Context: an optimization exercise on an open-source flow, tuned for small area and a short achievable clock period. The choices shown serve that exercise and are no tape-out recipe.
RTL that was checked went through simulation tests only; none was proved equivalent to the original.
Not every run is shown, and edits may drop behaviour that the tests do not exercise.
No functional check of the RTL was part of runs 6 to 9.

==> flow/design.v <==
`timescale 1ns / 1ps
module axis_eth_fcs
(
    input  wire        clk,
    input  wire        rst,
    input  wire [127:0]  input_axis_tdata,
    input  wire [15:0]   input_axis_tstrb,
    input  wire          input_axis_tvalid,
    output wire          input_axis_tready,
    input  wire          input_axis_tlast,
    output wire [31:0] output_fcs,
    output wire        output_fcs_valid
);
reg [31:0] crc_reg;
reg crc_restart;
reg fcs_valid_reg;
assign input_axis_tready = 1'b1;
assign output_fcs = crc_reg;
assign output_fcs_valid = fcs_valid_reg;
wire [15:0] s = input_axis_tstrb;
wire [31:0] crc = ~crc_reg | {32{crc_restart}};
wire m3 = ~s[8];
wire m2 = ~s[4] | (s[8] & ~s[12]);
wire m1 = ~s[2] | (s[4] & ~s[6]) | (s[8] & ~s[10]) | (s[12] & ~s[14]);
wire m0 = ~s[1] | (s[2] & ~s[3]) | (s[4] & ~s[5]) | (s[6] & ~s[7]) |
          (s[8] & ~s[9]) | (s[10] & ~s[11]) | (s[12] & ~s[13]) | (s[14] & ~s[15]);
wire [127:0] w0 = input_axis_tdata ^ {96'h0, crc};
wire [127:0] w1 = m3 ? {w0[63:0], 64'h0} : w0;
wire [127:0] w2 = m2 ? {w1[95:0], 32'h0} : w1;
wire [127:0] w3 = m1 ? {w2[111:0], 16'h0} : w2;
wire [127:0] w  = m0 ? {w3[119:0], 8'h0} : w3;
wire [31:0] ovf = (s[3:1] == 3'b000) ? {8'h0, crc[31:8]} :
                  (s[3:1] == 3'b001) ? {16'h0, crc[31:16]} :
                  (s[3:1] == 3'b011) ? {24'h0, crc[31:24]} : 32'h0;
wire [31:0] t;
assign t[0] = w[0] ^ w[1] ^ w[2] ^ w[3] ^ w[5] ^ w[9] ^ w[10] ^ w[11] ^ w[12] ^ w[14] ^ w[15] ^ w[17] ^ w[18] ^ w[22] ^ w[24] ^ w[25] ^ w[27] ^ w[29] ^ w[30] ^ w[31] ^ w[32] ^ w[33] ^ w[34] ^ w[41] ^ w[43] ^ w[44] ^ w[45] ^ w[46] ^ w[47] ^ w[49] ^ w[55] ^ w[56] ^ w[60] ^ w[61] ^ w[62] ^ w[63] ^ w[65] ^ w[67] ^ w[68] ^ w[70] ^ w[73] ^ w[74] ^ w[75] ^ w[78] ^ w[80] ^ w[81] ^ w[83] ^ w[84] ^ w[91] ^ w[94] ^ w[96] ^ w[97] ^ w[98] ^ w[99] ^ w[100] ^ w[102] ^ w[103] ^ w[104] ^ w[112] ^ w[116] ^ w[118] ^ w[119] ^ w[122];
assign t[1] = w[1] ^ w[2] ^ w[3] ^ w[4] ^ w[6] ^ w[10] ^ w[11] ^ w[12] ^ w[13] ^ w[15] ^ w[16] ^ w[18] ^ w[19] ^ w[23] ^ w[25] ^ w[26] ^ w[28] ^ w[30] ^ w[31] ^ w[32] ^ w[33] ^ w[34] ^ w[35] ^ w[42] ^ w[44] ^ w[45] ^ w[46] ^ w[47] ^ w[48] ^ w[50] ^ w[56] ^ w[57] ^ w[61] ^ w[62] ^ w[63] ^ w[64] ^ w[66] ^ w[68] ^ w[69] ^ w[71] ^ w[74] ^ w[75] ^ w[76] ^ w[79] ^ w[81] ^ w[82] ^ w[84] ^ w[85] ^ w[92] ^ w[95] ^ w[97] ^ w[98] ^ w[99] ^ w[100] ^ w[101] ^ w[103] ^ w[104] ^ w[105] ^ w[113] ^ w[117] ^ w[119] ^ w[120] ^ w[123];
assign t[2] = w[2] ^ w[3] ^ w[4] ^ w[5] ^ w[7] ^ w[11] ^ w[12] ^ w[13] ^ w[14] ^ w[16] ^ w[17] ^ w[19] ^ w[20] ^ w[24] ^ w[26] ^ w[27] ^ w[29] ^ w[31] ^ w[32] ^ w[33] ^ w[34] ^ w[35] ^ w[36] ^ w[43] ^ w[45] ^ w[46] ^ w[47] ^ w[48] ^ w[49] ^ w[51] ^ w[57] ^ w[58] ^ w[62] ^ w[63] ^ w[64] ^ w[65] ^ w[67] ^ w[69] ^ w[70] ^ w[72] ^ w[75] ^ w[76] ^ w[77] ^ w[80] ^ w[82] ^ w[83] ^ w[85] ^ w[86] ^ w[93] ^ w[96] ^ w[98] ^ w[99] ^ w[100] ^ w[101] ^ w[102] ^ w[104] ^ w[105] ^ w[106] ^ w[114] ^ w[118] ^ w[120] ^ w[121] ^ w[124];
assign t[3] = w[3] ^ w[4] ^ w[5] ^ w[6] ^ w[8] ^ w[12] ^ w[13] ^ w[14] ^ w[15] ^ w[17] ^ w[18] ^ w[20] ^ w[21] ^ w[25] ^ w[27] ^ w[28] ^ w[30] ^ w[32] ^ w[33] ^ w[34] ^ w[35] ^ w[36] ^ w[37] ^ w[44] ^ w[46] ^ w[47] ^ w[48] ^ w[49] ^ w[50] ^ w[52] ^ w[58] ^ w[59] ^ w[63] ^ w[64] ^ w[65] ^ w[66] ^ w[68] ^ w[70] ^ w[71] ^ w[73] ^ w[76] ^ w[77] ^ w[78] ^ w[81] ^ w[83] ^ w[84] ^ w[86] ^ w[87] ^ w[94] ^ w[97] ^ w[99] ^ w[100] ^ w[101] ^ w[102] ^ w[103] ^ w[105] ^ w[106] ^ w[107] ^ w[115] ^ w[119] ^ w[121] ^ w[122] ^ w[125];
assign t[4] = w[0] ^ w[4] ^ w[5] ^ w[6] ^ w[7] ^ w[9] ^ w[13] ^ w[14] ^ w[15] ^ w[16] ^ w[18] ^ w[19] ^ w[21] ^ w[22] ^ w[26] ^ w[28] ^ w[29] ^ w[31] ^ w[33] ^ w[34] ^ w[35] ^ w[36] ^ w[37] ^ w[38] ^ w[45] ^ w[47] ^ w[48] ^ w[49] ^ w[50] ^ w[51] ^ w[53] ^ w[59] ^ w[60] ^ w[64] ^ w[65] ^ w[66] ^ w[67] ^ w[69] ^ w[71] ^ w[72] ^ w[74] ^ w[77] ^ w[78] ^ w[79] ^ w[82] ^ w[84] ^ w[85] ^ w[87] ^ w[88] ^ w[95] ^ w[98] ^ w[100] ^ w[101] ^ w[102] ^ w[103] ^ w[104] ^ w[106] ^ w[107] ^ w[108] ^ w[116] ^ w[120] ^ w[122] ^ w[123] ^ w[126];
assign t[5] = w[1] ^ w[5] ^ w[6] ^ w[7] ^ w[8] ^ w[10] ^ w[14] ^ w[15] ^ w[16] ^ w[17] ^ w[19] ^ w[20] ^ w[22] ^ w[23] ^ w[27] ^ w[29] ^ w[30] ^ w[32] ^ w[34] ^ w[35] ^ w[36] ^ w[37] ^ w[38] ^ w[39] ^ w[46] ^ w[48] ^ w[49] ^ w[50] ^ w[51] ^ w[52] ^ w[54] ^ w[60] ^ w[61] ^ w[65] ^ w[66] ^ w[67] ^ w[68] ^ w[70] ^ w[72] ^ w[73] ^ w[75] ^ w[78] ^ w[79] ^ w[80] ^ w[83] ^ w[85] ^ w[86] ^ w[88] ^ w[89] ^ w[96] ^ w[99] ^ w[101] ^ w[102] ^ w[103] ^ w[104] ^ w[105] ^ w[107] ^ w[108] ^ w[109] ^ w[117] ^ w[121] ^ w[123] ^ w[124] ^ w[127];
assign t[6] = w[1] ^ w[3] ^ w[5] ^ w[6] ^ w[7] ^ w[8] ^ w[10] ^ w[12] ^ w[14] ^ w[16] ^ w[20] ^ w[21] ^ w[22] ^ w[23] ^ w[25] ^ w[27] ^ w[28] ^ w[29] ^ w[32] ^ w[34] ^ w[35] ^ w[36] ^ w[37] ^ w[38] ^ w[39] ^ w[40] ^ w[41] ^ w[43] ^ w[44] ^ w[45] ^ w[46] ^ w[50] ^ w[51] ^ w[52] ^ w[53] ^ w[56] ^ w[60] ^ w[63] ^ w[65] ^ w[66] ^ w[69] ^ w[70] ^ w[71] ^ w[75] ^ w[76] ^ w[78] ^ w[79] ^ w[83] ^ w[86] ^ w[87] ^ w[89] ^ w[90] ^ w[91] ^ w[94] ^ w[96] ^ w[98] ^ w[99] ^ w[105] ^ w[106] ^ w[108] ^ w[109] ^ w[110] ^ w[112] ^ w[116] ^ w[119] ^ w[124] ^ w[125];
assign t[7] = w[0] ^ w[2] ^ w[4] ^ w[6] ^ w[7] ^ w[8] ^ w[9] ^ w[11] ^ w[13] ^ w[15] ^ w[17] ^ w[21] ^ w[22] ^ w[23] ^ w[24] ^ w[26] ^ w[28] ^ w[29] ^ w[30] ^ w[33] ^ w[35] ^ w[36] ^ w[37] ^ w[38] ^ w[39] ^ w[40] ^ w[41] ^ w[42] ^ w[44] ^ w[45] ^ w[46] ^ w[47] ^ w[51] ^ w[52] ^ w[53] ^ w[54] ^ w[57] ^ w[61] ^ w[64] ^ w[66] ^ w[67] ^ w[70] ^ w[71] ^ w[72] ^ w[76] ^ w[77] ^ w[79] ^ w[80] ^ w[84] ^ w[87] ^ w[88] ^ w[90] ^ w[91] ^ w[92] ^ w[95] ^ w[97] ^ w[99] ^ w[100] ^ w[106] ^ w[107] ^ w[109] ^ w[110] ^ w[111] ^ w[113] ^ w[117] ^ w[120] ^ w[125] ^ w[126];
assign t[8] = w[0] ^ w[1] ^ w[3] ^ w[5] ^ w[7] ^ w[8] ^ w[9] ^ w[10] ^ w[12] ^ w[14] ^ w[16] ^ w[18] ^ w[22] ^ w[23] ^ w[24] ^ w[25] ^ w[27] ^ w[29] ^ w[30] ^ w[31] ^ w[34] ^ w[36] ^ w[37] ^ w[38] ^ w[39] ^ w[40] ^ w[41] ^ w[42] ^ w[43] ^ w[45] ^ w[46] ^ w[47] ^ w[48] ^ w[52] ^ w[53] ^ w[54] ^ w[55] ^ w[58] ^ w[62] ^ w[65] ^ w[67] ^ w[68] ^ w[71] ^ w[72] ^ w[73] ^ w[77] ^ w[78] ^ w[80] ^ w[81] ^ w[85] ^ w[88] ^ w[89] ^ w[91] ^ w[92] ^ w[93] ^ w[96] ^ w[98] ^ w[100] ^ w[101] ^ w[107] ^ w[108] ^ w[110] ^ w[111] ^ w[112] ^ w[114] ^ w[118] ^ w[121] ^ w[126] ^ w[127];
assign t[9] = w[3] ^ w[4] ^ w[5] ^ w[6] ^ w[8] ^ w[12] ^ w[13] ^ w[14] ^ w[18] ^ w[19] ^ w[22] ^ w[23] ^ w[26] ^ w[27] ^ w[28] ^ w[29] ^ w[33] ^ w[34] ^ w[35] ^ w[37] ^ w[38] ^ w[39] ^ w[40] ^ w[42] ^ w[45] ^ w[48] ^ w[53] ^ w[54] ^ w[59] ^ w[60] ^ w[61] ^ w[62] ^ w[65] ^ w[66] ^ w[67] ^ w[69] ^ w[70] ^ w[72] ^ w[75] ^ w[79] ^ w[80] ^ w[82] ^ w[83] ^ w[84] ^ w[86] ^ w[89] ^ w[90] ^ w[91] ^ w[92] ^ w[93] ^ w[96] ^ w[98] ^ w[100] ^ w[101] ^ w[103] ^ w[104] ^ w[108] ^ w[109] ^ w[111] ^ w[113] ^ w[115] ^ w[116] ^ w[118] ^ w[127];
assign t[10] = w[1] ^ w[2] ^ w[3] ^ w[4] ^ w[6] ^ w[7] ^ w[10] ^ w[11] ^ w[12] ^ w[13] ^ w[17] ^ w[18] ^ w[19] ^ w[20] ^ w[22] ^ w[23] ^ w[25] ^ w[28] ^ w[31] ^ w[32] ^ w[33] ^ w[35] ^ w[36] ^ w[38] ^ w[39] ^ w[40] ^ w[44] ^ w[45] ^ w[47] ^ w[54] ^ w[56] ^ w[65] ^ w[66] ^ w[71] ^ w[74] ^ w[75] ^ w[76] ^ w[78] ^ w[85] ^ w[87] ^ w[90] ^ w[92] ^ w[93] ^ w[96] ^ w[98] ^ w[100] ^ w[101] ^ w[103] ^ w[105] ^ w[109] ^ w[110] ^ w[114] ^ w[117] ^ w[118] ^ w[122];
assign t[11] = w[2] ^ w[3] ^ w[4] ^ w[5] ^ w[7] ^ w[8] ^ w[11] ^ w[12] ^ w[13] ^ w[14] ^ w[18] ^ w[19] ^ w[20] ^ w[21] ^ w[23] ^ w[24] ^ w[26] ^ w[29] ^ w[32] ^ w[33] ^ w[34] ^ w[36] ^ w[37] ^ w[39] ^ w[40] ^ w[41] ^ w[45] ^ w[46] ^ w[48] ^ w[55] ^ w[57] ^ w[66] ^ w[67] ^ w[72] ^ w[75] ^ w[76] ^ w[77] ^ w[79] ^ w[86] ^ w[88] ^ w[91] ^ w[93] ^ w[94] ^ w[97] ^ w[99] ^ w[101] ^ w[102] ^ w[104] ^ w[106] ^ w[110] ^ w[111] ^ w[115] ^ w[118] ^ w[119] ^ w[123];
assign t[12] = w[0] ^ w[3] ^ w[4] ^ w[5] ^ w[6] ^ w[8] ^ w[9] ^ w[12] ^ w[13] ^ w[14] ^ w[15] ^ w[19] ^ w[20] ^ w[21] ^ w[22] ^ w[24] ^ w[25] ^ w[27] ^ w[30] ^ w[33] ^ w[34] ^ w[35] ^ w[37] ^ w[38] ^ w[40] ^ w[41] ^ w[42] ^ w[46] ^ w[47] ^ w[49] ^ w[56] ^ w[58] ^ w[67] ^ w[68] ^ w[73] ^ w[76] ^ w[77] ^ w[78] ^ w[80] ^ w[87] ^ w[89] ^ w[92] ^ w[94] ^ w[95] ^ w[98] ^ w[100] ^ w[102] ^ w[103] ^ w[105] ^ w[107] ^ w[111] ^ w[112] ^ w[116] ^ w[119] ^ w[120] ^ w[124];
assign t[13] = w[1] ^ w[4] ^ w[5] ^ w[6] ^ w[7] ^ w[9] ^ w[10] ^ w[13] ^ w[14] ^ w[15] ^ w[16] ^ w[20] ^ w[21] ^ w[22] ^ w[23] ^ w[25] ^ w[26] ^ w[28] ^ w[31] ^ w[34] ^ w[35] ^ w[36] ^ w[38] ^ w[39] ^ w[41] ^ w[42] ^ w[43] ^ w[47] ^ w[48] ^ w[50] ^ w[57] ^ w[59] ^ w[68] ^ w[69] ^ w[74] ^ w[77] ^ w[78] ^ w[79] ^ w[81] ^ w[88] ^ w[90] ^ w[93] ^ w[95] ^ w[96] ^ w[99] ^ w[101] ^ w[103] ^ w[104] ^ w[106] ^ w[108] ^ w[112] ^ w[113] ^ w[117] ^ w[120] ^ w[121] ^ w[125];
assign t[14] = w[2] ^ w[5] ^ w[6] ^ w[7] ^ w[8] ^ w[10] ^ w[11] ^ w[14] ^ w[15] ^ w[16] ^ w[17] ^ w[21] ^ w[22] ^ w[23] ^ w[24] ^ w[26] ^ w[27] ^ w[29] ^ w[32] ^ w[35] ^ w[36] ^ w[37] ^ w[39] ^ w[40] ^ w[42] ^ w[43] ^ w[44] ^ w[48] ^ w[49] ^ w[51] ^ w[58] ^ w[60] ^ w[69] ^ w[70] ^ w[75] ^ w[78] ^ w[79] ^ w[80] ^ w[82] ^ w[89] ^ w[91] ^ w[94] ^ w[96] ^ w[97] ^ w[100] ^ w[102] ^ w[104] ^ w[105] ^ w[107] ^ w[109] ^ w[113] ^ w[114] ^ w[118] ^ w[121] ^ w[122] ^ w[126];
assign t[15] = w[0] ^ w[3] ^ w[6] ^ w[7] ^ w[8] ^ w[9] ^ w[11] ^ w[12] ^ w[15] ^ w[16] ^ w[17] ^ w[18] ^ w[22] ^ w[23] ^ w[24] ^ w[25] ^ w[27] ^ w[28] ^ w[30] ^ w[33] ^ w[36] ^ w[37] ^ w[38] ^ w[40] ^ w[41] ^ w[43] ^ w[44] ^ w[45] ^ w[49] ^ w[50] ^ w[52] ^ w[59] ^ w[61] ^ w[70] ^ w[71] ^ w[76] ^ w[79] ^ w[80] ^ w[81] ^ w[83] ^ w[90] ^ w[92] ^ w[95] ^ w[97] ^ w[98] ^ w[101] ^ w[103] ^ w[105] ^ w[106] ^ w[108] ^ w[110] ^ w[114] ^ w[115] ^ w[119] ^ w[122] ^ w[123] ^ w[127];
assign t[16] = w[2] ^ w[3] ^ w[4] ^ w[5] ^ w[7] ^ w[8] ^ w[11] ^ w[13] ^ w[14] ^ w[15] ^ w[16] ^ w[19] ^ w[22] ^ w[23] ^ w[26] ^ w[27] ^ w[28] ^ w[30] ^ w[32] ^ w[33] ^ w[37] ^ w[38] ^ w[39] ^ w[42] ^ w[43] ^ w[47] ^ w[49] ^ w[50] ^ w[51] ^ w[53] ^ w[55] ^ w[56] ^ w[61] ^ w[63] ^ w[65] ^ w[67] ^ w[68] ^ w[70] ^ w[71] ^ w[72] ^ w[73] ^ w[74] ^ w[75] ^ w[77] ^ w[78] ^ w[82] ^ w[83] ^ w[93] ^ w[94] ^ w[97] ^ w[100] ^ w[103] ^ w[106] ^ w[107] ^ w[109] ^ w[111] ^ w[112] ^ w[115] ^ w[118] ^ w[119] ^ w[120] ^ w[122] ^ w[123] ^ w[124];
assign t[17] = w[3] ^ w[4] ^ w[5] ^ w[6] ^ w[8] ^ w[9] ^ w[12] ^ w[14] ^ w[15] ^ w[16] ^ w[17] ^ w[20] ^ w[23] ^ w[24] ^ w[27] ^ w[28] ^ w[29] ^ w[31] ^ w[33] ^ w[34] ^ w[38] ^ w[39] ^ w[40] ^ w[43] ^ w[44] ^ w[48] ^ w[50] ^ w[51] ^ w[52] ^ w[54] ^ w[56] ^ w[57] ^ w[62] ^ w[64] ^ w[66] ^ w[68] ^ w[69] ^ w[71] ^ w[72] ^ w[73] ^ w[74] ^ w[75] ^ w[76] ^ w[78] ^ w[79] ^ w[83] ^ w[84] ^ w[94] ^ w[95] ^ w[98] ^ w[101] ^ w[104] ^ w[107] ^ w[108] ^ w[110] ^ w[112] ^ w[113] ^ w[116] ^ w[119] ^ w[120] ^ w[121] ^ w[123] ^ w[124] ^ w[125];
assign t[18] = w[4] ^ w[5] ^ w[6] ^ w[7] ^ w[9] ^ w[10] ^ w[13] ^ w[15] ^ w[16] ^ w[17] ^ w[18] ^ w[21] ^ w[24] ^ w[25] ^ w[28] ^ w[29] ^ w[30] ^ w[32] ^ w[34] ^ w[35] ^ w[39] ^ w[40] ^ w[41] ^ w[44] ^ w[45] ^ w[49] ^ w[51] ^ w[52] ^ w[53] ^ w[55] ^ w[57] ^ w[58] ^ w[63] ^ w[65] ^ w[67] ^ w[69] ^ w[70] ^ w[72] ^ w[73] ^ w[74] ^ w[75] ^ w[76] ^ w[77] ^ w[79] ^ w[80] ^ w[84] ^ w[85] ^ w[95] ^ w[96] ^ w[99] ^ w[102] ^ w[105] ^ w[108] ^ w[109] ^ w[111] ^ w[113] ^ w[114] ^ w[117] ^ w[120] ^ w[121] ^ w[122] ^ w[124] ^ w[125] ^ w[126];
assign t[19] = w[0] ^ w[5] ^ w[6] ^ w[7] ^ w[8] ^ w[10] ^ w[11] ^ w[14] ^ w[16] ^ w[17] ^ w[18] ^ w[19] ^ w[22] ^ w[25] ^ w[26] ^ w[29] ^ w[30] ^ w[31] ^ w[33] ^ w[35] ^ w[36] ^ w[40] ^ w[41] ^ w[42] ^ w[45] ^ w[46] ^ w[50] ^ w[52] ^ w[53] ^ w[54] ^ w[56] ^ w[58] ^ w[59] ^ w[64] ^ w[66] ^ w[68] ^ w[70] ^ w[71] ^ w[73] ^ w[74] ^ w[75] ^ w[76] ^ w[77] ^ w[78] ^ w[80] ^ w[81] ^ w[85] ^ w[86] ^ w[96] ^ w[97] ^ w[100] ^ w[103] ^ w[106] ^ w[109] ^ w[110] ^ w[112] ^ w[114] ^ w[115] ^ w[118] ^ w[121] ^ w[122] ^ w[123] ^ w[125] ^ w[126] ^ w[127];
assign t[20] = w[2] ^ w[3] ^ w[5] ^ w[6] ^ w[7] ^ w[8] ^ w[10] ^ w[14] ^ w[19] ^ w[20] ^ w[22] ^ w[23] ^ w[24] ^ w[25] ^ w[26] ^ w[29] ^ w[33] ^ w[36] ^ w[37] ^ w[42] ^ w[44] ^ w[45] ^ w[49] ^ w[51] ^ w[53] ^ w[54] ^ w[56] ^ w[57] ^ w[59] ^ w[61] ^ w[62] ^ w[63] ^ w[68] ^ w[69] ^ w[70] ^ w[71] ^ w[72] ^ w[73] ^ w[76] ^ w[77] ^ w[79] ^ w[80] ^ w[82] ^ w[83] ^ w[84] ^ w[86] ^ w[87] ^ w[91] ^ w[94] ^ w[96] ^ w[99] ^ w[100] ^ w[101] ^ w[102] ^ w[103] ^ w[107] ^ w[110] ^ w[111] ^ w[112] ^ w[113] ^ w[115] ^ w[118] ^ w[123] ^ w[124] ^ w[126] ^ w[127];
assign t[21] = w[0] ^ w[1] ^ w[2] ^ w[4] ^ w[5] ^ w[6] ^ w[7] ^ w[8] ^ w[10] ^ w[12] ^ w[14] ^ w[17] ^ w[18] ^ w[20] ^ w[21] ^ w[22] ^ w[23] ^ w[26] ^ w[29] ^ w[31] ^ w[32] ^ w[33] ^ w[37] ^ w[38] ^ w[41] ^ w[44] ^ w[47] ^ w[49] ^ w[50] ^ w[52] ^ w[54] ^ w[56] ^ w[57] ^ w[58] ^ w[61] ^ w[64] ^ w[65] ^ w[67] ^ w[68] ^ w[69] ^ w[71] ^ w[72] ^ w[75] ^ w[77] ^ w[85] ^ w[87] ^ w[88] ^ w[91] ^ w[92] ^ w[94] ^ w[95] ^ w[96] ^ w[98] ^ w[99] ^ w[101] ^ w[108] ^ w[111] ^ w[113] ^ w[114] ^ w[118] ^ w[122] ^ w[124] ^ w[125] ^ w[127];
assign t[22] = w[0] ^ w[6] ^ w[7] ^ w[8] ^ w[10] ^ w[12] ^ w[13] ^ w[14] ^ w[17] ^ w[19] ^ w[21] ^ w[23] ^ w[25] ^ w[29] ^ w[31] ^ w[38] ^ w[39] ^ w[41] ^ w[42] ^ w[43] ^ w[44] ^ w[46] ^ w[47] ^ w[48] ^ w[49] ^ w[50] ^ w[51] ^ w[53] ^ w[56] ^ w[57] ^ w[58] ^ w[59] ^ w[60] ^ w[61] ^ w[63] ^ w[66] ^ w[67] ^ w[69] ^ w[72] ^ w[74] ^ w[75] ^ w[76] ^ w[80] ^ w[81] ^ w[83] ^ w[84] ^ w[86] ^ w[88] ^ w[89] ^ w[91] ^ w[92] ^ w[93] ^ w[94] ^ w[95] ^ w[98] ^ w[103] ^ w[104] ^ w[109] ^ w[114] ^ w[115] ^ w[116] ^ w[118] ^ w[122] ^ w[123] ^ w[125] ^ w[126];
assign t[23] = w[1] ^ w[7] ^ w[8] ^ w[9] ^ w[11] ^ w[13] ^ w[14] ^ w[15] ^ w[18] ^ w[20] ^ w[22] ^ w[24] ^ w[26] ^ w[30] ^ w[32] ^ w[39] ^ w[40] ^ w[42] ^ w[43] ^ w[44] ^ w[45] ^ w[47] ^ w[48] ^ w[49] ^ w[50] ^ w[51] ^ w[52] ^ w[54] ^ w[57] ^ w[58] ^ w[59] ^ w[60] ^ w[61] ^ w[62] ^ w[64] ^ w[67] ^ w[68] ^ w[70] ^ w[73] ^ w[75] ^ w[76] ^ w[77] ^ w[81] ^ w[82] ^ w[84] ^ w[85] ^ w[87] ^ w[89] ^ w[90] ^ w[92] ^ w[93] ^ w[94] ^ w[95] ^ w[96] ^ w[99] ^ w[104] ^ w[105] ^ w[110] ^ w[115] ^ w[116] ^ w[117] ^ w[119] ^ w[123] ^ w[124] ^ w[126] ^ w[127];
assign t[24] = w[1] ^ w[3] ^ w[5] ^ w[8] ^ w[11] ^ w[16] ^ w[17] ^ w[18] ^ w[19] ^ w[21] ^ w[22] ^ w[23] ^ w[24] ^ w[29] ^ w[30] ^ w[32] ^ w[34] ^ w[40] ^ w[47] ^ w[48] ^ w[50] ^ w[51] ^ w[52] ^ w[53] ^ w[56] ^ w[58] ^ w[59] ^ w[67] ^ w[69] ^ w[70] ^ w[71] ^ w[73] ^ w[75] ^ w[76] ^ w[77] ^ w[80] ^ w[81] ^ w[82] ^ w[84] ^ w[85] ^ w[86] ^ w[88] ^ w[90] ^ w[93] ^ w[95] ^ w[98] ^ w[99] ^ w[102] ^ w[103] ^ w[104] ^ w[105] ^ w[106] ^ w[111] ^ w[112] ^ w[117] ^ w[119] ^ w[120] ^ w[122] ^ w[124] ^ w[125] ^ w[127];
assign t[25] = w[0] ^ w[1] ^ w[3] ^ w[4] ^ w[5] ^ w[6] ^ w[10] ^ w[11] ^ w[14] ^ w[15] ^ w[19] ^ w[20] ^ w[23] ^ w[27] ^ w[29] ^ w[32] ^ w[34] ^ w[35] ^ w[43] ^ w[44] ^ w[45] ^ w[46] ^ w[47] ^ w[48] ^ w[51] ^ w[52] ^ w[53] ^ w[54] ^ w[55] ^ w[56] ^ w[57] ^ w[59] ^ w[61] ^ w[62] ^ w[63] ^ w[65] ^ w[67] ^ w[71] ^ w[72] ^ w[73] ^ w[75] ^ w[76] ^ w[77] ^ w[80] ^ w[82] ^ w[84] ^ w[85] ^ w[86] ^ w[87] ^ w[89] ^ w[97] ^ w[98] ^ w[102] ^ w[105] ^ w[106] ^ w[107] ^ w[113] ^ w[116] ^ w[119] ^ w[120] ^ w[121] ^ w[122] ^ w[123] ^ w[125] ^ w[126];
assign t[26] = w[0] ^ w[1] ^ w[2] ^ w[4] ^ w[5] ^ w[6] ^ w[7] ^ w[11] ^ w[12] ^ w[15] ^ w[16] ^ w[20] ^ w[21] ^ w[24] ^ w[28] ^ w[30] ^ w[33] ^ w[35] ^ w[36] ^ w[44] ^ w[45] ^ w[46] ^ w[47] ^ w[48] ^ w[49] ^ w[52] ^ w[53] ^ w[54] ^ w[55] ^ w[56] ^ w[57] ^ w[58] ^ w[60] ^ w[62] ^ w[63] ^ w[64] ^ w[66] ^ w[68] ^ w[72] ^ w[73] ^ w[74] ^ w[76] ^ w[77] ^ w[78] ^ w[81] ^ w[83] ^ w[85] ^ w[86] ^ w[87] ^ w[88] ^ w[90] ^ w[98] ^ w[99] ^ w[103] ^ w[106] ^ w[107] ^ w[108] ^ w[114] ^ w[117] ^ w[120] ^ w[121] ^ w[122] ^ w[123] ^ w[124] ^ w[126] ^ w[127];
assign t[27] = w[0] ^ w[6] ^ w[7] ^ w[8] ^ w[9] ^ w[10] ^ w[11] ^ w[13] ^ w[14] ^ w[15] ^ w[16] ^ w[18] ^ w[21] ^ w[24] ^ w[27] ^ w[30] ^ w[32] ^ w[33] ^ w[36] ^ w[37] ^ w[41] ^ w[43] ^ w[44] ^ w[48] ^ w[50] ^ w[53] ^ w[54] ^ w[57] ^ w[58] ^ w[59] ^ w[60] ^ w[62] ^ w[64] ^ w[68] ^ w[69] ^ w[70] ^ w[77] ^ w[79] ^ w[80] ^ w[81] ^ w[82] ^ w[83] ^ w[86] ^ w[87] ^ w[88] ^ w[89] ^ w[94] ^ w[96] ^ w[97] ^ w[98] ^ w[102] ^ w[103] ^ w[107] ^ w[108] ^ w[109] ^ w[112] ^ w[115] ^ w[116] ^ w[119] ^ w[121] ^ w[123] ^ w[124] ^ w[125] ^ w[127];
assign t[28] = w[2] ^ w[3] ^ w[5] ^ w[7] ^ w[8] ^ w[16] ^ w[18] ^ w[19] ^ w[24] ^ w[27] ^ w[28] ^ w[29] ^ w[30] ^ w[32] ^ w[37] ^ w[38] ^ w[41] ^ w[42] ^ w[43] ^ w[46] ^ w[47] ^ w[51] ^ w[54] ^ w[56] ^ w[58] ^ w[59] ^ w[62] ^ w[67] ^ w[68] ^ w[69] ^ w[71] ^ w[73] ^ w[74] ^ w[75] ^ w[82] ^ w[87] ^ w[88] ^ w[89] ^ w[90] ^ w[91] ^ w[94] ^ w[95] ^ w[96] ^ w[100] ^ w[102] ^ w[108] ^ w[109] ^ w[110] ^ w[112] ^ w[113] ^ w[117] ^ w[118] ^ w[119] ^ w[120] ^ w[124] ^ w[125] ^ w[126];
assign t[29] = w[0] ^ w[3] ^ w[4] ^ w[6] ^ w[8] ^ w[9] ^ w[17] ^ w[19] ^ w[20] ^ w[25] ^ w[28] ^ w[29] ^ w[30] ^ w[31] ^ w[33] ^ w[38] ^ w[39] ^ w[42] ^ w[43] ^ w[44] ^ w[47] ^ w[48] ^ w[52] ^ w[55] ^ w[57] ^ w[59] ^ w[60] ^ w[63] ^ w[68] ^ w[69] ^ w[70] ^ w[72] ^ w[74] ^ w[75] ^ w[76] ^ w[83] ^ w[88] ^ w[89] ^ w[90] ^ w[91] ^ w[92] ^ w[95] ^ w[96] ^ w[97] ^ w[101] ^ w[103] ^ w[109] ^ w[110] ^ w[111] ^ w[113] ^ w[114] ^ w[118] ^ w[119] ^ w[120] ^ w[121] ^ w[125] ^ w[126] ^ w[127];
assign t[30] = w[2] ^ w[3] ^ w[4] ^ w[7] ^ w[11] ^ w[12] ^ w[14] ^ w[15] ^ w[17] ^ w[20] ^ w[21] ^ w[22] ^ w[24] ^ w[25] ^ w[26] ^ w[27] ^ w[33] ^ w[39] ^ w[40] ^ w[41] ^ w[46] ^ w[47] ^ w[48] ^ w[53] ^ w[55] ^ w[58] ^ w[62] ^ w[63] ^ w[64] ^ w[65] ^ w[67] ^ w[68] ^ w[69] ^ w[71] ^ w[74] ^ w[76] ^ w[77] ^ w[78] ^ w[80] ^ w[81] ^ w[83] ^ w[89] ^ w[90] ^ w[92] ^ w[93] ^ w[94] ^ w[99] ^ w[100] ^ w[103] ^ w[110] ^ w[111] ^ w[114] ^ w[115] ^ w[116] ^ w[118] ^ w[120] ^ w[121] ^ w[126] ^ w[127];
assign t[31] = w[0] ^ w[1] ^ w[2] ^ w[4] ^ w[8] ^ w[9] ^ w[10] ^ w[11] ^ w[13] ^ w[14] ^ w[16] ^ w[17] ^ w[21] ^ w[23] ^ w[24] ^ w[26] ^ w[28] ^ w[29] ^ w[30] ^ w[31] ^ w[32] ^ w[33] ^ w[40] ^ w[42] ^ w[43] ^ w[44] ^ w[45] ^ w[46] ^ w[48] ^ w[54] ^ w[55] ^ w[59] ^ w[60] ^ w[61] ^ w[62] ^ w[64] ^ w[66] ^ w[67] ^ w[69] ^ w[72] ^ w[73] ^ w[74] ^ w[77] ^ w[79] ^ w[80] ^ w[82] ^ w[83] ^ w[90] ^ w[93] ^ w[95] ^ w[96] ^ w[97] ^ w[98] ^ w[99] ^ w[101] ^ w[102] ^ w[103] ^ w[111] ^ w[115] ^ w[117] ^ w[118] ^ w[121] ^ w[127];
wire [31:0] crc_next = t ^ ovf;
always @(posedge clk or posedge rst) begin
    if (rst) begin
        crc_restart <= 1'b1;
        fcs_valid_reg <= 1'b0;
    end else begin
        fcs_valid_reg <= input_axis_tvalid & input_axis_tlast;
        if (input_axis_tvalid) begin
            crc_restart <= input_axis_tlast;
        end
    end
end
always @(posedge clk) begin
    if (input_axis_tvalid) begin
        crc_reg <= ~crc_next;
    end
end
endmodule
==> flow/run.sh <==
#!/bin/bash
# synth_recipe.tcl (not shown) runs the flow's synth.tcl, then flattens the netlist and writes it again
# the make line also repeats each setting of config.mk as NAME=value (left out here)
make -C /OpenROAD-flow-scripts/flow DESIGN_CONFIG=/design/flow/config.mk WORK_HOME=/design/flow/orfs CLKGATE_MAP_FILE= SYNTH_SCRIPT=/design/flow/synth_recipe.tcl finish
==> flow/config.mk <==
export PLATFORM = sky130hd
export DESIGN_NAME = axis_eth_fcs
export DESIGN_NICKNAME = axis_eth_fcs
export VERILOG_FILES = /design/flow/design.v
export SDC_FILE = /design/flow/constraint.sdc
export NUM_CORES = 4
export LEC_CHECK = 0
export CAP_MARGIN = 20
export CORE_MARGIN = 2
export CORE_UTILIZATION = 40
export SETUP_SLACK_MARGIN = 0.3
export SLEW_MARGIN = 20
==> flow/constraint.sdc <==
create_clock -name core_clock -period 16.0 [get_ports {clk}]
set_input_delay 3.2000 -clock core_clock [delete_from_list [all_inputs] [get_ports {clk}]]
set_output_delay 3.2000 -clock core_clock [all_outputs]
set_load 0.01 [all_outputs]
==> impl_metrics.toml, run 1 <==
[sta]
min_period_over_period = 0.641
worst_slew_pin_slew_ns = 1.38
period_needed_ns = 10.25
finalMaxSlewViolations = 0
hold_violations = 0
setup_viol = 0

[cells_and_area]
finalNonFillerCells = 2707
biggestCellCategory = "multi-input combinational cells"
final-nonclk-buf-share = 0.113
largest_reg_flops = 32
seq-cell-share = 0.0502
register_area_mm2 = 0.00101
multiInputGateArea_mm2 = 0.0160
clock_area_frac = 0.00733

[cts]
clkLatencyLatePin_ns = 0.28
clk_pin_slew_ns = 0.06
cts_resized = 0
clock-sinks = 34
cts_setup_buffers = 0
root_buffer = "clkbuf_16"
cts_max_level = 2
cts_buffers = 5

[logic_synthesis]
ys_seq_elements = 34
yosys-top-cells-count = "xnor2_1, xor2_1, nand2_1"
synth_edf_count = 32
yosys.area.top_type_share = 0.298
ys_async_sr_fraction = 0.0588
synthTopCellsByArea = "xnor2_1, xnor3_1, xor2_1"

[critical_path]
worstRegToRegCells = 12
cp_data_arrival_time_ns = 10.26
cp_data_required_time_ns = 16.01
path_max_fanout = 75
worstSetupPathType = "in -> reg"

[drt]
drtIter0Drc = 3336
ant_nets = 0
wl_met2_um = 42500

[floorplan]
core_area_mm2 = 0.0433
die_height_um = 214

[global_routing]
met2_usage = 0.660
antenna_found_initial = 8
grt_pass1_wl_um = 142000

[status]
status = "complete, no violations"
-- run 1: cells in the final DEF, fill, tap and decap left out, types with 9 or more instances in the layout --
cell,instances
xor2_2,9
o21ai_1,28
nand2b_1,36
nor2_1,66
xor2_1,218
o211ai_1,11
o22ai_1,43
nor3_1,12
xnor3_1,96
a21oi_1,73
clkdlybuf4s50_1,177
buf_4,67
o21ai_2,11
a22oi_1,25
nand2_1,118
mux2i_1,70
edfxtp_1,32
o21ai_0,72
mux2_2,21
a21oi_2,9
o221ai_1,11
xnor2_1,596
xnor2_2,18
a32oi_1,27
nand3_1,67
-- run 1: cells by family (layout without fill, tap and decap cells) --
family,after synthesis,in the layout,share of synthesized area
AOI/OAI and AO/OA,428,428,0.183
xor gates and xnor gates,940,940,0.556
buffers and inverters,120,260,0.0395
DFF,34,34,0.0575
muxes,104,104,0.0651
other,1,2,0.000213
and+or+nand+nor,354,354,0.0980
-- run 1: worst max-delay path: stages --
cell and delay [ns]:
clkdlybuf4s50_1 1.00, nand4_2 0.64, nor2_4 0.83, buf_4 0.84
o21ai_0 0.26, o22ai_2 0.57, xor2_1 0.79, xor2_1 0.32
xnor2_1 0.57, xnor2_1 0.19, xnor3_1 0.47, xnor2_1 0.49
Run 1, clock wires, drivers and flops:
Bar = 50 µm.
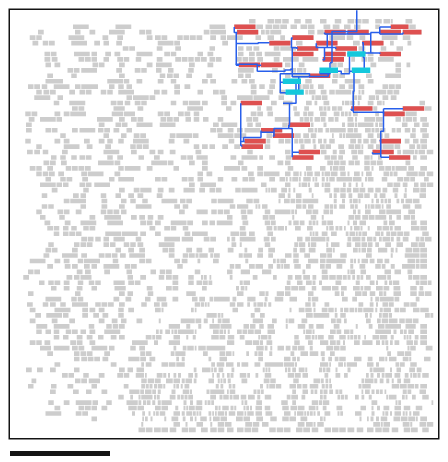
- red: flip-flops (count 34)
- cyan: cells driving clock nets (count 5)
- blue: clock wires (length 531 µm)
- routed clock nets: 6

Run 1, wiring by layer:
Bar = 50 µm.
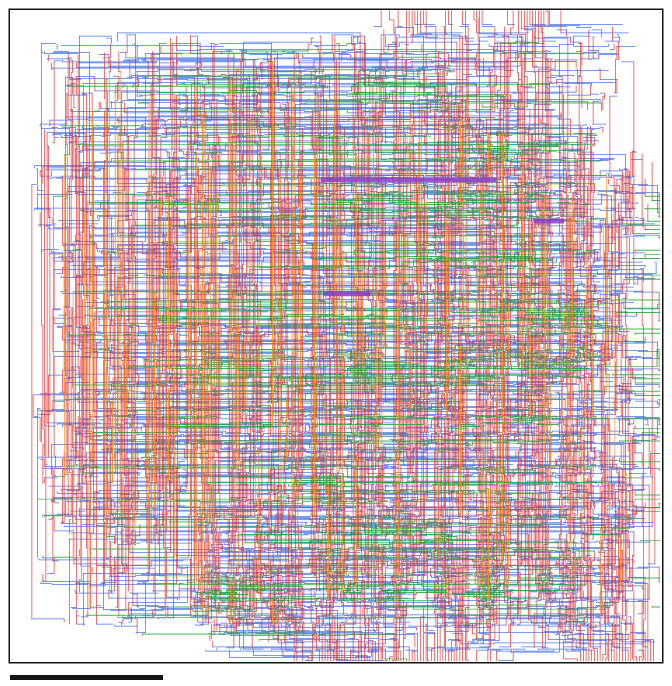
- blue: met1 (wire length 39.9 mm)
- red: met2 (wire length 42.5 mm)
- purple: met5 (wire length 78.2 µm)
- green: met3 (wire length 14,700 µm)
- orange: met4 (wire length 10,000 µm)
DRT Wirelength: 107,000 µm
total track usage: 0.463
Routed WL per cell: 39.6 µm

Run 1, signal wires on met3:
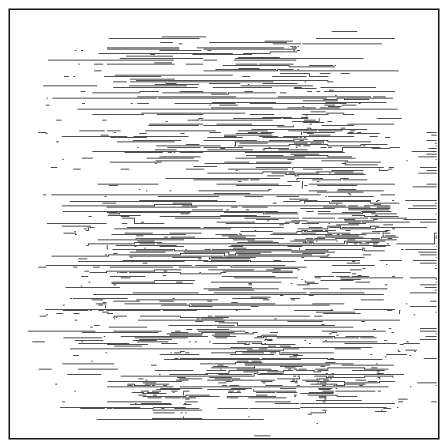
- longest straight run: 160 µm
- main direction: horizontal
- wire length on this layer: 14,700 µm
- nets with wire on the layer: 510
met3 usage: 0.140
vias: 17.9k

==> run 1 -> run 2 <==
==> flow/flow/run.sh (new file) <==
#!/bin/bash
set -euo pipefail
cd "$(dirname "$0")/.."
MARGIN=$(cat flow/margin.txt)
bash standard.sh synth > flow_synth.log 2>&1
bash standard.sh SETUP_SLACK_MARGIN=$MARGIN finish > flow_finish.log 2>&1
==> flow/flow/margin.txt (new file) <==
8
==> flow/standard.sh (new file) <==
#!/bin/bash
# synth_recipe.tcl (not shown) runs the flow's synth.tcl, then flattens the netlist and writes it again
# the make line also repeats each setting of config.mk as NAME=value (left out here)
make -C /OpenROAD-flow-scripts/flow DESIGN_CONFIG=/design/flow/config.mk WORK_HOME=/design/flow/orfs CLKGATE_MAP_FILE= SYNTH_SCRIPT=/design/flow/synth_recipe.tcl "${@:-finish}"
removed: flow/run.sh
Run 2, wiring by layer:
Bar = 50 µm.
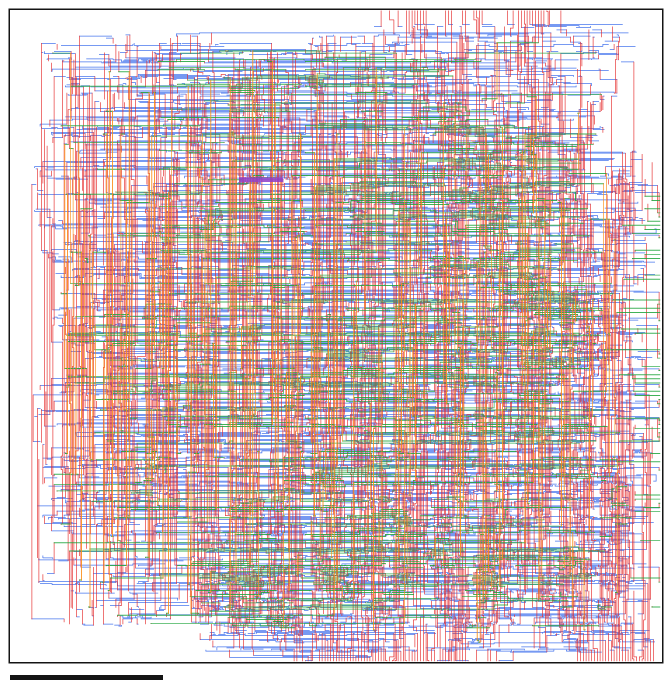
- red: met2 (wire length 42.7 mm)
- orange: met4 (wire length 10,300 µm)
- purple: met5 (wire length 12.9 µm)
- blue: met1 (wire length 40.2 mm)
- green: met3 (wire length 15,400 µm)
Routed WL per cell: 39.9 µm
DRT Wirelength: 109,000 µm
total track usage: 0.470
vias: 18.1k

Run 2, signal wires on met3:
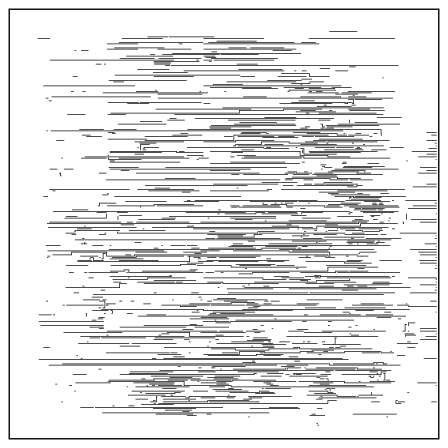
- longest straight run: 156 µm
- wire length on this layer: 15,400 µm
- share of all routed wire: 14%
met3 usage: 0.144

==> run 2 against run 1 <==
  * Die area unchanged
  * Fmax increased by 25%
  * First-iteration DRC count increased by 0.93%
  * Synthesized cell count unchanged
  * Clock skew increased by 0.0013 ns
  * Core utilization increased by 2.8 points
  * Critical path type unchanged
==> impl_metrics.toml, run 2 <==
[logic_synthesis]
ys_async_sr_fraction = 0.0588
synth_edf_count = 32
yosys.area.top_type_share = 0.298
yosys_warnings = 1
ys_seq_elements = 34
synthTopCellsByArea = "xnor2_1, xnor3_1, xor2_1"
yosys-top-cells-count = "xnor2_1, xor2_1, nand2_1"

[critical_path]
cp_data_arrival_time_ns = 8.16
crit_chain = "buf_2, buf_12, inv_2, nor2_4, buf_6, nand2_2, nor3_1, a31oi_1, o21ai_0, xnor2_1, xnor3_1, xnor2_1, xnor2_2, xnor3_1"
critical_path.slowest_cell = "o21ai_0"
worstSetupPathType = "in -> reg"
cpPeakStageDelay_ns = 0.92
cp_data_required_time_ns = 15.96
path_max_fanout = 77
path_buf_inv = 4
crit_family = "XOR/XNOR gates"
endpoint_kind = "flip-flop"

[drt]
ant_nets = 0
drtIter0Drc = 3367
wl_met2_um = 42700
met1_length_um = 40200

[cts]
cts_resized = 137
cts_max_level = 2
clk_pin_slew_ns = 0.05
root_buffer = "clkbuf_16"
clkLatencyLatePin_ns = 0.28
cts_setup_buffers = 13
cts_buffers = 5
clock-sinks = 34

[floorplan]
die_height_um = 214
core_area_mm2 = 0.0433

[sta]
period_needed_ns = 8.19
worst_slew_pin_slew_ns = 1.18
setup_slack_ns = 7.81
finalMaxSlewViolations = 0
min_period_over_period = 0.512
setup_viol = 0
hold_violations = 0

[cells_and_area]
finalNonFillerCells = 2724
final_cell_mix = "xnor2_1, xor2_1, clkdlybuf4s50_1, nand2_1, xnor3_1"
drive_gt1_frac = 0.158
mostFrequentLayoutCell = "xnor2_1"
largest_reg_flops = 32

[run]
maxCapViolCount = 0

[status]
status = "complete, no violations"

[global_routing]
grt_overflow_total = 0
grt_pass1_vias = 17000
antenna_found_initial = 3
grt_pass1_wl_um = 144000
Run 2, drive-strength map:
Bar = 50 µm.
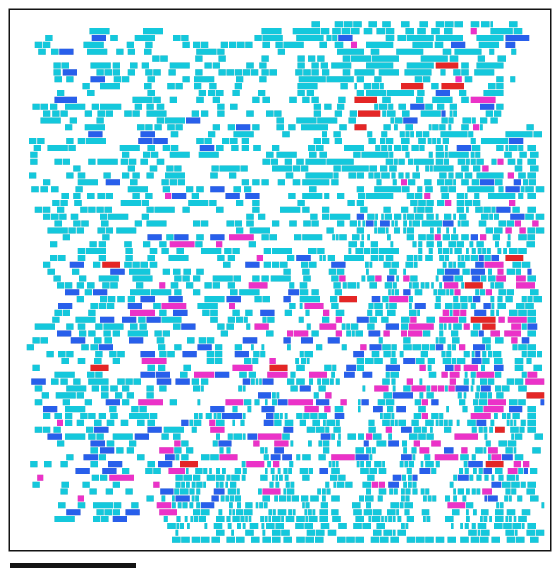
- cyan: drive 1 or less (cells 1,801; share 84%)
- magenta: drive 3 to 4 (cells 136; share 6.4%)
- red: drive 6 and up (cells 18; share 0.84%)
- blue: drive 2 (cells 184; share 8.6%)
Non-clk bufs: 262
Final Cell Area: 0.0214 mm²
synth-to-layout area growth: 21.4%

[run 2: final cells by class]
cell class | count | area, µm²
Sequential cell | 34 | 1010
Inverter | 6 | 22.5
Timing Repair Buffer | 262 | 2530
Multi-Input combinational cell | 1829 | 16900
Clock buffer | 7 | 143
Tap cell | 585 | 732
Clock inverter | 1 | 5.00
Fill cell | 4202 | 21900
[run 2: logic make-up (layout without fill, tap and decap cells)]
group / Yosys count / count (layout) / synth area share
multiplexers: 104 / 104 / 0.0651
AO/OA/AOI/OAI: 428 / 428 / 0.183
buffers and inverters: 120 / 276 / 0.0395
other: 1 / 1 / 0.000213
AND/OR/NAND/NOR: 354 / 356 / 0.0980
flip-flops: 34 / 34 / 0.0575
XOR/XNOR: 940 / 940 / 0.556
[run 2: final timing paths]
check,cells past startpoint,start,end
max in group asynchronous,2,rst,crc_restart
worst min register to register,1,crc_restart,crc_restart
min in group asynchronous,2,rst,fcs_valid_reg
worst max register to register,11,crc_restart,crc_reg[22]
worst max-delay path,14,input_axis_tstrb[8],crc_reg[22]
worst min-delay path,1,crc_restart,crc_restart
[run 2: per-layer routing]
layer,track usage,vias up
met5,0,-
met4,0.347,2
met3,0.144,441
met2,0.664,1608
met1,0.602,8817
li1,-,7264
==> run 2 -> run 3 <==
==> flow/flow/margin.txt (replaced) <==
9.5
==> run 3 against run 2 <==
  * The run now fails in 5_1_grt
  * Synthesized cell count did not move
  * Area after synthesis did not move
==> impl_metrics.toml, run 3 <==
[status]
status = "stopped before the end"
lastStage = "5_1_grt"
error = "[ERROR GRT-0232] Routing congestion too high. Check the congestion heatmap in the GUI."

[floorplan]
rows = 76
io_pins = 182
die_height_um = 214
start_util = 0.407
die_width_um = 214

[place]
place_area_mm2 = 0.0200
io_buffers = 179
post-dp-hpwl_um = 87300
place_congestion = 1.10

[cts]
cts_max_level = 2
postCtsHoldBufs = 0
cts_buffers = 5
clock-sinks = 34
cts_max_path_buffers = 2
root_buffer = "clkbuf_16"

[sta]
worstEpCategory = "register data pin"
postGrtWorstEndpoint = "crc_reg[11]$_DFFE_PP_/D"

[logic_synthesis]
yosys_warnings = 1
syn_area_per_cell_um2 = 8.88
ys_async_sr_fraction = 0.0588
synthMuxAreaShare = 0.0651
synthXorXnorAreaFrac = 0.556
synth_top_family_by_area = "XOR/XNOR gates"
synthAdderAreaFrac = 0
synth_simple_gate_area_frac = 0.0980
synth_cells = 1981
synth_compound_area_frac = 0.183
syn_area_mm2 = 0.0176
synth-main-ff-cell = "edfxtp_1"
seq_area_frac_synth = 0.0575
synth_top_area_cell = "xnor2_1"
synth_most_common_cell = "xnor2_1"
ys_seq_elements = 34
yosys.area.top_type_share = 0.298
synth_edf_count = 32
synth_nets = 2129
yosys-top-cells-count = "xnor2_1, xor2_1, nand2_1"
synth_cell_types = 97
synthTopCellsByArea = "xnor2_1, xnor3_1, xor2_1"

[global_routing]
grt_start_max_net_pins = 53
grt_use_total = 0.760
grt_overflow_total = 149
[run 3: worst max-delay path by stage]
stage,cells after the start,slack (ns),endpoint,start
3_3_place_gp,12,5.89,crc_reg[22],input_axis_tstrb[1]
3_5_place_dp,12,5.89,crc_reg[22],input_axis_tstrb[1]
4_1_cts,12,9.42,crc_reg[17],input_axis_tdata[24]
2_1_floorplan,13,9.50,crc_reg[24],input_axis_tstrb[12]
[run 3: cell families after synthesis]
group,Yosys count
xor+xnor,940
compound gates,428
mux,104
flops,34
other cells,1
buf+inv,120
simple gates,354
[run 3: timing repair]
action | CTS
gates resized for setup | 929
pin swaps | 261
gates cloned | 38
setup endpoints to repair | 32
buffers inserted | 382
[run 3: layer usage]
| layer | track usage | GRT overflow |
|---|---|---|
| met2 | 0.870 | 63 |
| met4 | 0.707 | 70 |
| met1 | 0.761 | 8 |
| met3 | 0.671 | 6 |
| met5 | 0.583 | 2 |
[run 3: metrics by stage]
step,hold slack (ns),setup WS [ns],utilization,instances
2_1_floorplan,1.13,9.50,-,1981
3_3_place_gp,0.986,5.89,0.462,2698
3_5_place_dp,0.997,5.89,0.462,2698
4_1_cts,1.01,9.42,0.699,3126
==> run 3 -> run 4 <==
==> flow/flow/run.sh (replaced) <==
#!/bin/bash
set -euo pipefail
cd "$(dirname "$0")/.."
mapfile -t ARGS < <(grep -v '^\s*$' flow/args.txt)
bash standard.sh synth > flow_synth.log 2>&1
bash standard.sh "${ARGS[@]}" finish > flow_finish.log 2>&1
==> flow/flow/args.txt (new file) <==
SETUP_SLACK_MARGIN=8
BUFFER_PORTS_ARGS=-buffer_cell sky130_fd_sc_hd__buf_2
removed: flow/flow/margin.txt
Run 4, worst path highlighted:
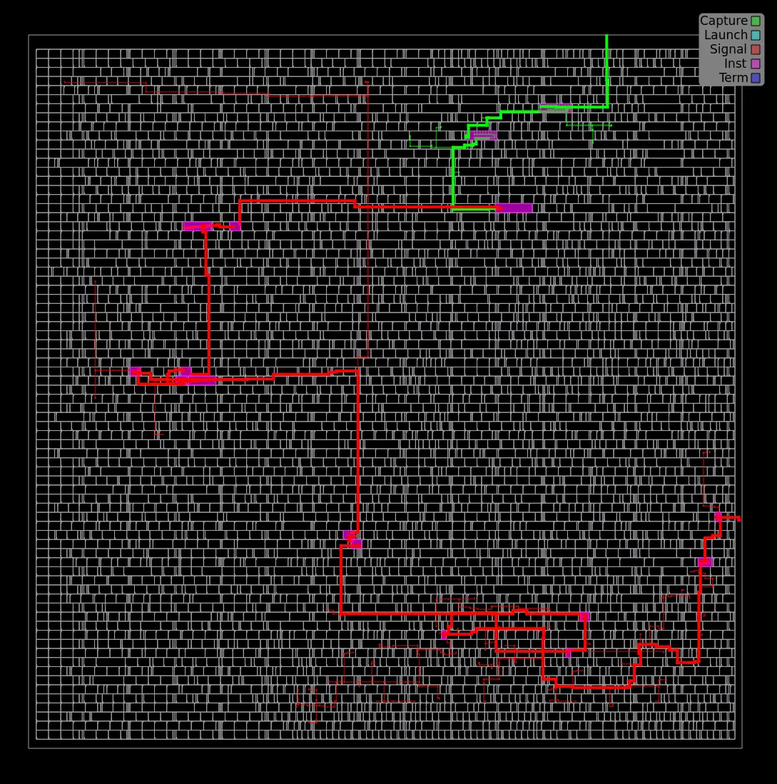
PnR worst setup slack: 7.92 ns
final core occ: 0.463
setup TNS: 0 ns
fin cells: 2,721
fin crit period: 8.08 ns

Run 4, signal wires on met3:
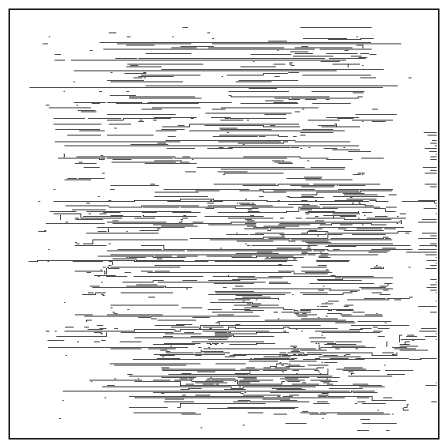
- nets with wire on the layer: 502
- main direction: horizontal
- wire length on this layer: 14,100 µm
- longest straight run: 176 µm
vias: 17.9k
DRT Wirelength: 107,000 µm
met3 usage: 0.135

==> run 4 against run 3 <==
  * Now clean on timing, DRC and antenna
  * Area after synthesis stayed put
  * Synthesized cell count stayed put
==> impl_metrics.toml, run 4 <==
[global_routing]
grt_use_total = 0.461
grt_overflow_total = 0
antenna_found_initial = 2
grt_start_max_net_pins = 80

[logic_synthesis]
seq_area_frac_synth = 0.0575
syn_area_mm2 = 0.0176
synth_top_area_cell = "xnor2_1"
ys_async_sr_fraction = 0.0588
ys_seq_elements = 34
synth_nets = 2129
synth-main-ff-cell = "edfxtp_1"
synth_cell_types = 97
synth_cells = 1981
synthTopCellsByArea = "xnor2_1, xnor3_1, xor2_1"
yosys_warnings = 1
syn_area_per_cell_um2 = 8.88
yosys.area.top_type_share = 0.298
yosys-top-cells-count = "xnor2_1, xor2_1, nand2_1"
synth_most_common_cell = "xnor2_1"
synth_edf_count = 32

[floorplan]
die_width_um = 214
die_height_um = 214
rows = 76
io_pins = 182
start_util = 0.407

[critical_path]
path_buf_inv = 3
critical_path.slowest_cell = "xor2_1"

[status]
status = "complete, no violations"

[cells_and_area]
register_area_mm2 = 0.00101
final-nonclk-buf-share = 0.0822
fill_cells = 4313
multi_input_area_share = 0.822
final.clkbuf_count = 5
drive_gt1_frac = 0.221

[cts]
root_buffer = "clkbuf_16"
postCtsHoldBufs = 0
cts_buffers = 5
cts_max_path_buffers = 2
cts_max_level = 2
clock-sinks = 34
clkLatencyLatePin_ns = 0.28

[min_path]
hp-start = "crc_restart"
hold_path.class = "reg -> reg"
min_to = "crc_restart"
hold_depth = 1

[place]
placed_cells = 2694
io_buffers = 179
post-dp-hpwl_um = 87300
place_area_mm2 = 0.0191
place_congestion = 1.07
dp_slack_ns = 6.71

[run]
maxCapViolCount = 0

[drt]
wl_per_cell_um = 39.4
ant_nets = 0

[sta]
worst_slew_pin_slew_ns = 1.21
setup_viol = 0
min_period_over_period = 0.505
Run 4, drive-strength map:
Bar = 50 µm.
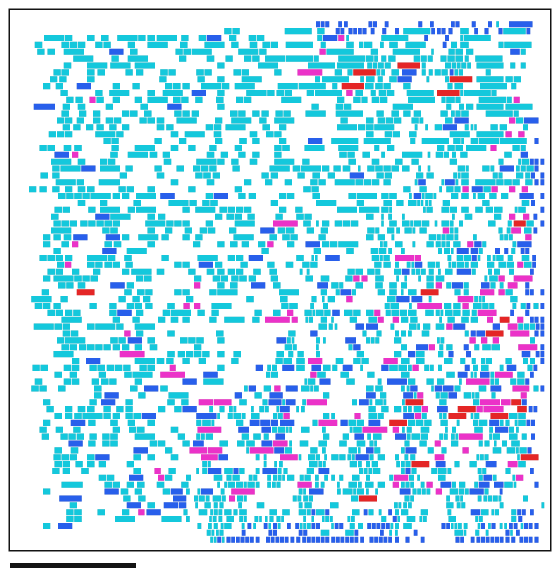
- magenta: drive 3 to 4 (cells 111; share 5.2%)
- blue: drive 2 (cells 341; share 16%)
- cyan: drive 1 or less (cells 1,664; share 78%)
- red: drive 6 and up (cells 20; share 0.94%)
synth-to-layout area growth: 13.8%
Non-clk bufs: 260
Final Cell Area: 0.0200 mm²

==> run 4: cell counts after synthesis <==
No cell type changed its count.
==> run 4: per-layer routing <==
metal	track usage	up-vias	routed length, µm
met5	0	-	13
met3	0.135	377	14100
met4	0.303	2	9500
met2	0.681	1546	43800
li1	-	7269	-
met1	0.583	8745	39900
==> run 4: cell families (layout without fill, tap and decap cells) <==
logic type / Yosys count / after routing / share of synthesized area
compound gates: 428 / 428 / 0.183
other cells: 1 / 1 / 0.000213
buf+inv: 120 / 274 / 0.0395
simple gates: 354 / 355 / 0.0980
xor+xnor: 940 / 940 / 0.556
flops: 34 / 34 / 0.0575
mux: 104 / 104 / 0.0651
==> run 4: repair_timing <==
action / in CTS / in global routing
setup buffers: 5 / 13
cloned: 0 / 1
resized for setup: 72 / 28
pin swaps: 6 / 6
endpoints found under the setup margin: 32 / 30
==> run 4 -> run 5 <==
==> flow/flow/run.sh (replaced) <==
#!/bin/bash
set -euo pipefail
cd "$(dirname "$0")/.."
if [[ -f flow/extra.mk ]]; then cat flow/extra.mk >> config.mk; fi
mapfile -t ARGS < <(grep -v '^\s*$' flow/args.txt)
bash standard.sh synth > flow_synth.log 2>&1
bash standard.sh "${ARGS[@]}" finish > flow_finish.log 2>&1
==> flow/flow/extra.mk (new file) <==
export DONT_USE_CELLS += sky130_fd_sc_hd__xor3_1 sky130_fd_sc_hd__xor3_2 sky130_fd_sc_hd__xor3_4 sky130_fd_sc_hd__xnor3_1 sky130_fd_sc_hd__xnor3_2 sky130_fd_sc_hd__xnor3_4
--- a/flow/config.mk
+++ b/flow/config.mk
@@ -10,3 +10,4 @@
 export CORE_UTILIZATION = 40
 export SETUP_SLACK_MARGIN = 0.3
 export SLEW_MARGIN = 20
+export DONT_USE_CELLS += sky130_fd_sc_hd__xor3_1 sky130_fd_sc_hd__xor3_2 sky130_fd_sc_hd__xor3_4 sky130_fd_sc_hd__xnor3_1 sky130_fd_sc_hd__xnor3_2 sky130_fd_sc_hd__xnor3_4
Run 5, drive-strength map:
Bar = 50 µm.
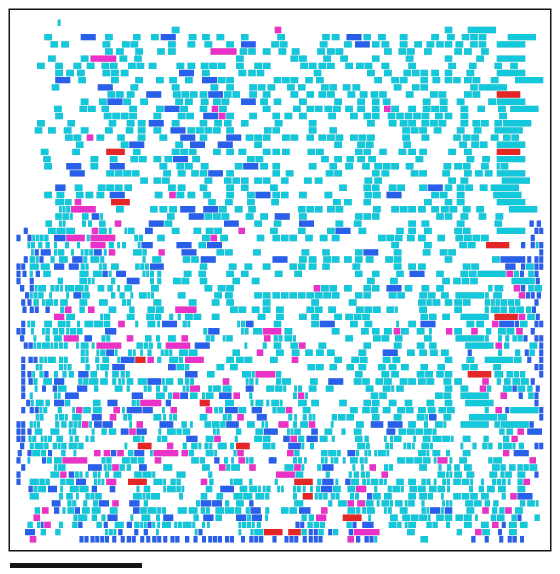
- red: drive 6 and up (cells 17; share 0.76%)
- cyan: drive 1 or less (cells 1,776; share 79%)
- blue: drive 2 (cells 337; share 15%)
- magenta: drive 3 to 4 (cells 116; share 5.2%)
synth-to-layout area growth: 17.2%
Non-clk bufs: 279

Run 5, wiring by layer:
Bar = 50 µm.
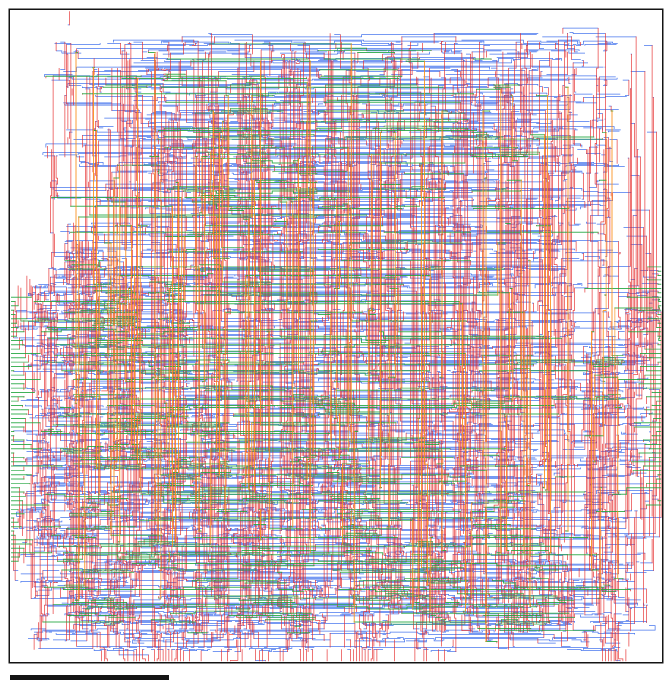
- orange: met4 (wire length 6,930 µm)
- red: met2 (wire length 39.9 mm)
- green: met3 (wire length 11,600 µm)
- blue: met1 (wire length 37.0 mm)

==> run 5 against run 4 <==
  * Design area fell by 5.6%
  * Critical endpoint is now crc_reg[21]
  * Register-to-register slack improved by 0.12 ns
  * Highest routed layer is now met4
  * Non-clock buffer count rose by 19
  * Worst hold slack got worse by 0.023 ns
  * Largest cell class unchanged
  * Still clean
  * Fmax rose by 0.70%
  * Flip-flop and latch count did not move
  * Wire length fell by 11%
==> impl_metrics.toml, run 5 <==
[status]
status = "complete, no violations"

[floorplan]
die_width_um = 205
die_height_um = 205
rows = 73

[cells_and_area]
fin_util = 0.476
register_area_mm2 = 0.00101
drive_gt1_frac = 0.209
final_cell_area_mm2 = 0.0189
finalNonFillerCells = 2772
final.clkbuf_count = 5
fill_cells = 4070

[logic_synthesis]
synth_nets = 2219
synth_edf_count = 32
yosys-top-cells-count = "xnor2_1, xor2_1, nand2_1"
synth-main-ff-cell = "edfxtp_1"
synth_top_family_by_area = "XOR/XNOR gates"
synth_most_common_cell = "xnor2_1"
syn_area_mm2 = 0.0161
ys_async_sr_fraction = 0.0588
synth_simple_gate_area_frac = 0.109
synth_compound_area_frac = 0.172

[place]
placed_cells = 2744
post-dp-hpwl_um = 79300

[sta]
setup_slack_ns = 7.97
setup_viol = 0

[min_path]
hold_path.class = "reg -> reg"

[critical_path]
critical_path.slowest_cell = "xnor2_1"
path_buf_inv = 6

[global_routing]
antenna_found_initial = 2

[cts]
cts_max_level = 2

[drt]
wl_per_cell_um = 34.4
Run 5, clock wires, drivers and flops:
Bar = 50 µm.
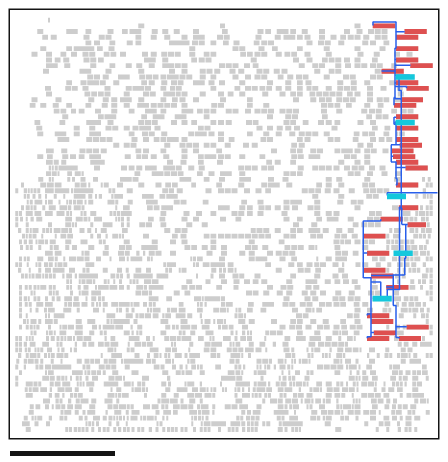
- red: flip-flops (count 34)
- blue: clock wires (length 483 µm)
- cyan: cells driving clock nets (count 5)
- flops lie: a column on the right
- routed clock nets: 6
Worst-Skew Late Latency: 0.29 ns
clk_skew: 0.00772 ns

run 5: cell count changes in the layout (fill, tap and decap cells not counted), sizes merged, moves of 14 or more:
cell    delta
nor2      +20
buf       +19
xnor2    +157
a32o      +14
xor2      +18
xnor3     -96
a32oi     -17
nor2b     +21
nand2     +61
nand2b    -20
nand3     -24
run 5: what timing repair did:
| item | 4_1_cts | 5_1_grt |
|---|---|---|
| buffers inserted | 7 | 10 |
| setup endpoints to repair | 32 | 31 |
| pin swaps | 3 | 6 |
| resized for setup | 86 | 45 |
| gates cloned | 2 | 0 |
run 5: worst min-delay path by stage:
stage / startpoint / to / slack, ns / depth (start not counted)
CTS: crc_restart / crc_restart / 0.97 / 1
detailed placement: crc_restart / crc_restart / 0.96 / 1
global placement: crc_restart / crc_restart / 0.95 / 1
floorplan: crc_reg[18] / crc_reg[10] / 1.11 / 6
global route: crc_restart / crc_restart / 1.03 / 1
finish: crc_restart / crc_restart / 0.97 / 1
run 5: metal layers:
layer | up-vias | track usage | part of all wire
li1 | 7323 | - | -
met1 | 8187 | 0.587 | 0.39
met2 | 1401 | 0.686 | 0.42
met3 | 255 | 0.0912 | 0.12
met4 | 0 | 0.250 | 0.073
met5 | - | 0 | 0
--- run 6 (changed files replaced; the others as in run 5) ---
removed: flow/flow/extra.mk
==> flow/design.v <==
`timescale 1ns / 1ps
module axis_eth_fcs
(
    input  wire        clk,
    input  wire        rst,
    input  wire [127:0]  input_axis_tdata,
    input  wire [15:0]   input_axis_tstrb,
    input  wire          input_axis_tvalid,
    output wire          input_axis_tready,
    input  wire          input_axis_tlast,
    output wire [31:0] output_fcs,
    output wire        output_fcs_valid
);
reg [31:0] crc_raw;
reg [1:0] crc_pad;
reg crc_restart;
reg fcs_valid_reg;
wire [15:0] s = input_axis_tstrb;
wire [31:0] crc;
wire [31:0] u1, y1, u2;
wire p32 = crc_raw[27] ^ crc_raw[29];
wire p33 = crc_raw[28] ^ crc_raw[30];
wire p34 = crc_raw[25] ^ crc_raw[31];
wire p35 = crc_raw[26] ^ p33;
wire p36 = crc_raw[24] ^ p32;
wire p37 = p34 ^ p36;
wire p38 = crc_raw[26] ^ crc_raw[31];
wire p39 = p32 ^ p38;
wire p40 = crc_raw[24] ^ crc_raw[27];
wire p41 = crc_raw[24] ^ p35;
wire p42 = crc_raw[25] ^ p35;
wire p43 = crc_raw[27] ^ p33;
wire p44 = crc_raw[28] ^ crc_raw[29];
wire p45 = p34 ^ p35;
wire p46 = crc_raw[26] ^ crc_raw[30];
wire p47 = crc_raw[30] ^ p32;
wire p48 = crc_raw[28] ^ p40;
assign u1[0] = p37;
assign u1[1] = p42;
assign u1[2] = p39;
assign u1[3] = p43;
assign u1[4] = crc_raw[31] ^ p44;
assign u1[5] = crc_raw[29] ^ crc_raw[30];
assign u1[6] = crc_raw[25] ^ crc_raw[30] ^ p36;
assign u1[7] = p45;
assign u1[8] = crc_raw[0] ^ p39;
assign u1[9] = crc_raw[1] ^ crc_raw[24] ^ crc_raw[29] ^ p33 ^ p34;
assign u1[10] = crc_raw[2] ^ p40 ^ p46;
assign u1[11] = crc_raw[3] ^ crc_raw[27] ^ crc_raw[28] ^ p34;
assign u1[12] = crc_raw[4] ^ crc_raw[26] ^ p44;
assign u1[13] = crc_raw[5] ^ p47;
assign u1[14] = crc_raw[6] ^ crc_raw[31] ^ p33;
assign u1[15] = crc_raw[7] ^ crc_raw[29] ^ crc_raw[31];
assign u1[16] = crc_raw[8] ^ crc_raw[30] ^ p37;
assign u1[17] = crc_raw[9] ^ p45;
assign u1[18] = crc_raw[10] ^ p39;
assign u1[19] = crc_raw[11] ^ p43;
assign u1[20] = crc_raw[12] ^ crc_raw[25] ^ p48;
assign u1[21] = crc_raw[13] ^ p38 ^ p48;
assign u1[22] = crc_raw[14] ^ crc_raw[24] ^ crc_raw[28] ^ crc_raw[31];
assign u1[23] = crc_raw[15] ^ crc_raw[25] ^ crc_raw[29];
assign u1[24] = crc_raw[16] ^ p37 ^ p46;
assign u1[25] = crc_raw[17] ^ crc_raw[29] ^ p41;
assign u1[26] = crc_raw[18] ^ p34 ^ p47;
assign u1[27] = crc_raw[19] ^ p36 ^ p42;
assign u1[28] = crc_raw[20] ^ p41;
assign u1[29] = crc_raw[21] ^ p32 ^ p34;
assign u1[30] = crc_raw[22] ^ p35 ^ p37;
assign u1[31] = crc_raw[23] ^ p41;
assign y1 = crc_pad[0] ? u1 : crc_raw;
wire q32 = y1[19] ^ y1[21];
wire q33 = y1[20] ^ y1[22];
wire q34 = y1[17] ^ y1[23];
wire q35 = y1[18] ^ y1[24];
wire q36 = y1[16] ^ y1[28];
wire q37 = y1[25] ^ y1[27];
wire q38 = y1[26] ^ y1[29];
wire q39 = y1[30] ^ q32;
wire q40 = y1[31] ^ q33;
wire q41 = y1[24] ^ y1[30];
wire q42 = q34 ^ q39;
wire q43 = y1[25] ^ q35;
wire q44 = y1[23] ^ y1[29];
wire q45 = y1[19] ^ y1[26];
wire q46 = y1[28] ^ q40;
wire q47 = y1[20] ^ y1[31];
wire q48 = y1[22] ^ y1[31];
wire q49 = y1[24] ^ y1[27];
wire q50 = q36 ^ q40;
wire q51 = y1[16] ^ q35;
wire q52 = q32 ^ q34;
wire q53 = q36 ^ q37;
wire q54 = y1[17] ^ y1[28];
wire q55 = q35 ^ q38;
wire q56 = q37 ^ q39;
wire q57 = q41 ^ q45;
wire q58 = y1[21] ^ q37;
wire q59 = y1[17] ^ q36;
wire q60 = y1[30] ^ q34;
wire q61 = y1[21] ^ q49;
wire q62 = y1[27] ^ y1[29];
wire q63 = y1[19] ^ y1[20];
wire q64 = y1[25] ^ q63;
wire q65 = y1[16] ^ q42;
wire q66 = y1[23] ^ q38;
wire q67 = y1[18] ^ q38;
wire q68 = q40 ^ q51;
assign u2[0] = q52 ^ q53;
assign u2[1] = q33 ^ q54 ^ q55;
assign u2[2] = y1[18] ^ q44 ^ q56;
assign u2[3] = q46 ^ q57;
assign u2[4] = q44 ^ q47 ^ q58;
assign u2[5] = y1[21] ^ y1[22] ^ y1[26] ^ y1[28] ^ q41;
assign u2[6] = y1[29] ^ q32 ^ q48 ^ q59;
assign u2[7] = y1[18] ^ y1[29] ^ q33 ^ q60;
assign u2[8] = y1[23] ^ y1[31] ^ q35 ^ q39;
assign u2[9] = q34 ^ q50 ^ q61;
assign u2[10] = y1[19] ^ y1[22] ^ q51 ^ q62;
assign u2[11] = y1[28] ^ q60 ^ q64;
assign u2[12] = y1[21] ^ q47 ^ q55;
assign u2[13] = y1[22] ^ q56;
assign u2[14] = y1[23] ^ y1[26] ^ q46;
assign u2[15] = q44 ^ q61;
assign u2[16] = y1[0] ^ y1[22] ^ q49 ^ q65;
assign u2[17] = y1[1] ^ q34 ^ q43 ^ q46;
assign u2[18] = y1[2] ^ q32 ^ q43 ^ q66;
assign u2[19] = y1[3] ^ q33 ^ q37 ^ q57;
assign u2[20] = y1[4] ^ y1[16] ^ y1[17] ^ q45 ^ q47;
assign u2[21] = y1[5] ^ y1[18] ^ y1[23] ^ q36 ^ q64;
assign u2[22] = y1[6] ^ y1[20] ^ y1[24] ^ q53 ^ q66;
assign u2[23] = y1[7] ^ q38 ^ q41 ^ q54 ^ q58;
assign u2[24] = y1[8] ^ q48 ^ q65 ^ q67;
assign u2[25] = y1[9] ^ y1[21] ^ y1[30] ^ q43 ^ q50;
assign u2[26] = y1[10] ^ y1[25] ^ q38 ^ q48 ^ q52;
assign u2[27] = y1[11] ^ y1[26] ^ q33 ^ q39 ^ q43 ^ q59;
assign u2[28] = y1[12] ^ q50 ^ q67;
assign u2[29] = y1[13] ^ q42 ^ q62;
assign u2[30] = y1[14] ^ q37 ^ q42 ^ q68;
assign u2[31] = y1[15] ^ y1[26] ^ y1[27] ^ q68;
assign crc = crc_pad[1] ? u2 : y1;
assign input_axis_tready = 1'b1;
assign output_fcs = ~crc;
assign output_fcs_valid = fcs_valid_reg;
wire [31:0] c = crc | {32{crc_restart}};
wire m3 = ~s[8];                      
wire m2 = s[8] ? ~s[12] : ~s[4];      
wire q3 = ~s[4];                      
wire pad0 = ~s[1] | (s[2] & ~s[3]) | (s[4] & ~s[5]) | (s[6] & ~s[7]) |
            (s[8] & ~s[9]) | (s[10] & ~s[11]) | (s[12] & ~s[13]) | (s[14] & ~s[15]);
wire pad1 = ~s[1] | (s[1] & ~s[2]) | (s[4] & ~s[5]) | (s[5] & ~s[6]) |
            (s[8] & ~s[9]) | (s[9] & ~s[10]) | (s[12] & ~s[13]) | (s[13] & ~s[14]);
wire v13 = ~(pad0 & pad1);
wire v14 = ~pad1;
wire v15 = ~pad0 & ~pad1;
wire [127:0] x0 = input_axis_tdata ^ {96'h0, c};
wire [127:0] x1 = m3 ? {x0[63:0], 64'h0} : x0;
wire [127:0] x2 = m2 ? {x1[95:0], 32'h0} : x1;
wire [127:0] w;
assign w[103:0] = x2[103:0];
assign w[111:104] = v13 ? x2[111:104] : (q3 ? c[15:8] : 8'h0);
assign w[119:112] = v14 ? x2[119:112] : (q3 ? c[23:16] : 8'h0);
assign w[127:120] = v15 ? x2[127:120] : (q3 ? c[31:24] : 8'h0);
wire [31:0] t;
wire x128 = w[5] ^ w[14];
wire x129 = w[29] ^ w[75];
wire x130 = w[33] ^ w[103];
wire x131 = w[6] ^ w[44];
wire x132 = w[7] ^ w[36];
wire x133 = w[8] ^ w[37];
wire x134 = w[47] ^ w[67];
wire x135 = w[3] ^ w[76];
wire x136 = w[4] ^ w[77];
wire x137 = w[10] ^ w[96];
wire x138 = w[12] ^ w[98];
wire x139 = w[22] ^ x128;
wire x140 = w[24] ^ w[80];
wire x141 = w[30] ^ w[68];
wire x142 = w[48] ^ w[69];
wire x143 = w[11] ^ w[32];
wire x144 = w[23] ^ w[71];
wire x145 = w[2] ^ w[118];
wire x146 = w[15] ^ w[27];
wire x147 = w[17] ^ w[70];
wire x148 = w[18] ^ w[45];
wire x149 = w[46] ^ w[99];
wire x150 = w[83] ^ x130;
wire x151 = w[16] ^ w[28];
wire x152 = w[34] ^ w[35];
wire x153 = w[57] ^ x131;
wire x154 = w[20] ^ x135;
wire x155 = w[72] ^ w[101];
wire x156 = w[21] ^ x136;
wire x157 = w[38] ^ w[39];
wire x158 = w[25] ^ w[41];
wire x159 = w[31] ^ w[74];
wire x160 = w[43] ^ w[119];
wire x161 = w[49] ^ w[122];
wire x162 = w[56] ^ w[73];
wire x163 = w[78] ^ w[100];
wire x164 = w[13] ^ w[26];
wire x165 = w[50] ^ w[123];
wire x166 = w[95] ^ w[120];
wire x167 = w[19] ^ x129;
wire x168 = w[51] ^ w[124];
wire x169 = w[52] ^ w[125];
wire x170 = w[94] ^ x133;
wire x171 = w[53] ^ w[126];
wire x172 = w[79] ^ x132;
wire x173 = w[54] ^ w[127];
wire x174 = w[40] ^ w[110];
wire x175 = w[0] ^ w[9];
wire x176 = w[102] ^ x140;
wire x177 = x137 ^ x139;
wire x178 = w[1] ^ w[85];
wire x179 = w[62] ^ w[82];
wire x180 = w[104] ^ x142;
wire x181 = w[58] ^ w[114];
wire x182 = w[59] ^ w[115];
wire x183 = w[61] ^ w[84];
wire x184 = w[63] ^ w[65];
wire x185 = w[81] ^ x141;
wire x186 = w[97] ^ x143;
wire x187 = w[112] ^ x162;
wire x188 = w[42] ^ w[92];
wire x189 = w[64] ^ w[66];
wire x190 = w[105] ^ x152;
wire x191 = w[113] ^ x153;
wire x192 = w[86] ^ w[106];
wire x193 = w[87] ^ w[107];
wire x194 = w[88] ^ w[108];
wire x195 = w[60] ^ w[89];
wire x196 = w[109] ^ x157;
wire x197 = w[90] ^ w[117];
wire x198 = w[116] ^ x134;
wire x199 = x138 ^ x144;
wire x200 = w[93] ^ x164;
wire x201 = w[121] ^ x147;
wire x202 = w[91] ^ w[111];
wire x203 = w[55] ^ x150;
wire x204 = x146 ^ x160;
wire x205 = x151 ^ x166;
wire x206 = x149 ^ x156;
wire x207 = x155 ^ x173;
wire x208 = x169 ^ x191;
wire x209 = x148 ^ x174;
wire x210 = x171 ^ x181;
wire x211 = x145 ^ x170;
wire x212 = x158 ^ x163;
wire x213 = w[100] ^ x179;
wire x214 = x159 ^ x165;
wire x215 = x183 ^ x188;
wire x216 = x128 ^ x154;
wire x217 = x167 ^ x192;
wire x218 = x184 ^ x190;
wire x219 = x150 ^ x182;
wire x220 = w[48] ^ x178;
wire x221 = w[66] ^ x196;
wire x222 = x172 ^ x177;
wire x223 = w[40] ^ x176;
wire x224 = x168 ^ x187;
wire x225 = w[94] ^ x198;
wire x226 = x129 ^ x161;
wire x227 = x186 ^ x204;
wire x228 = w[15] ^ x189;
wire x229 = w[19] ^ x130;
wire x230 = w[25] ^ w[47];
wire x231 = w[56] ^ x199;
wire x232 = x180 ^ x205;
wire x233 = w[16] ^ x201;
wire x234 = w[57] ^ x200;
wire x235 = w[18] ^ w[58];
wire x236 = w[29] ^ x175;
wire x237 = w[65] ^ x194;
wire x238 = x171 ^ x193;
wire x239 = w[23] ^ w[67];
wire x240 = w[52] ^ x220;
wire x241 = w[86] ^ x195;
wire x242 = w[32] ^ w[69];
wire x243 = w[53] ^ w[70];
wire x244 = w[22] ^ x197;
wire x245 = w[72] ^ w[76];
wire x246 = w[46] ^ w[89];
wire x247 = w[62] ^ w[121];
wire x248 = w[77] ^ x185;
wire x249 = x202 ^ x207;
wire x250 = w[111] ^ x223;
wire x251 = w[42] ^ x211;
wire x252 = w[7] ^ w[74];
wire x253 = w[8] ^ x182;
wire x254 = w[1] ^ x159;
wire x255 = w[60] ^ x203;
wire x256 = x177 ^ x212;
wire x257 = w[2] ^ x228;
wire x258 = w[4] ^ w[79];
wire x259 = w[101] ^ x230;
wire x260 = x178 ^ x231;
wire x261 = x214 ^ x232;
wire x262 = w[27] ^ w[96];
wire x263 = w[31] ^ x134;
wire x264 = w[33] ^ x155;
wire x265 = w[43] ^ x180;
wire x266 = w[45] ^ w[120];
wire x267 = w[49] ^ x168;
wire x268 = w[83] ^ x149;
wire x269 = x213 ^ x262;
wire x270 = x216 ^ x217;
wire x271 = w[12] ^ x206;
wire x272 = w[13] ^ x170;
wire x273 = w[28] ^ w[97];
wire x274 = w[50] ^ x169;
wire x275 = w[71] ^ w[102];
wire x276 = x131 ^ x163;
wire x277 = x193 ^ x272;
wire x278 = w[6] ^ x139;
wire x279 = w[38] ^ x156;
wire x280 = w[51] ^ x238;
wire x281 = w[59] ^ w[98];
wire x282 = w[106] ^ x161;
wire x283 = w[20] ^ w[78];
wire x284 = w[61] ^ x165;
wire x285 = w[73] ^ x240;
wire x286 = w[80] ^ x167;
wire x287 = x221 ^ x241;
wire x288 = x286 ^ x287;
wire x289 = w[21] ^ w[91];
wire x290 = w[87] ^ x160;
wire x291 = w[90] ^ w[108];
wire x292 = w[116] ^ x243;
wire x293 = w[11] ^ w[35];
wire x294 = w[30] ^ x147;
wire x295 = w[41] ^ x172;
wire x296 = w[54] ^ x208;
wire x297 = w[88] ^ x166;
wire x298 = x133 ^ x140;
wire x299 = x134 ^ x144;
wire x300 = w[93] ^ x210;
wire x301 = x132 ^ x209;
wire x302 = w[17] ^ w[92];
wire x303 = w[105] ^ x143;
wire x304 = x244 ^ x303;
wire x305 = w[9] ^ w[15];
wire x306 = w[68] ^ w[99];
wire x307 = w[81] ^ w[103];
wire x308 = w[125] ^ x194;
wire x309 = w[126] ^ x195;
wire x310 = x224 ^ x251;
wire x311 = x173 ^ x248;
wire x312 = w[7] ^ w[95];
wire x313 = w[14] ^ x225;
wire x314 = w[121] ^ x179;
wire x315 = w[3] ^ w[34];
wire x316 = w[44] ^ w[104];
wire x317 = x138 ^ x145;
wire x318 = x148 ^ x149;
wire x319 = x175 ^ x176;
wire x320 = x183 ^ x227;
wire x321 = x185 ^ x255;
wire x322 = x187 ^ x256;
wire x323 = w[10] ^ w[63];
wire x324 = w[75] ^ x215;
wire x325 = w[117] ^ x190;
wire x326 = w[119] ^ x135;
wire x327 = x164 ^ x229;
wire x328 = x185 ^ x259;
wire x329 = x191 ^ x213;
wire x330 = x258 ^ x261;
wire x331 = w[64] ^ x181;
wire x332 = w[85] ^ x218;
wire x333 = x132 ^ x266;
wire x334 = x136 ^ x270;
wire x335 = x233 ^ x265;
wire x336 = x234 ^ x264;
wire x337 = x263 ^ x331;
wire x338 = x267 ^ x268;
wire x339 = w[32] ^ x146;
wire x340 = w[48] ^ w[119];
wire x341 = w[73] ^ w[84];
wire x342 = x161 ^ x192;
wire x343 = x189 ^ x216;
wire x344 = x201 ^ x273;
wire x345 = x218 ^ x274;
wire x346 = x219 ^ x235;
wire x347 = x271 ^ x340;
wire x348 = x277 ^ x346;
wire x349 = w[82] ^ w[84];
wire x350 = x148 ^ x152;
wire x351 = x163 ^ x282;
wire x352 = x198 ^ x278;
wire x353 = x236 ^ x237;
wire x354 = x279 ^ x352;
wire x355 = x280 ^ x281;
wire x356 = w[6] ^ x222;
wire x357 = w[102] ^ w[104];
wire x358 = w[107] ^ x141;
wire x359 = x133 ^ x239;
wire x360 = x283 ^ x356;
wire x361 = x284 ^ x358;
wire x362 = x288 ^ x359;
wire x363 = w[27] ^ w[112];
wire x364 = w[45] ^ x151;
wire x365 = w[78] ^ x129;
wire x366 = x131 ^ x158;
wire x367 = x154 ^ x174;
wire x368 = x168 ^ x242;
wire x369 = x222 ^ x289;
wire x370 = x291 ^ x292;
wire x371 = x174 ^ x296;
wire x372 = x196 ^ x202;
wire x373 = x206 ^ x236;
wire x374 = x215 ^ x245;
wire x375 = x257 ^ x293;
wire x376 = x294 ^ x297;
wire x377 = x299 ^ x376;
wire x378 = w[43] ^ x157;
wire x379 = w[55] ^ x246;
wire x380 = w[107] ^ x199;
wire x381 = w[118] ^ x188;
wire x382 = x247 ^ x300;
wire x383 = w[3] ^ w[113];
wire x384 = w[28] ^ w[65];
wire x385 = w[118] ^ x138;
wire x386 = x219 ^ x249;
wire x387 = x269 ^ x383;
wire x388 = w[4] ^ w[114];
wire x389 = w[13] ^ x137;
wire x390 = w[35] ^ x276;
wire x391 = w[87] ^ x260;
wire x392 = w[93] ^ w[122];
wire x393 = x145 ^ x302;
wire x394 = x154 ^ x159;
wire x395 = x304 ^ x392;
wire x396 = x388 ^ x394;
wire x397 = w[24] ^ w[34];
wire x398 = w[39] ^ w[55];
wire x399 = x186 ^ x239;
wire x400 = w[49] ^ x154;
wire x401 = w[124] ^ x138;
wire x402 = x141 ^ x175;
wire x403 = x146 ^ x212;
wire x404 = w[23] ^ w[113];
wire x405 = w[42] ^ x197;
wire x406 = w[50] ^ x306;
wire x407 = w[59] ^ x308;
wire x408 = x156 ^ x158;
wire x409 = x234 ^ x305;
wire x410 = x254 ^ x405;
wire x411 = w[26] ^ w[39];
wire x412 = w[109] ^ x226;
wire x413 = w[11] ^ w[22];
wire x414 = w[81] ^ w[127];
wire x415 = x413 ^ x414;
wire x416 = w[19] ^ x310;
wire x417 = w[111] ^ w[115];
wire x418 = w[120] ^ x184;
wire x419 = x203 ^ x252;
wire x420 = x417 ^ x418;
wire x421 = x419 ^ x420;
wire x422 = w[8] ^ x224;
wire x423 = w[17] ^ w[83];
wire x424 = w[5] ^ w[99];
wire x425 = w[30] ^ w[79];
wire x426 = x205 ^ x252;
wire x427 = x210 ^ x245;
wire x428 = x250 ^ x424;
wire x429 = w[0] ^ w[26];
wire x430 = w[46] ^ x214;
wire x431 = w[76] ^ x253;
wire x432 = w[80] ^ w[122];
wire x433 = w[109] ^ x311;
wire x434 = w[63] ^ w[110];
wire x435 = w[123] ^ x144;
wire x436 = w[20] ^ x312;
wire x437 = w[41] ^ x242;
wire x438 = w[0] ^ x153;
wire x439 = w[24] ^ x290;
wire x440 = w[64] ^ x165;
wire x441 = w[96] ^ x309;
wire x442 = w[16] ^ w[21];
wire x443 = w[5] ^ x197;
wire x444 = w[14] ^ w[98];
wire x445 = x137 ^ x142;
wire x446 = x314 ^ x444;
wire x447 = x445 ^ x446;
wire x448 = w[90] ^ x142;
assign t[0] = w[62] ^ w[91] ^ x147 ^ x184 ^ x225 ^ x226 ^ x254 ^ x315 ^ x316 ^ x317 ^ x318 ^ x319 ^ x320 ^ x321 ^ x322;
assign t[1] = x186 ^ x257 ^ x260 ^ x318 ^ x323 ^ x324 ^ x325 ^ x326 ^ x327 ^ x328 ^ x329 ^ x330;
assign t[2] = x143 ^ x176 ^ x269 ^ x317 ^ x332 ^ x333 ^ x334 ^ x335 ^ x336 ^ x337 ^ x338;
assign t[3] = w[36] ^ x275 ^ x276 ^ x328 ^ x339 ^ x341 ^ x342 ^ x343 ^ x344 ^ x345 ^ x347 ^ x348;
assign t[4] = w[37] ^ w[60] ^ w[85] ^ x155 ^ x172 ^ x228 ^ x261 ^ x275 ^ x327 ^ x349 ^ x350 ^ x351 ^ x353 ^ x354 ^ x355;
assign t[5] = w[103] ^ x207 ^ x233 ^ x237 ^ x285 ^ x325 ^ x338 ^ x339 ^ x357 ^ x360 ^ x361 ^ x362;
assign t[6] = w[1] ^ x170 ^ x192 ^ x195 ^ x221 ^ x231 ^ x268 ^ x290 ^ x345 ^ x363 ^ x364 ^ x365 ^ x366 ^ x367 ^ x368 ^ x369 ^ x370;
assign t[7] = w[33] ^ w[45] ^ w[100] ^ w[106] ^ x164 ^ x244 ^ x273 ^ x280 ^ x295 ^ x298 ^ x371 ^ x372 ^ x373 ^ x374 ^ x375 ^ x377;
assign t[8] = w[16] ^ x248 ^ x249 ^ x256 ^ x263 ^ x285 ^ x298 ^ x301 ^ x315 ^ x353 ^ x363 ^ x378 ^ x379 ^ x380 ^ x381 ^ x382;
assign t[9] = w[40] ^ x180 ^ x200 ^ x215 ^ x258 ^ x278 ^ x350 ^ x362 ^ x370 ^ x384 ^ x385 ^ x386 ^ x387;
assign t[10] = w[54] ^ w[75] ^ x221 ^ x229 ^ x259 ^ x301 ^ x384 ^ x389 ^ x390 ^ x391 ^ x393 ^ x395 ^ x396;
assign t[11] = w[66] ^ w[88] ^ w[115] ^ w[123] ^ x202 ^ x209 ^ x211 ^ x270 ^ x295 ^ x336 ^ x347 ^ x357 ^ x397 ^ x398 ^ x399;
assign t[12] = w[58] ^ w[119] ^ x166 ^ x187 ^ x188 ^ x190 ^ x229 ^ x246 ^ x250 ^ x277 ^ x354 ^ x400 ^ x401 ^ x402 ^ x403;
assign t[13] = w[47] ^ w[101] ^ w[106] ^ w[112] ^ w[121] ^ x152 ^ x232 ^ x307 ^ x360 ^ x378 ^ x404 ^ x406 ^ x407 ^ x408 ^ x409 ^ x410;
assign t[14] = w[51] ^ w[82] ^ w[105] ^ w[107] ^ x146 ^ x181 ^ x186 ^ x223 ^ x251 ^ x309 ^ x335 ^ x369 ^ x390 ^ x404 ^ x411 ^ x412;
assign t[15] = w[38] ^ w[52] ^ w[92] ^ w[95] ^ w[97] ^ w[101] ^ w[105] ^ w[114] ^ x135 ^ x151 ^ x172 ^ x175 ^ x199 ^ x204 ^ x209 ^ x219 ^ x282 ^ x284 ^ x291 ^ x294 ^ x298 ^ x366 ^ x415;
assign t[16] = w[3] ^ w[72] ^ w[75] ^ w[82] ^ x136 ^ x139 ^ x151 ^ x196 ^ x200 ^ x227 ^ x243 ^ x299 ^ x351 ^ x361 ^ x416 ^ x421;
assign t[17] = w[9] ^ w[68] ^ w[84] ^ w[94] ^ w[108] ^ w[116] ^ x157 ^ x204 ^ x247 ^ x264 ^ x330 ^ x343 ^ x365 ^ x371 ^ x380 ^ x397 ^ x422 ^ x423;
assign t[18] = w[67] ^ w[108] ^ w[117] ^ x148 ^ x201 ^ x208 ^ x305 ^ x332 ^ x341 ^ x368 ^ x389 ^ x398 ^ x408 ^ x412 ^ x425 ^ x426 ^ x427 ^ x428;
assign t[19] = w[6] ^ w[42] ^ w[71] ^ w[85] ^ w[97] ^ w[118] ^ x130 ^ x169 ^ x189 ^ x210 ^ x217 ^ x233 ^ x293 ^ x301 ^ x322 ^ x429 ^ x430 ^ x431 ^ x432 ^ x433;
assign t[20] = w[25] ^ w[26] ^ w[29] ^ w[45] ^ w[69] ^ w[70] ^ w[77] ^ w[86] ^ x176 ^ x183 ^ x222 ^ x238 ^ x306 ^ x329 ^ x386 ^ x400 ^ x416 ^ x434 ^ x435;
assign t[21] = w[18] ^ w[33] ^ w[61] ^ w[124] ^ x177 ^ x208 ^ x211 ^ x226 ^ x237 ^ x249 ^ x279 ^ x302 ^ x337 ^ x391 ^ x406 ^ x429 ^ x436 ^ x437;
assign t[22] = w[13] ^ w[23] ^ w[51] ^ w[56] ^ w[88] ^ w[125] ^ x158 ^ x161 ^ x253 ^ x265 ^ x288 ^ x289 ^ x300 ^ x307 ^ x312 ^ x313 ^ x323 ^ x374 ^ x385 ^ x423 ^ x430 ^ x438;
assign t[23] = w[39] ^ w[58] ^ w[70] ^ w[99] ^ x179 ^ x209 ^ x267 ^ x285 ^ x304 ^ x311 ^ x313 ^ x316 ^ x324 ^ x409 ^ x431 ^ x436 ^ x439 ^ x440 ^ x441;
assign t[24] = w[34] ^ w[53] ^ w[77] ^ w[127] ^ x178 ^ x180 ^ x217 ^ x235 ^ x274 ^ x281 ^ x307 ^ x326 ^ x349 ^ x377 ^ x395 ^ x422 ^ x428 ^ x442;
assign t[25] = w[0] ^ w[10] ^ w[72] ^ w[102] ^ x162 ^ x198 ^ x218 ^ x220 ^ x266 ^ x296 ^ x314 ^ x320 ^ x334 ^ x355 ^ x379 ^ x432 ^ x435;
assign t[26] = w[24] ^ w[47] ^ w[63] ^ w[74] ^ w[123] ^ x151 ^ x162 ^ x173 ^ x193 ^ x194 ^ x206 ^ x240 ^ x247 ^ x283 ^ x321 ^ x333 ^ x342 ^ x375 ^ x401 ^ x427 ^ x438 ^ x443;
assign t[27] = w[112] ^ w[124] ^ x153 ^ x227 ^ x241 ^ x292 ^ x295 ^ x308 ^ x319 ^ x348 ^ x433 ^ x440 ^ x442 ^ x447;
assign t[28] = w[38] ^ w[54] ^ w[91] ^ w[109] ^ w[110] ^ w[126] ^ x134 ^ x141 ^ x167 ^ x235 ^ x246 ^ x275 ^ x310 ^ x387 ^ x407 ^ x426 ^ x437 ^ x439 ^ x443;
assign t[29] = w[8] ^ w[59] ^ w[127] ^ x155 ^ x160 ^ x167 ^ x203 ^ x208 ^ x230 ^ x297 ^ x344 ^ x372 ^ x381 ^ x396 ^ x402 ^ x434 ^ x441 ^ x448;
assign t[30] = w[64] ^ w[68] ^ w[71] ^ w[89] ^ x140 ^ x271 ^ x313 ^ x367 ^ x382 ^ x393 ^ x403 ^ x411 ^ x415 ^ x421 ^ x448;
assign t[31] = w[17] ^ w[43] ^ w[44] ^ w[61] ^ w[73] ^ w[95] ^ x145 ^ x189 ^ x200 ^ x207 ^ x250 ^ x253 ^ x255 ^ x364 ^ x373 ^ x399 ^ x410 ^ x425 ^ x447;
always @(posedge clk or posedge rst) begin
    if (rst) begin
        crc_restart <= 1'b1;
        fcs_valid_reg <= 1'b0;
    end else begin
        fcs_valid_reg <= input_axis_tvalid & input_axis_tlast;
        if (input_axis_tvalid) begin
            crc_restart <= input_axis_tlast;
        end
    end
end
always @(posedge clk) begin
    if (input_axis_tvalid) begin
        crc_raw <= t;
        crc_pad <= {pad1, pad0};
    end
end
endmodule
==> flow/flow/run.sh <==
#!/bin/bash
set -euo pipefail
cd "$(dirname "$0")/.."
mapfile -t ARGS < <(grep -v '^\s*$' flow/args.txt)
bash standard.sh synth > flow_synth.log 2>&1
bash standard.sh "${ARGS[@]}" finish > flow_finish.log 2>&1
==> flow/config.mk <==
export PLATFORM = sky130hd
export DESIGN_NAME = axis_eth_fcs
export DESIGN_NICKNAME = axis_eth_fcs
export VERILOG_FILES = /design/flow/design.v
export SDC_FILE = /design/flow/constraint.sdc
export NUM_CORES = 4
export LEC_CHECK = 0
export CAP_MARGIN = 20
export CORE_MARGIN = 2
export CORE_UTILIZATION = 40
export SETUP_SLACK_MARGIN = 0.3
export SLEW_MARGIN = 20
Run 6, wiring by layer:
Bar = 50 µm.
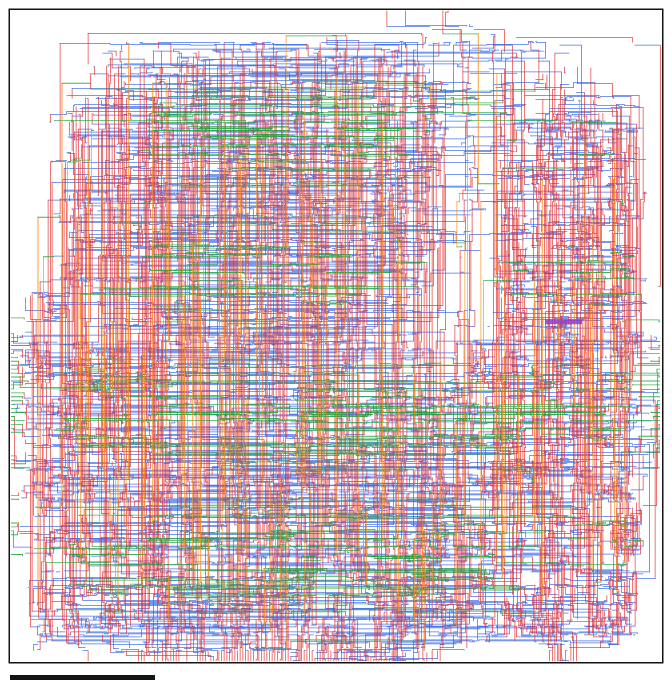
- blue: met1 (wire length 40.6 mm)
- red: met2 (wire length 44.7 mm)
- green: met3 (wire length 11,300 µm)
- purple: met5 (wire length 11.0 µm)
- orange: met4 (wire length 10,400 µm)
DRT Wirelength: 107,000 µm
total track usage: 0.415
Routed WL per cell: 36.5 µm
vias: 18.6k

Run 6, worst path highlighted:
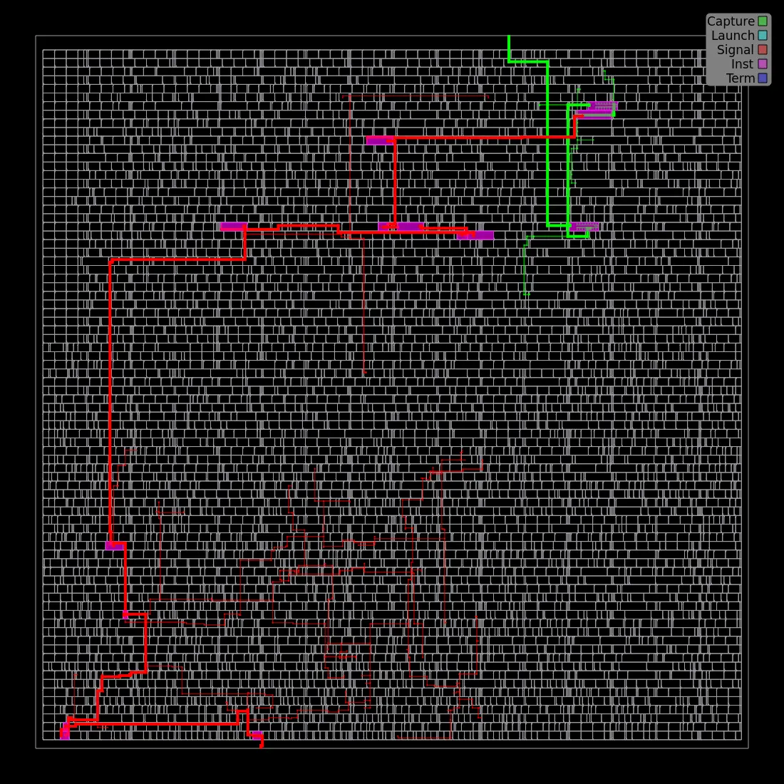
fin crit period: 8.06 ns
fin cells: 2,931
PnR worst setup slack: 7.94 ns
final core occ: 0.448

==> run 6 against run 5 <==
  * Synthesized cell count up 5.5%
  * Core utilization down 2.8 points
  * Highest routed layer is now met5
  * Sequential share of layout area down 0.37 points
  * Register-to-register slack worse by 2.2 ns
  * First-iteration DRC count down 7.0%
  * Design area up 14%
  * Worst hold slack better by 0.38 ns
==> impl_metrics.toml, run 6 <==
[logic_synthesis]
yosys-top-cells-count = "xnor2_1, xor2_1, nor2_1"
synth-main-ff-cell = "edfxtp_1"
ys_async_sr_fraction = 0.0556
synth_nets = 2333

[cts]
clkLatencyLatePin_ns = 0.28
cts_resized = 14

[sta]
fin_skew_ns = 0.00362
setup_viol = 0

[global_routing]
met2_usage = 0.626
grt.met3_usage = 0.0751
gr-usage-met1 = 0.528
antenna_found_initial = 5

[min_path]
hp-start = "crc_restart"
hold_path.class = "reg -> reg"

[critical_path]
path_buf_inv = 3
critical_path.slowest_cell = "o221ai_2"

[cells_and_area]
drive_gt1_frac = 0.183
register_area_mm2 = 0.00107

[drt]
met1_length_um = 40600
top_layer = "met5"
met3_length_um = 11300
wl_met2_um = 44700

[place]
placed_cells = 2908

[floorplan]
die_width_um = 225

[status]
status = "complete, no violations"
Run 6, drive-strength map:
Bar = 50 µm.
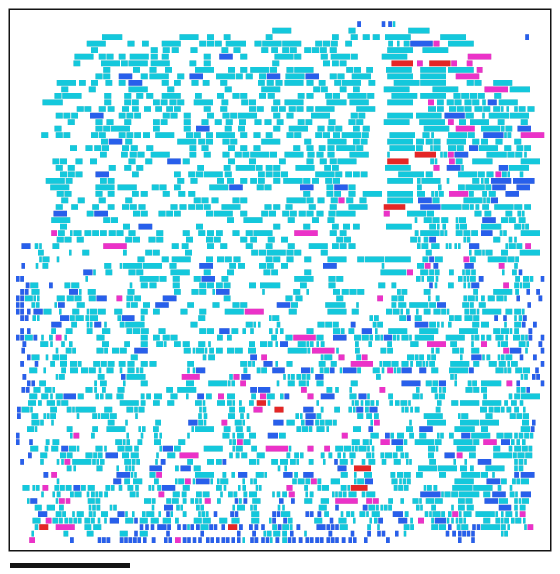
- magenta: drive 3 to 4 (cells 87; share 3.8%)
- blue: drive 2 (cells 325; share 14%)
- red: drive 6 and up (cells 11; share 0.48%)
- cyan: drive 1 or less (cells 1,890; share 82%)
synth-to-layout area growth: 10.2%
Non-clk bufs: 247
Final Cell Area: 0.0215 mm²

[run 6: cell types whose count changed in the layout (fill, tap and decap cells not counted), sizes merged, moves of 20 or more]
cell,delta
o22ai,-27
xnor2,-185
nor2,+76
nand2,-52
buf,-31
nor2b,-23
inv,+29
xnor3,+144
o21ai,-38
xor3,+20
mux2i,+36
xor2,-54
a21oi,+30
[run 6: cell type report]
type / instances / area share
clock inverters: 2 / 0.000524
well taps: 615 / 0.0358
inverters: 38 / 0.00693
clock buffers: 6 / 0.00600
repair buffers: 247 / 0.0674
flip-flops and latches: 36 / 0.0499
multi-input cells: 1984 / 0.833
diodes: 3 / 0.000349
[run 6: cells by family after synthesis]
family          Yosys count  share of synthesized area
other cells               1                   0.000192
buf+inv                 165                     0.0366
mux                     131                     0.0732
flops                    36                     0.0550
compound gates          429                      0.160
xor+xnor                941                      0.558
simple gates            482                      0.118
[run 6: stage by stage]
step                hold slack [ns]  worst slack, ns  area, µm²
floorplan                      1.52             8.38      19500
global placement               1.30             7.10      21000
detailed placement             1.31             7.00      21000
CTS                            1.32             7.98      21300
global route                   1.39             8.02      21500
finish                         1.34             7.94      21500
==> run 6 -> run 7 <==
--- a/flow/design.v
+++ b/flow/design.v
@@ -144,22 +144,24 @@
 wire [31:0] c = crc | {32{crc_restart}};
 wire m3 = ~s[8];                      
 wire m2 = s[8] ? ~s[12] : ~s[4];      
-wire q3 = ~s[4];                      
 wire pad0 = ~s[1] | (s[2] & ~s[3]) | (s[4] & ~s[5]) | (s[6] & ~s[7]) |
             (s[8] & ~s[9]) | (s[10] & ~s[11]) | (s[12] & ~s[13]) | (s[14] & ~s[15]);
 wire pad1 = ~s[1] | (s[1] & ~s[2]) | (s[4] & ~s[5]) | (s[5] & ~s[6]) |
             (s[8] & ~s[9]) | (s[9] & ~s[10]) | (s[12] & ~s[13]) | (s[13] & ~s[14]);
-wire v13 = ~(pad0 & pad1);
-wire v14 = ~pad1;
-wire v15 = ~pad0 & ~pad1;
-wire [127:0] x0 = input_axis_tdata ^ {96'h0, c};
+wire [127:0] dm;
+genvar b;
+generate
+    for (b = 0; b < 16; b = b + 1) begin : mask
+        if (b % 4 == 0) begin : keep
+            assign dm[8*b +: 8] = input_axis_tdata[8*b +: 8];
+        end else begin : zero
+            assign dm[8*b +: 8] = input_axis_tdata[8*b +: 8] & {8{s[b]}};
+        end
+    end
+endgenerate
+wire [127:0] x0 = dm ^ {96'h0, c};
 wire [127:0] x1 = m3 ? {x0[63:0], 64'h0} : x0;
-wire [127:0] x2 = m2 ? {x1[95:0], 32'h0} : x1;
-wire [127:0] w;
-assign w[103:0] = x2[103:0];
-assign w[111:104] = v13 ? x2[111:104] : (q3 ? c[15:8] : 8'h0);
-assign w[119:112] = v14 ? x2[119:112] : (q3 ? c[23:16] : 8'h0);
-assign w[127:120] = v15 ? x2[127:120] : (q3 ? c[31:24] : 8'h0);
+wire [127:0] w  = m2 ? {x1[95:0], 32'h0} : x1;
 wire [31:0] t;
 wire x128 = w[5] ^ w[14];
 wire x129 = w[29] ^ w[75];
==> flow/flow/args.txt (replaced) <==
SETUP_SLACK_MARGIN=8.5
BUFFER_PORTS_ARGS=-buffer_cell sky130_fd_sc_hd__buf_2
Run 7, clock wires, drivers and flops:
Bar = 50 µm.
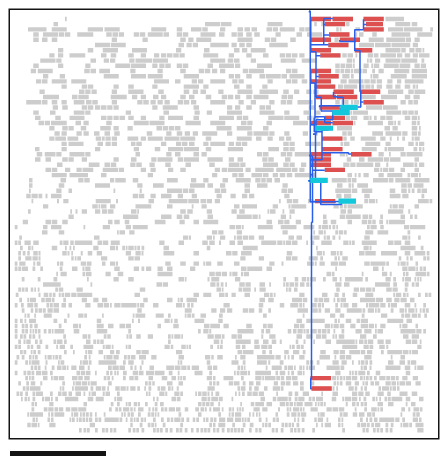
- cyan: cells driving clock nets (count 5)
- blue: clock wires (length 641 µm)
- red: flip-flops (count 36)
- flops lie: north-east
- routed clock nets: 6

Run 7, worst path highlighted:
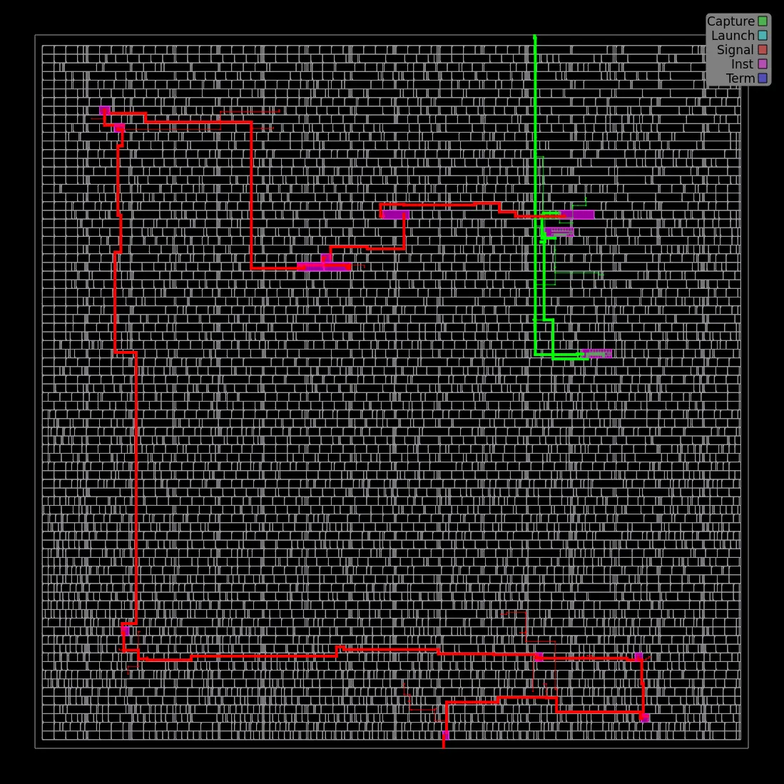
PnR worst setup slack: 8.36 ns
fin cells: 2,959
final core occ: 0.454
fin crit period: 7.64 ns

==> run 7 against run 6 <==
  * Wire length up 0.73%
  * Via count down 1.0%
  * Sequential share of layout area about the same
  * Worst hold slack worse by 0.52 ns
==> impl_metrics.toml, run 7 <==
[drt]
wl_met2_um = 48400
wl_um = 108000
wl_per_cell_um = 36.4
met3_length_um = 8790
met1_length_um = 41200

[cts]
cts_resized = 41
clkLatencyLatePin_ns = 0.29

[logic_synthesis]
synth-main-ff-cell = "edfxtp_1"
synthMuxAreaShare = 0.0493
synthXorXnorAreaFrac = 0.578
synth_compound_area_frac = 0.145
synth_simple_gate_area_frac = 0.137
yosys-top-cells-count = "xnor2_1, xor2_1, nand2_1"

[place]
place_area_mm2 = 0.0209

[critical_path]
critical_path.slowest_cell = "xnor2_1"

[cells_and_area]
multi_input_area_share = 0.829
final-nonclk-buf-share = 0.0765
seq_cells = 36

[floorplan]
tap_cells = 615

[min_path]
hold_path.class = "reg -> reg"
hp-start = "crc_restart"

[status]
status = "complete, no violations"

[sta]
setup_viol = 0
holdWs_ns = 0.826
Run 7, signal wires on met3:
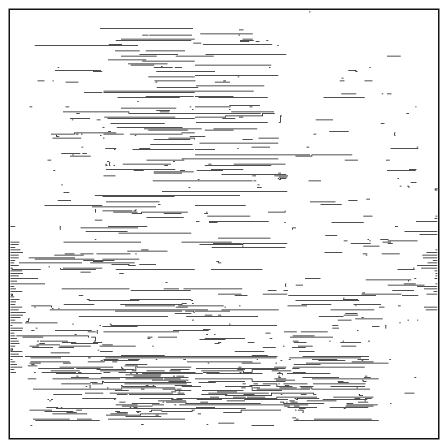
- wire length on this layer: 8,790 µm
- main direction: horizontal
- share of all routed wire: 8.2%
- longest straight run: 132 µm

## run 7: cell types whose count changed after synthesis, sizes merged, moves of 21 or more
cell   change
mux2i     -38
inv       -26
nand3     +21
xnor2     -31
xor2      +46
nand2     +53
## run 7: routing by layer
| layer | global-route usage | up-vias |
|---|---|---|
| met1 | 0.526 | 9029 |
| met5 | 0 | - |
| met4 | 0.294 | 0 |
| met3 | 0.0470 | 286 |
| met2 | 0.688 | 1183 |
| li1 | - | 7883 |
## run 7: how the worst max path moves through the flow
stage | slack [ns] | to | depth (start not counted)
2_1_floorplan | 8.92 | crc_raw[25] | 14
3_5_place_dp | 7.24 | crc_raw[15] | 15
3_3_place_gp | 7.18 | crc_raw[15] | 15
4_1_cts | 8.50 | crc_raw[27] | 15
5_1_grt | 8.38 | crc_raw[20] | 16
6_report | 8.36 | crc_raw[19] | 11
## run 7: logic make-up after synthesis
logic type,Yosys count
xor+xnor,957
mux,84
other cells,1
buf+inv,149
flops,36
simple gates,570
compound gates,401
==> run 7 -> run 8 <==
==> flow/flow/run.sh (replaced) <==
#!/bin/bash
set -euo pipefail
cd "$(dirname "$0")/.."
if [[ -f flow/extra.mk ]]; then cat flow/extra.mk >> config.mk; fi
mapfile -t ARGS < <(grep -v '^\s*$' flow/args.txt)
bash standard.sh synth > flow_synth.log 2>&1
bash standard.sh "${ARGS[@]}" finish > flow_finish.log 2>&1
==> flow/flow/extra.mk (new file) <==
export DONT_USE_CELLS += sky130_fd_sc_hd__xor3_1 sky130_fd_sc_hd__xor3_2 sky130_fd_sc_hd__xor3_4 sky130_fd_sc_hd__xnor3_1 sky130_fd_sc_hd__xnor3_2 sky130_fd_sc_hd__xnor3_4
--- a/flow/config.mk
+++ b/flow/config.mk
@@ -10,3 +10,4 @@
 export CORE_UTILIZATION = 40
 export SETUP_SLACK_MARGIN = 0.3
 export SLEW_MARGIN = 20
+export DONT_USE_CELLS += sky130_fd_sc_hd__xor3_1 sky130_fd_sc_hd__xor3_2 sky130_fd_sc_hd__xor3_4 sky130_fd_sc_hd__xnor3_1 sky130_fd_sc_hd__xnor3_2 sky130_fd_sc_hd__xnor3_4
Run 8, signal wires on met3:
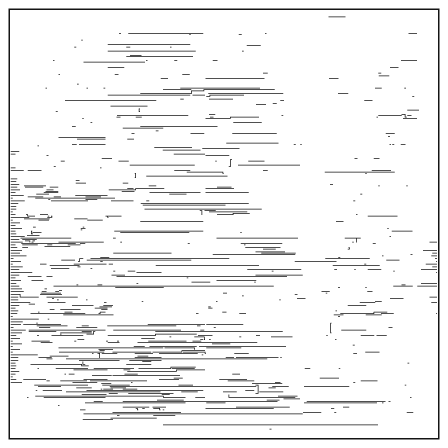
- nets with wire on the layer: 359
- share of all routed wire: 6.5%
- wire length on this layer: 6,080 µm
vias: 16.5k
DRT Wirelength: 93,000 µm
met3 usage: 0.0552

Run 8, clock wires, drivers and flops:
Bar = 50 µm.
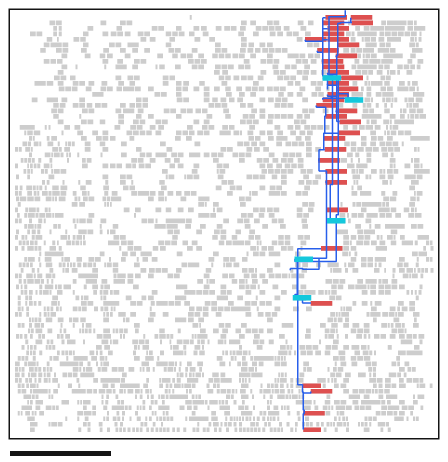
- cyan: cells driving clock nets (count 5)
- red: flip-flops (count 36)
- blue: clock wires (length 673 µm)
- flops lie: a column on the right
Worst-Skew Late Latency: 0.30 ns

==> run 8 against run 7 <==
  * Worst hold slack improved by 0.15 ns
  * Critical path type unchanged
  * Non-clock buffer count decreased by 14
  * Die area decreased by 10%
  * Still clean
  * Area after synthesis is 11% lower
  * Highest routed layer unchanged
==> impl_metrics.toml, run 8 <==
[cts]
cts_resized = 17
cts_tree = "done"
cts_buffers = 5
cts_max_level = 2

[cells_and_area]
final-nonclk-buf-share = 0.0796
diodes = 0
multi_input_area_share = 0.817
seq-cell-share = 0.0552
fill_cells = 4361
area_growth_pct = 12.6
mostFrequentLayoutCell = "xnor2_1"
register_area_mm2 = 0.00107
seq_cells = 36

[logic_synthesis]
synth_compound_area_frac = 0.147
synth_nets = 2321
synth_simple_gate_area_frac = 0.123
yosys-top-cells-count = "xnor2_1, xor2_1, nand2_1"
synth_cells = 2173
synthXorXnorAreaFrac = 0.587
synth-main-ff-cell = "edfxtp_1"
synthMuxAreaShare = 0.0486
synthAdderAreaFrac = 0
syn_area_mm2 = 0.0173

[critical_path]
cp_data_required_time_ns = 16.05
critical_path.slowest_cell = "o221ai_1"
endpoint_kind = "flip-flop"
crit_cells = 11
crit_family = "XOR/XNOR gates"

[sta]
min_period_over_period = 0.474
period_needed_ns = 7.58
setup_viol = 0
setup_slack_ns = 8.42

[place]
io_buffers = 179
place_congestion = 1.03

[floorplan]
tap_cells = 585

[drt]
wl_met2_um = 42400
met3_length_um = 6080
wl_per_cell_um = 32.0
met1_length_um = 36200

[run]
maxCapViolCount = 0

[global_routing]
met2_usage = 0.683
top_usage_layer = "met2"
grt_pass1_wl_um = 127000
gr-usage-met1 = 0.487

[status]
status = "complete, no violations"

[min_path]
hp-start = "crc_restart"
hold_path.class = "reg -> reg"
Run 8, wiring by layer:
Bar = 50 µm.
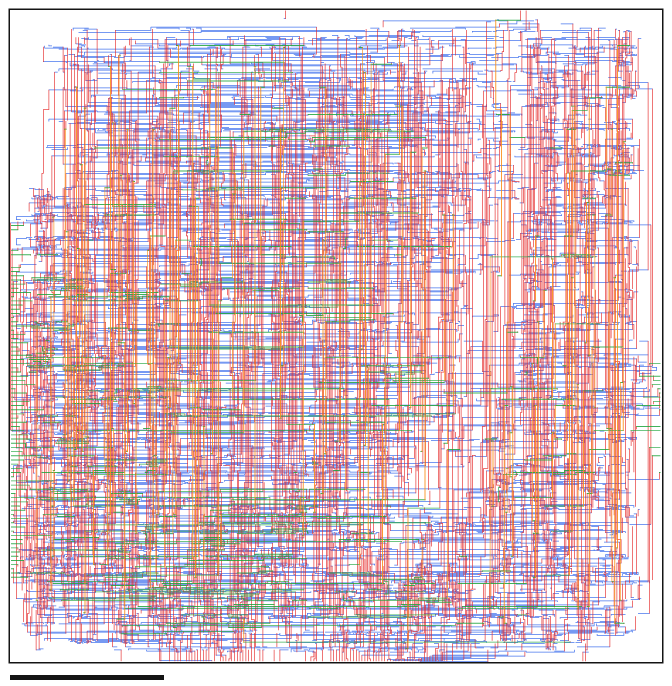
- blue: met1 (wire length 36.2 mm)
- orange: met4 (wire length 8,330 µm)
- green: met3 (wire length 6,080 µm)
- red: met2 (wire length 42.4 mm)

run 8: cell types whose count changed after synthesis, moves of 16 or more:
| cell | change |
|---|---|
| xnor2_1 | +239 |
| nor2_1 | -18 |
| xnor2_2 | +16 |
| xnor3_1 | -141 |
| nor3_1 | -27 |
run 8: per-stage QoR:
step / instance area (µm²) / hold slack [ns] / util / instances
after global routing: 19400 / 1.00 / 0.453 / 2908
after detailed placement: 18800 / 0.957 / 0.438 / 2869
final: 19400 / 0.975 / 0.453 / 2908
after CTS: 19200 / 0.971 / 0.447 / 2889
after floorplan: 17300 / 1.25 / - / 2173
after global placement: 18800 / 0.930 / 0.438 / 2869
run 8: worst max path at each step:
stage / to / startpoint
after floorplan: crc_raw[2] / input_axis_tstrb[12]
after global placement: crc_raw[7] / input_axis_tstrb[8]
after detailed placement: crc_raw[10] / input_axis_tstrb[8]
after CTS: crc_raw[10] / input_axis_tstrb[4]
after global routing: crc_raw[7] / input_axis_tstrb[8]
final: crc_raw[7] / input_axis_tstrb[4]
==> run 8 -> run 9 <==
==> flow/flow/args.txt (replaced) <==
SETUP_SLACK_MARGIN=9.25
BUFFER_PORTS_ARGS=-buffer_cell sky130_fd_sc_hd__buf_2
Run 9, clock wires, drivers and flops:
Bar = 50 µm.
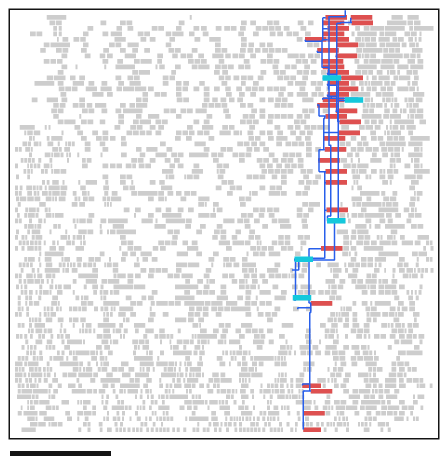
- red: flip-flops (count 36)
- blue: clock wires (length 649 µm)
- cyan: cells driving clock nets (count 5)
- routed clock nets: 6

Run 9, drive-strength map:
Bar = 50 µm.
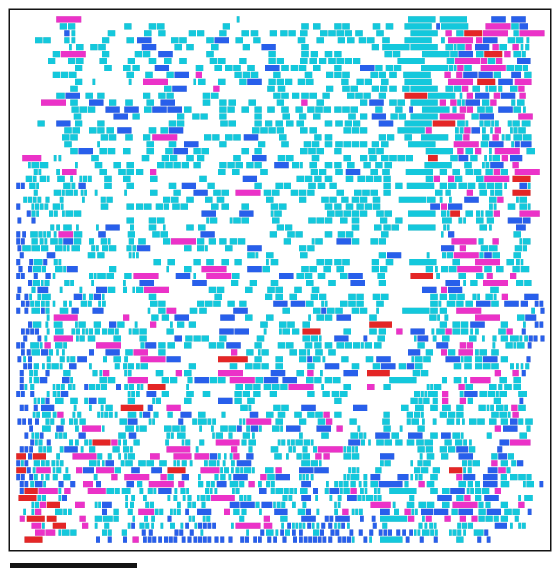
- cyan: drive 1 or less (cells 1,747; share 74%)
- red: drive 6 and up (cells 29; share 1.2%)
- blue: drive 2 (cells 410; share 17%)
- magenta: drive 3 to 4 (cells 187; share 7.9%)
Final Cell Area: 0.0211 mm²
synth-to-layout area growth: 22.5%
Non-clk bufs: 307
PnR worst setup slack: 9.22 ns

==> run 9 against run 8 <==
  * Global-route usage grew 0.31 points
  * Clock skew shrank 0.0010 ns
  * Critical endpoint is now crc_raw[8]
  * Core utilization grew 4.0 points
  * Clock-buffer cell count is the same
  * Non-clock buffer count grew 50
  * Worst setup slack gained 0.81 ns
  * Critical path depth is the same
  * Via count grew 3.2%
==> impl_metrics.toml, run 9 <==
[cells_and_area]
fin_util = 0.493
register_area_mm2 = 0.00107

[sta]
min_period_over_period = 0.423
setup_viol = 0
holdWs_ns = 0.981

[cts]
cts_resized = 146
cts_tree = "done"

[global_routing]
grt_pass1_wl_um = 128000

[drt]
wl_per_cell_um = 31.9

[logic_synthesis]
synth_simple_gate_area_frac = 0.123
synth_compound_area_frac = 0.147
yosys-top-cells-count = "xnor2_1, xor2_1, nand2_1"
synthAdderAreaFrac = 0
synthXorXnorAreaFrac = 0.587
synth_cells = 2173
synthMuxAreaShare = 0.0486

[run]
maxCapViolCount = 0

[place]
placed_cells = 2869
place_congestion = 1.03
io_buffers = 179

[critical_path]
critical_path.slowest_cell = "a21oi_4"
endpoint = "crc_raw[8]"
cp_data_required_time_ns = 16.04

[status]
status = "complete, no violations"

[min_path]
hold_path.class = "reg -> reg"
Run 9, signal wires on met3:
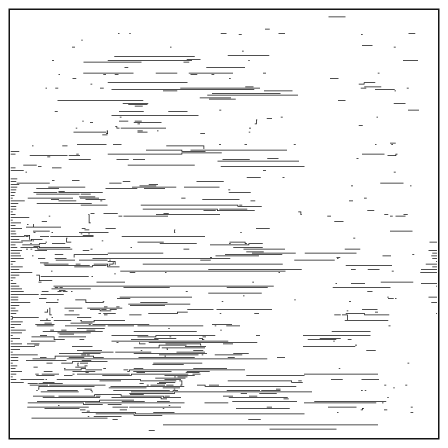
- main direction: horizontal
- longest straight run: 109 µm
- wire length on this layer: 6,850 µm
- nets with wire on the layer: 396
- share of all routed wire: 7.2%
vias: 17.0k
DRT Wirelength: 94,600 µm
met3 usage: 0.0524

run 9: cell counts after synthesis:
No cell type changed its count.
run 9: per-layer routing:
layer  global-route usage  vias to the layer above  part of all wire
li1                     -                     7579                 -
met1                0.490                     8121              0.38
met2                0.689                      998              0.45
met3               0.0524                      326             0.072
met4                0.311                        0             0.096
met5                    0                        -                 0
run 9: layout make-up:
cell class | count | area share
multi-input cells | 2004 | 0.804
repair buffers | 307 | 0.0998
flip-flops and latches | 36 | 0.0507
well taps | 585 | 0.0346
clock buffers | 5 | 0.00592
inverters | 18 | 0.00349
clock inverters | 3 | 0.000888
diodes | 2 | 0.000237
run 9: critical path, delay by kind of cell:
family                 cells  cell delay, ns
buffers and inverters      1            0.25
AND/OR/NAND/NOR            2            0.62
AO/OA/AOI/OAI              1            0.57
XOR/XNOR                   7            2.16

## Gallery

Drive-strength map.
Bar = 50 µm.
panel A
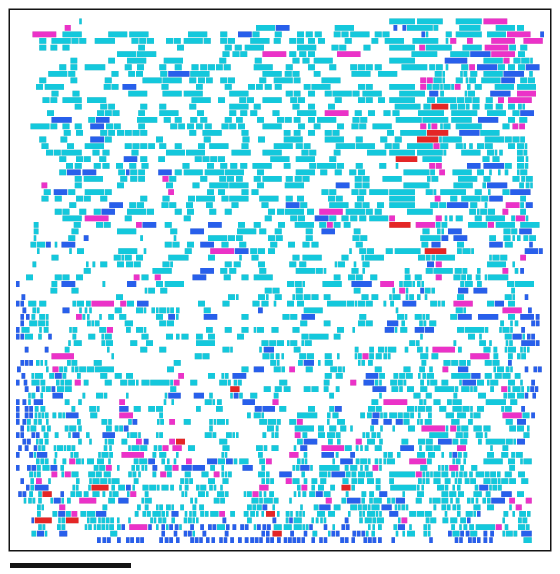
panel B
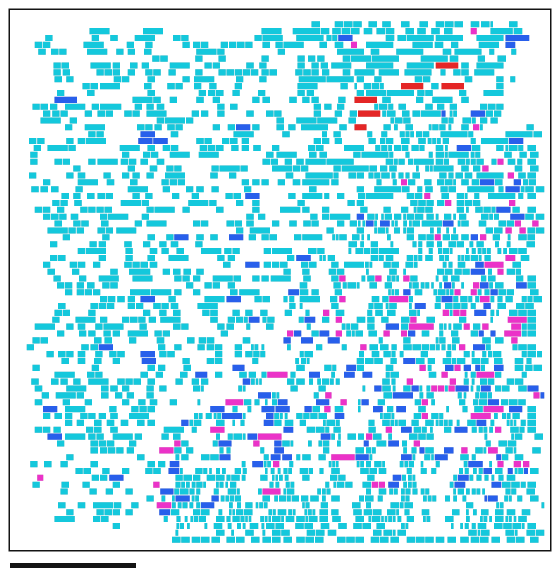
panel C
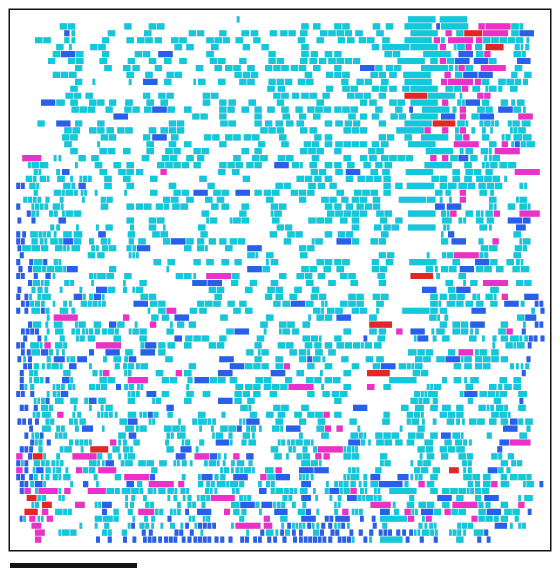
- run 7 = panel A
- run 8 = panel C
- run 1 = panel B


==> gallery <==
Wiring by layer.
Bar = 50 µm.
(a)
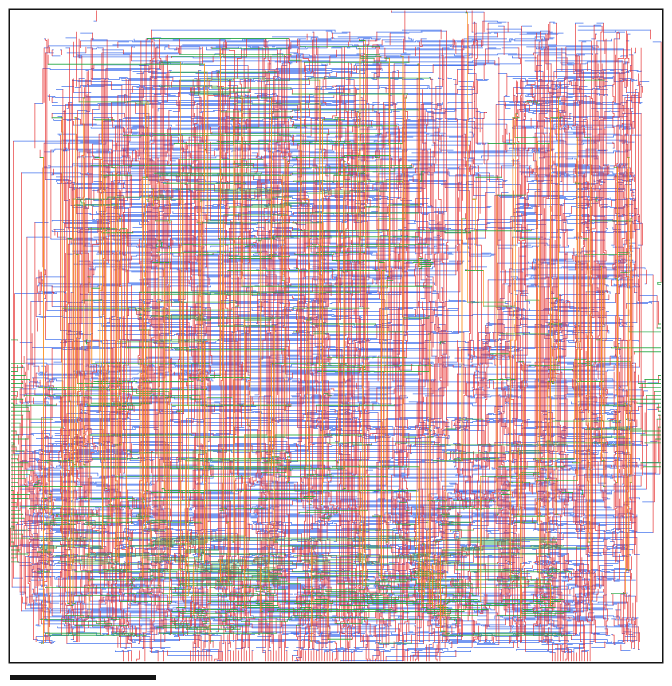
(b)
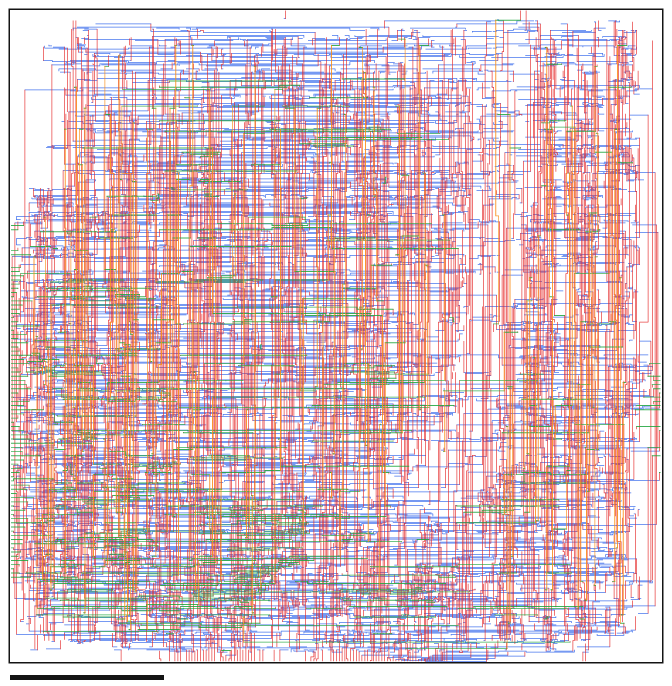
(c)
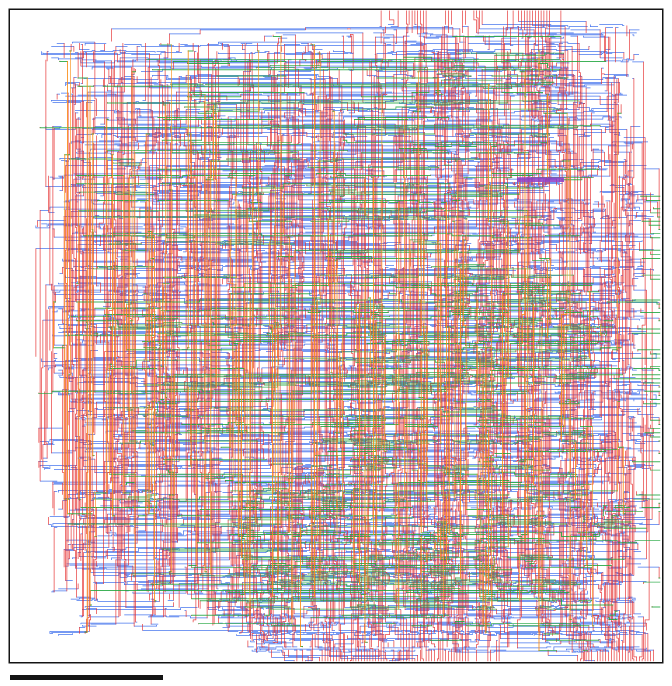
| picture | from |
|---|---|
| (c) | run 4 |
| (b) | run 9 |
| (a) | run 7 |

Key to (b):
- orange: met4 (wire length 9,060 µm)
- red: met2 (wire length 42.8 mm)
- blue: met1 (wire length 35.9 mm)
- green: met3 (wire length 6,850 µm)

[afterwards: timing with drivers on the ports]
How much do the figures lean on ideal ports? The routed layouts below were timed once more, with nothing changed but the port constraints.
Step 1 sets driving cells, clkbuf_16 on the clock port and buf_2 on the other inputs (assumed; they add their load-dependent delay and slew).
Step 2 also shifts input and output timing later by t, the mid clock arrival at the registers, as if the neighbouring blocks saw the same clock.
a / b / c = ideal ports / drivers / drivers and shift; a / b = the first two.
run	shift t [ns]	setup slack, ns	worst hold slack (ns)	worst slew at a driven data input, ns
run 1	0.304	5.750 / 5.749 / 5.445	1.006 / 1.006 / 1.006	0.09
run 2	0.305	7.806 / 7.804 / 7.499	1.000 / 1.000 / 1.000	0.09
run 4	0.303	7.917 / 7.922 / 7.618	0.989 / 0.989 / 0.989	0.07
run 5	0.307	7.973 / 7.978 / 7.670	0.967 / 0.967 / 0.967	0.06
run 6	0.308	7.940 / 7.950 / 7.642	1.343 / 1.343 / 1.343	0.08
run 7	0.327	8.361 / 8.389 / 8.062	0.826 / 0.826 / 0.826	0.06
run 8	0.332	8.417 / 8.437 / 8.106	0.975 / 0.975 / 0.975	0.06
run 9	0.330	9.225 / 9.243 / 8.913	0.981 / 0.981 / 0.981	0.06
After both steps setup and hold are still met in every run listed. For run 9, which loses most, drivers alone change the setup slack by +0.018 ns; drivers and shift together by -0.312 ns.
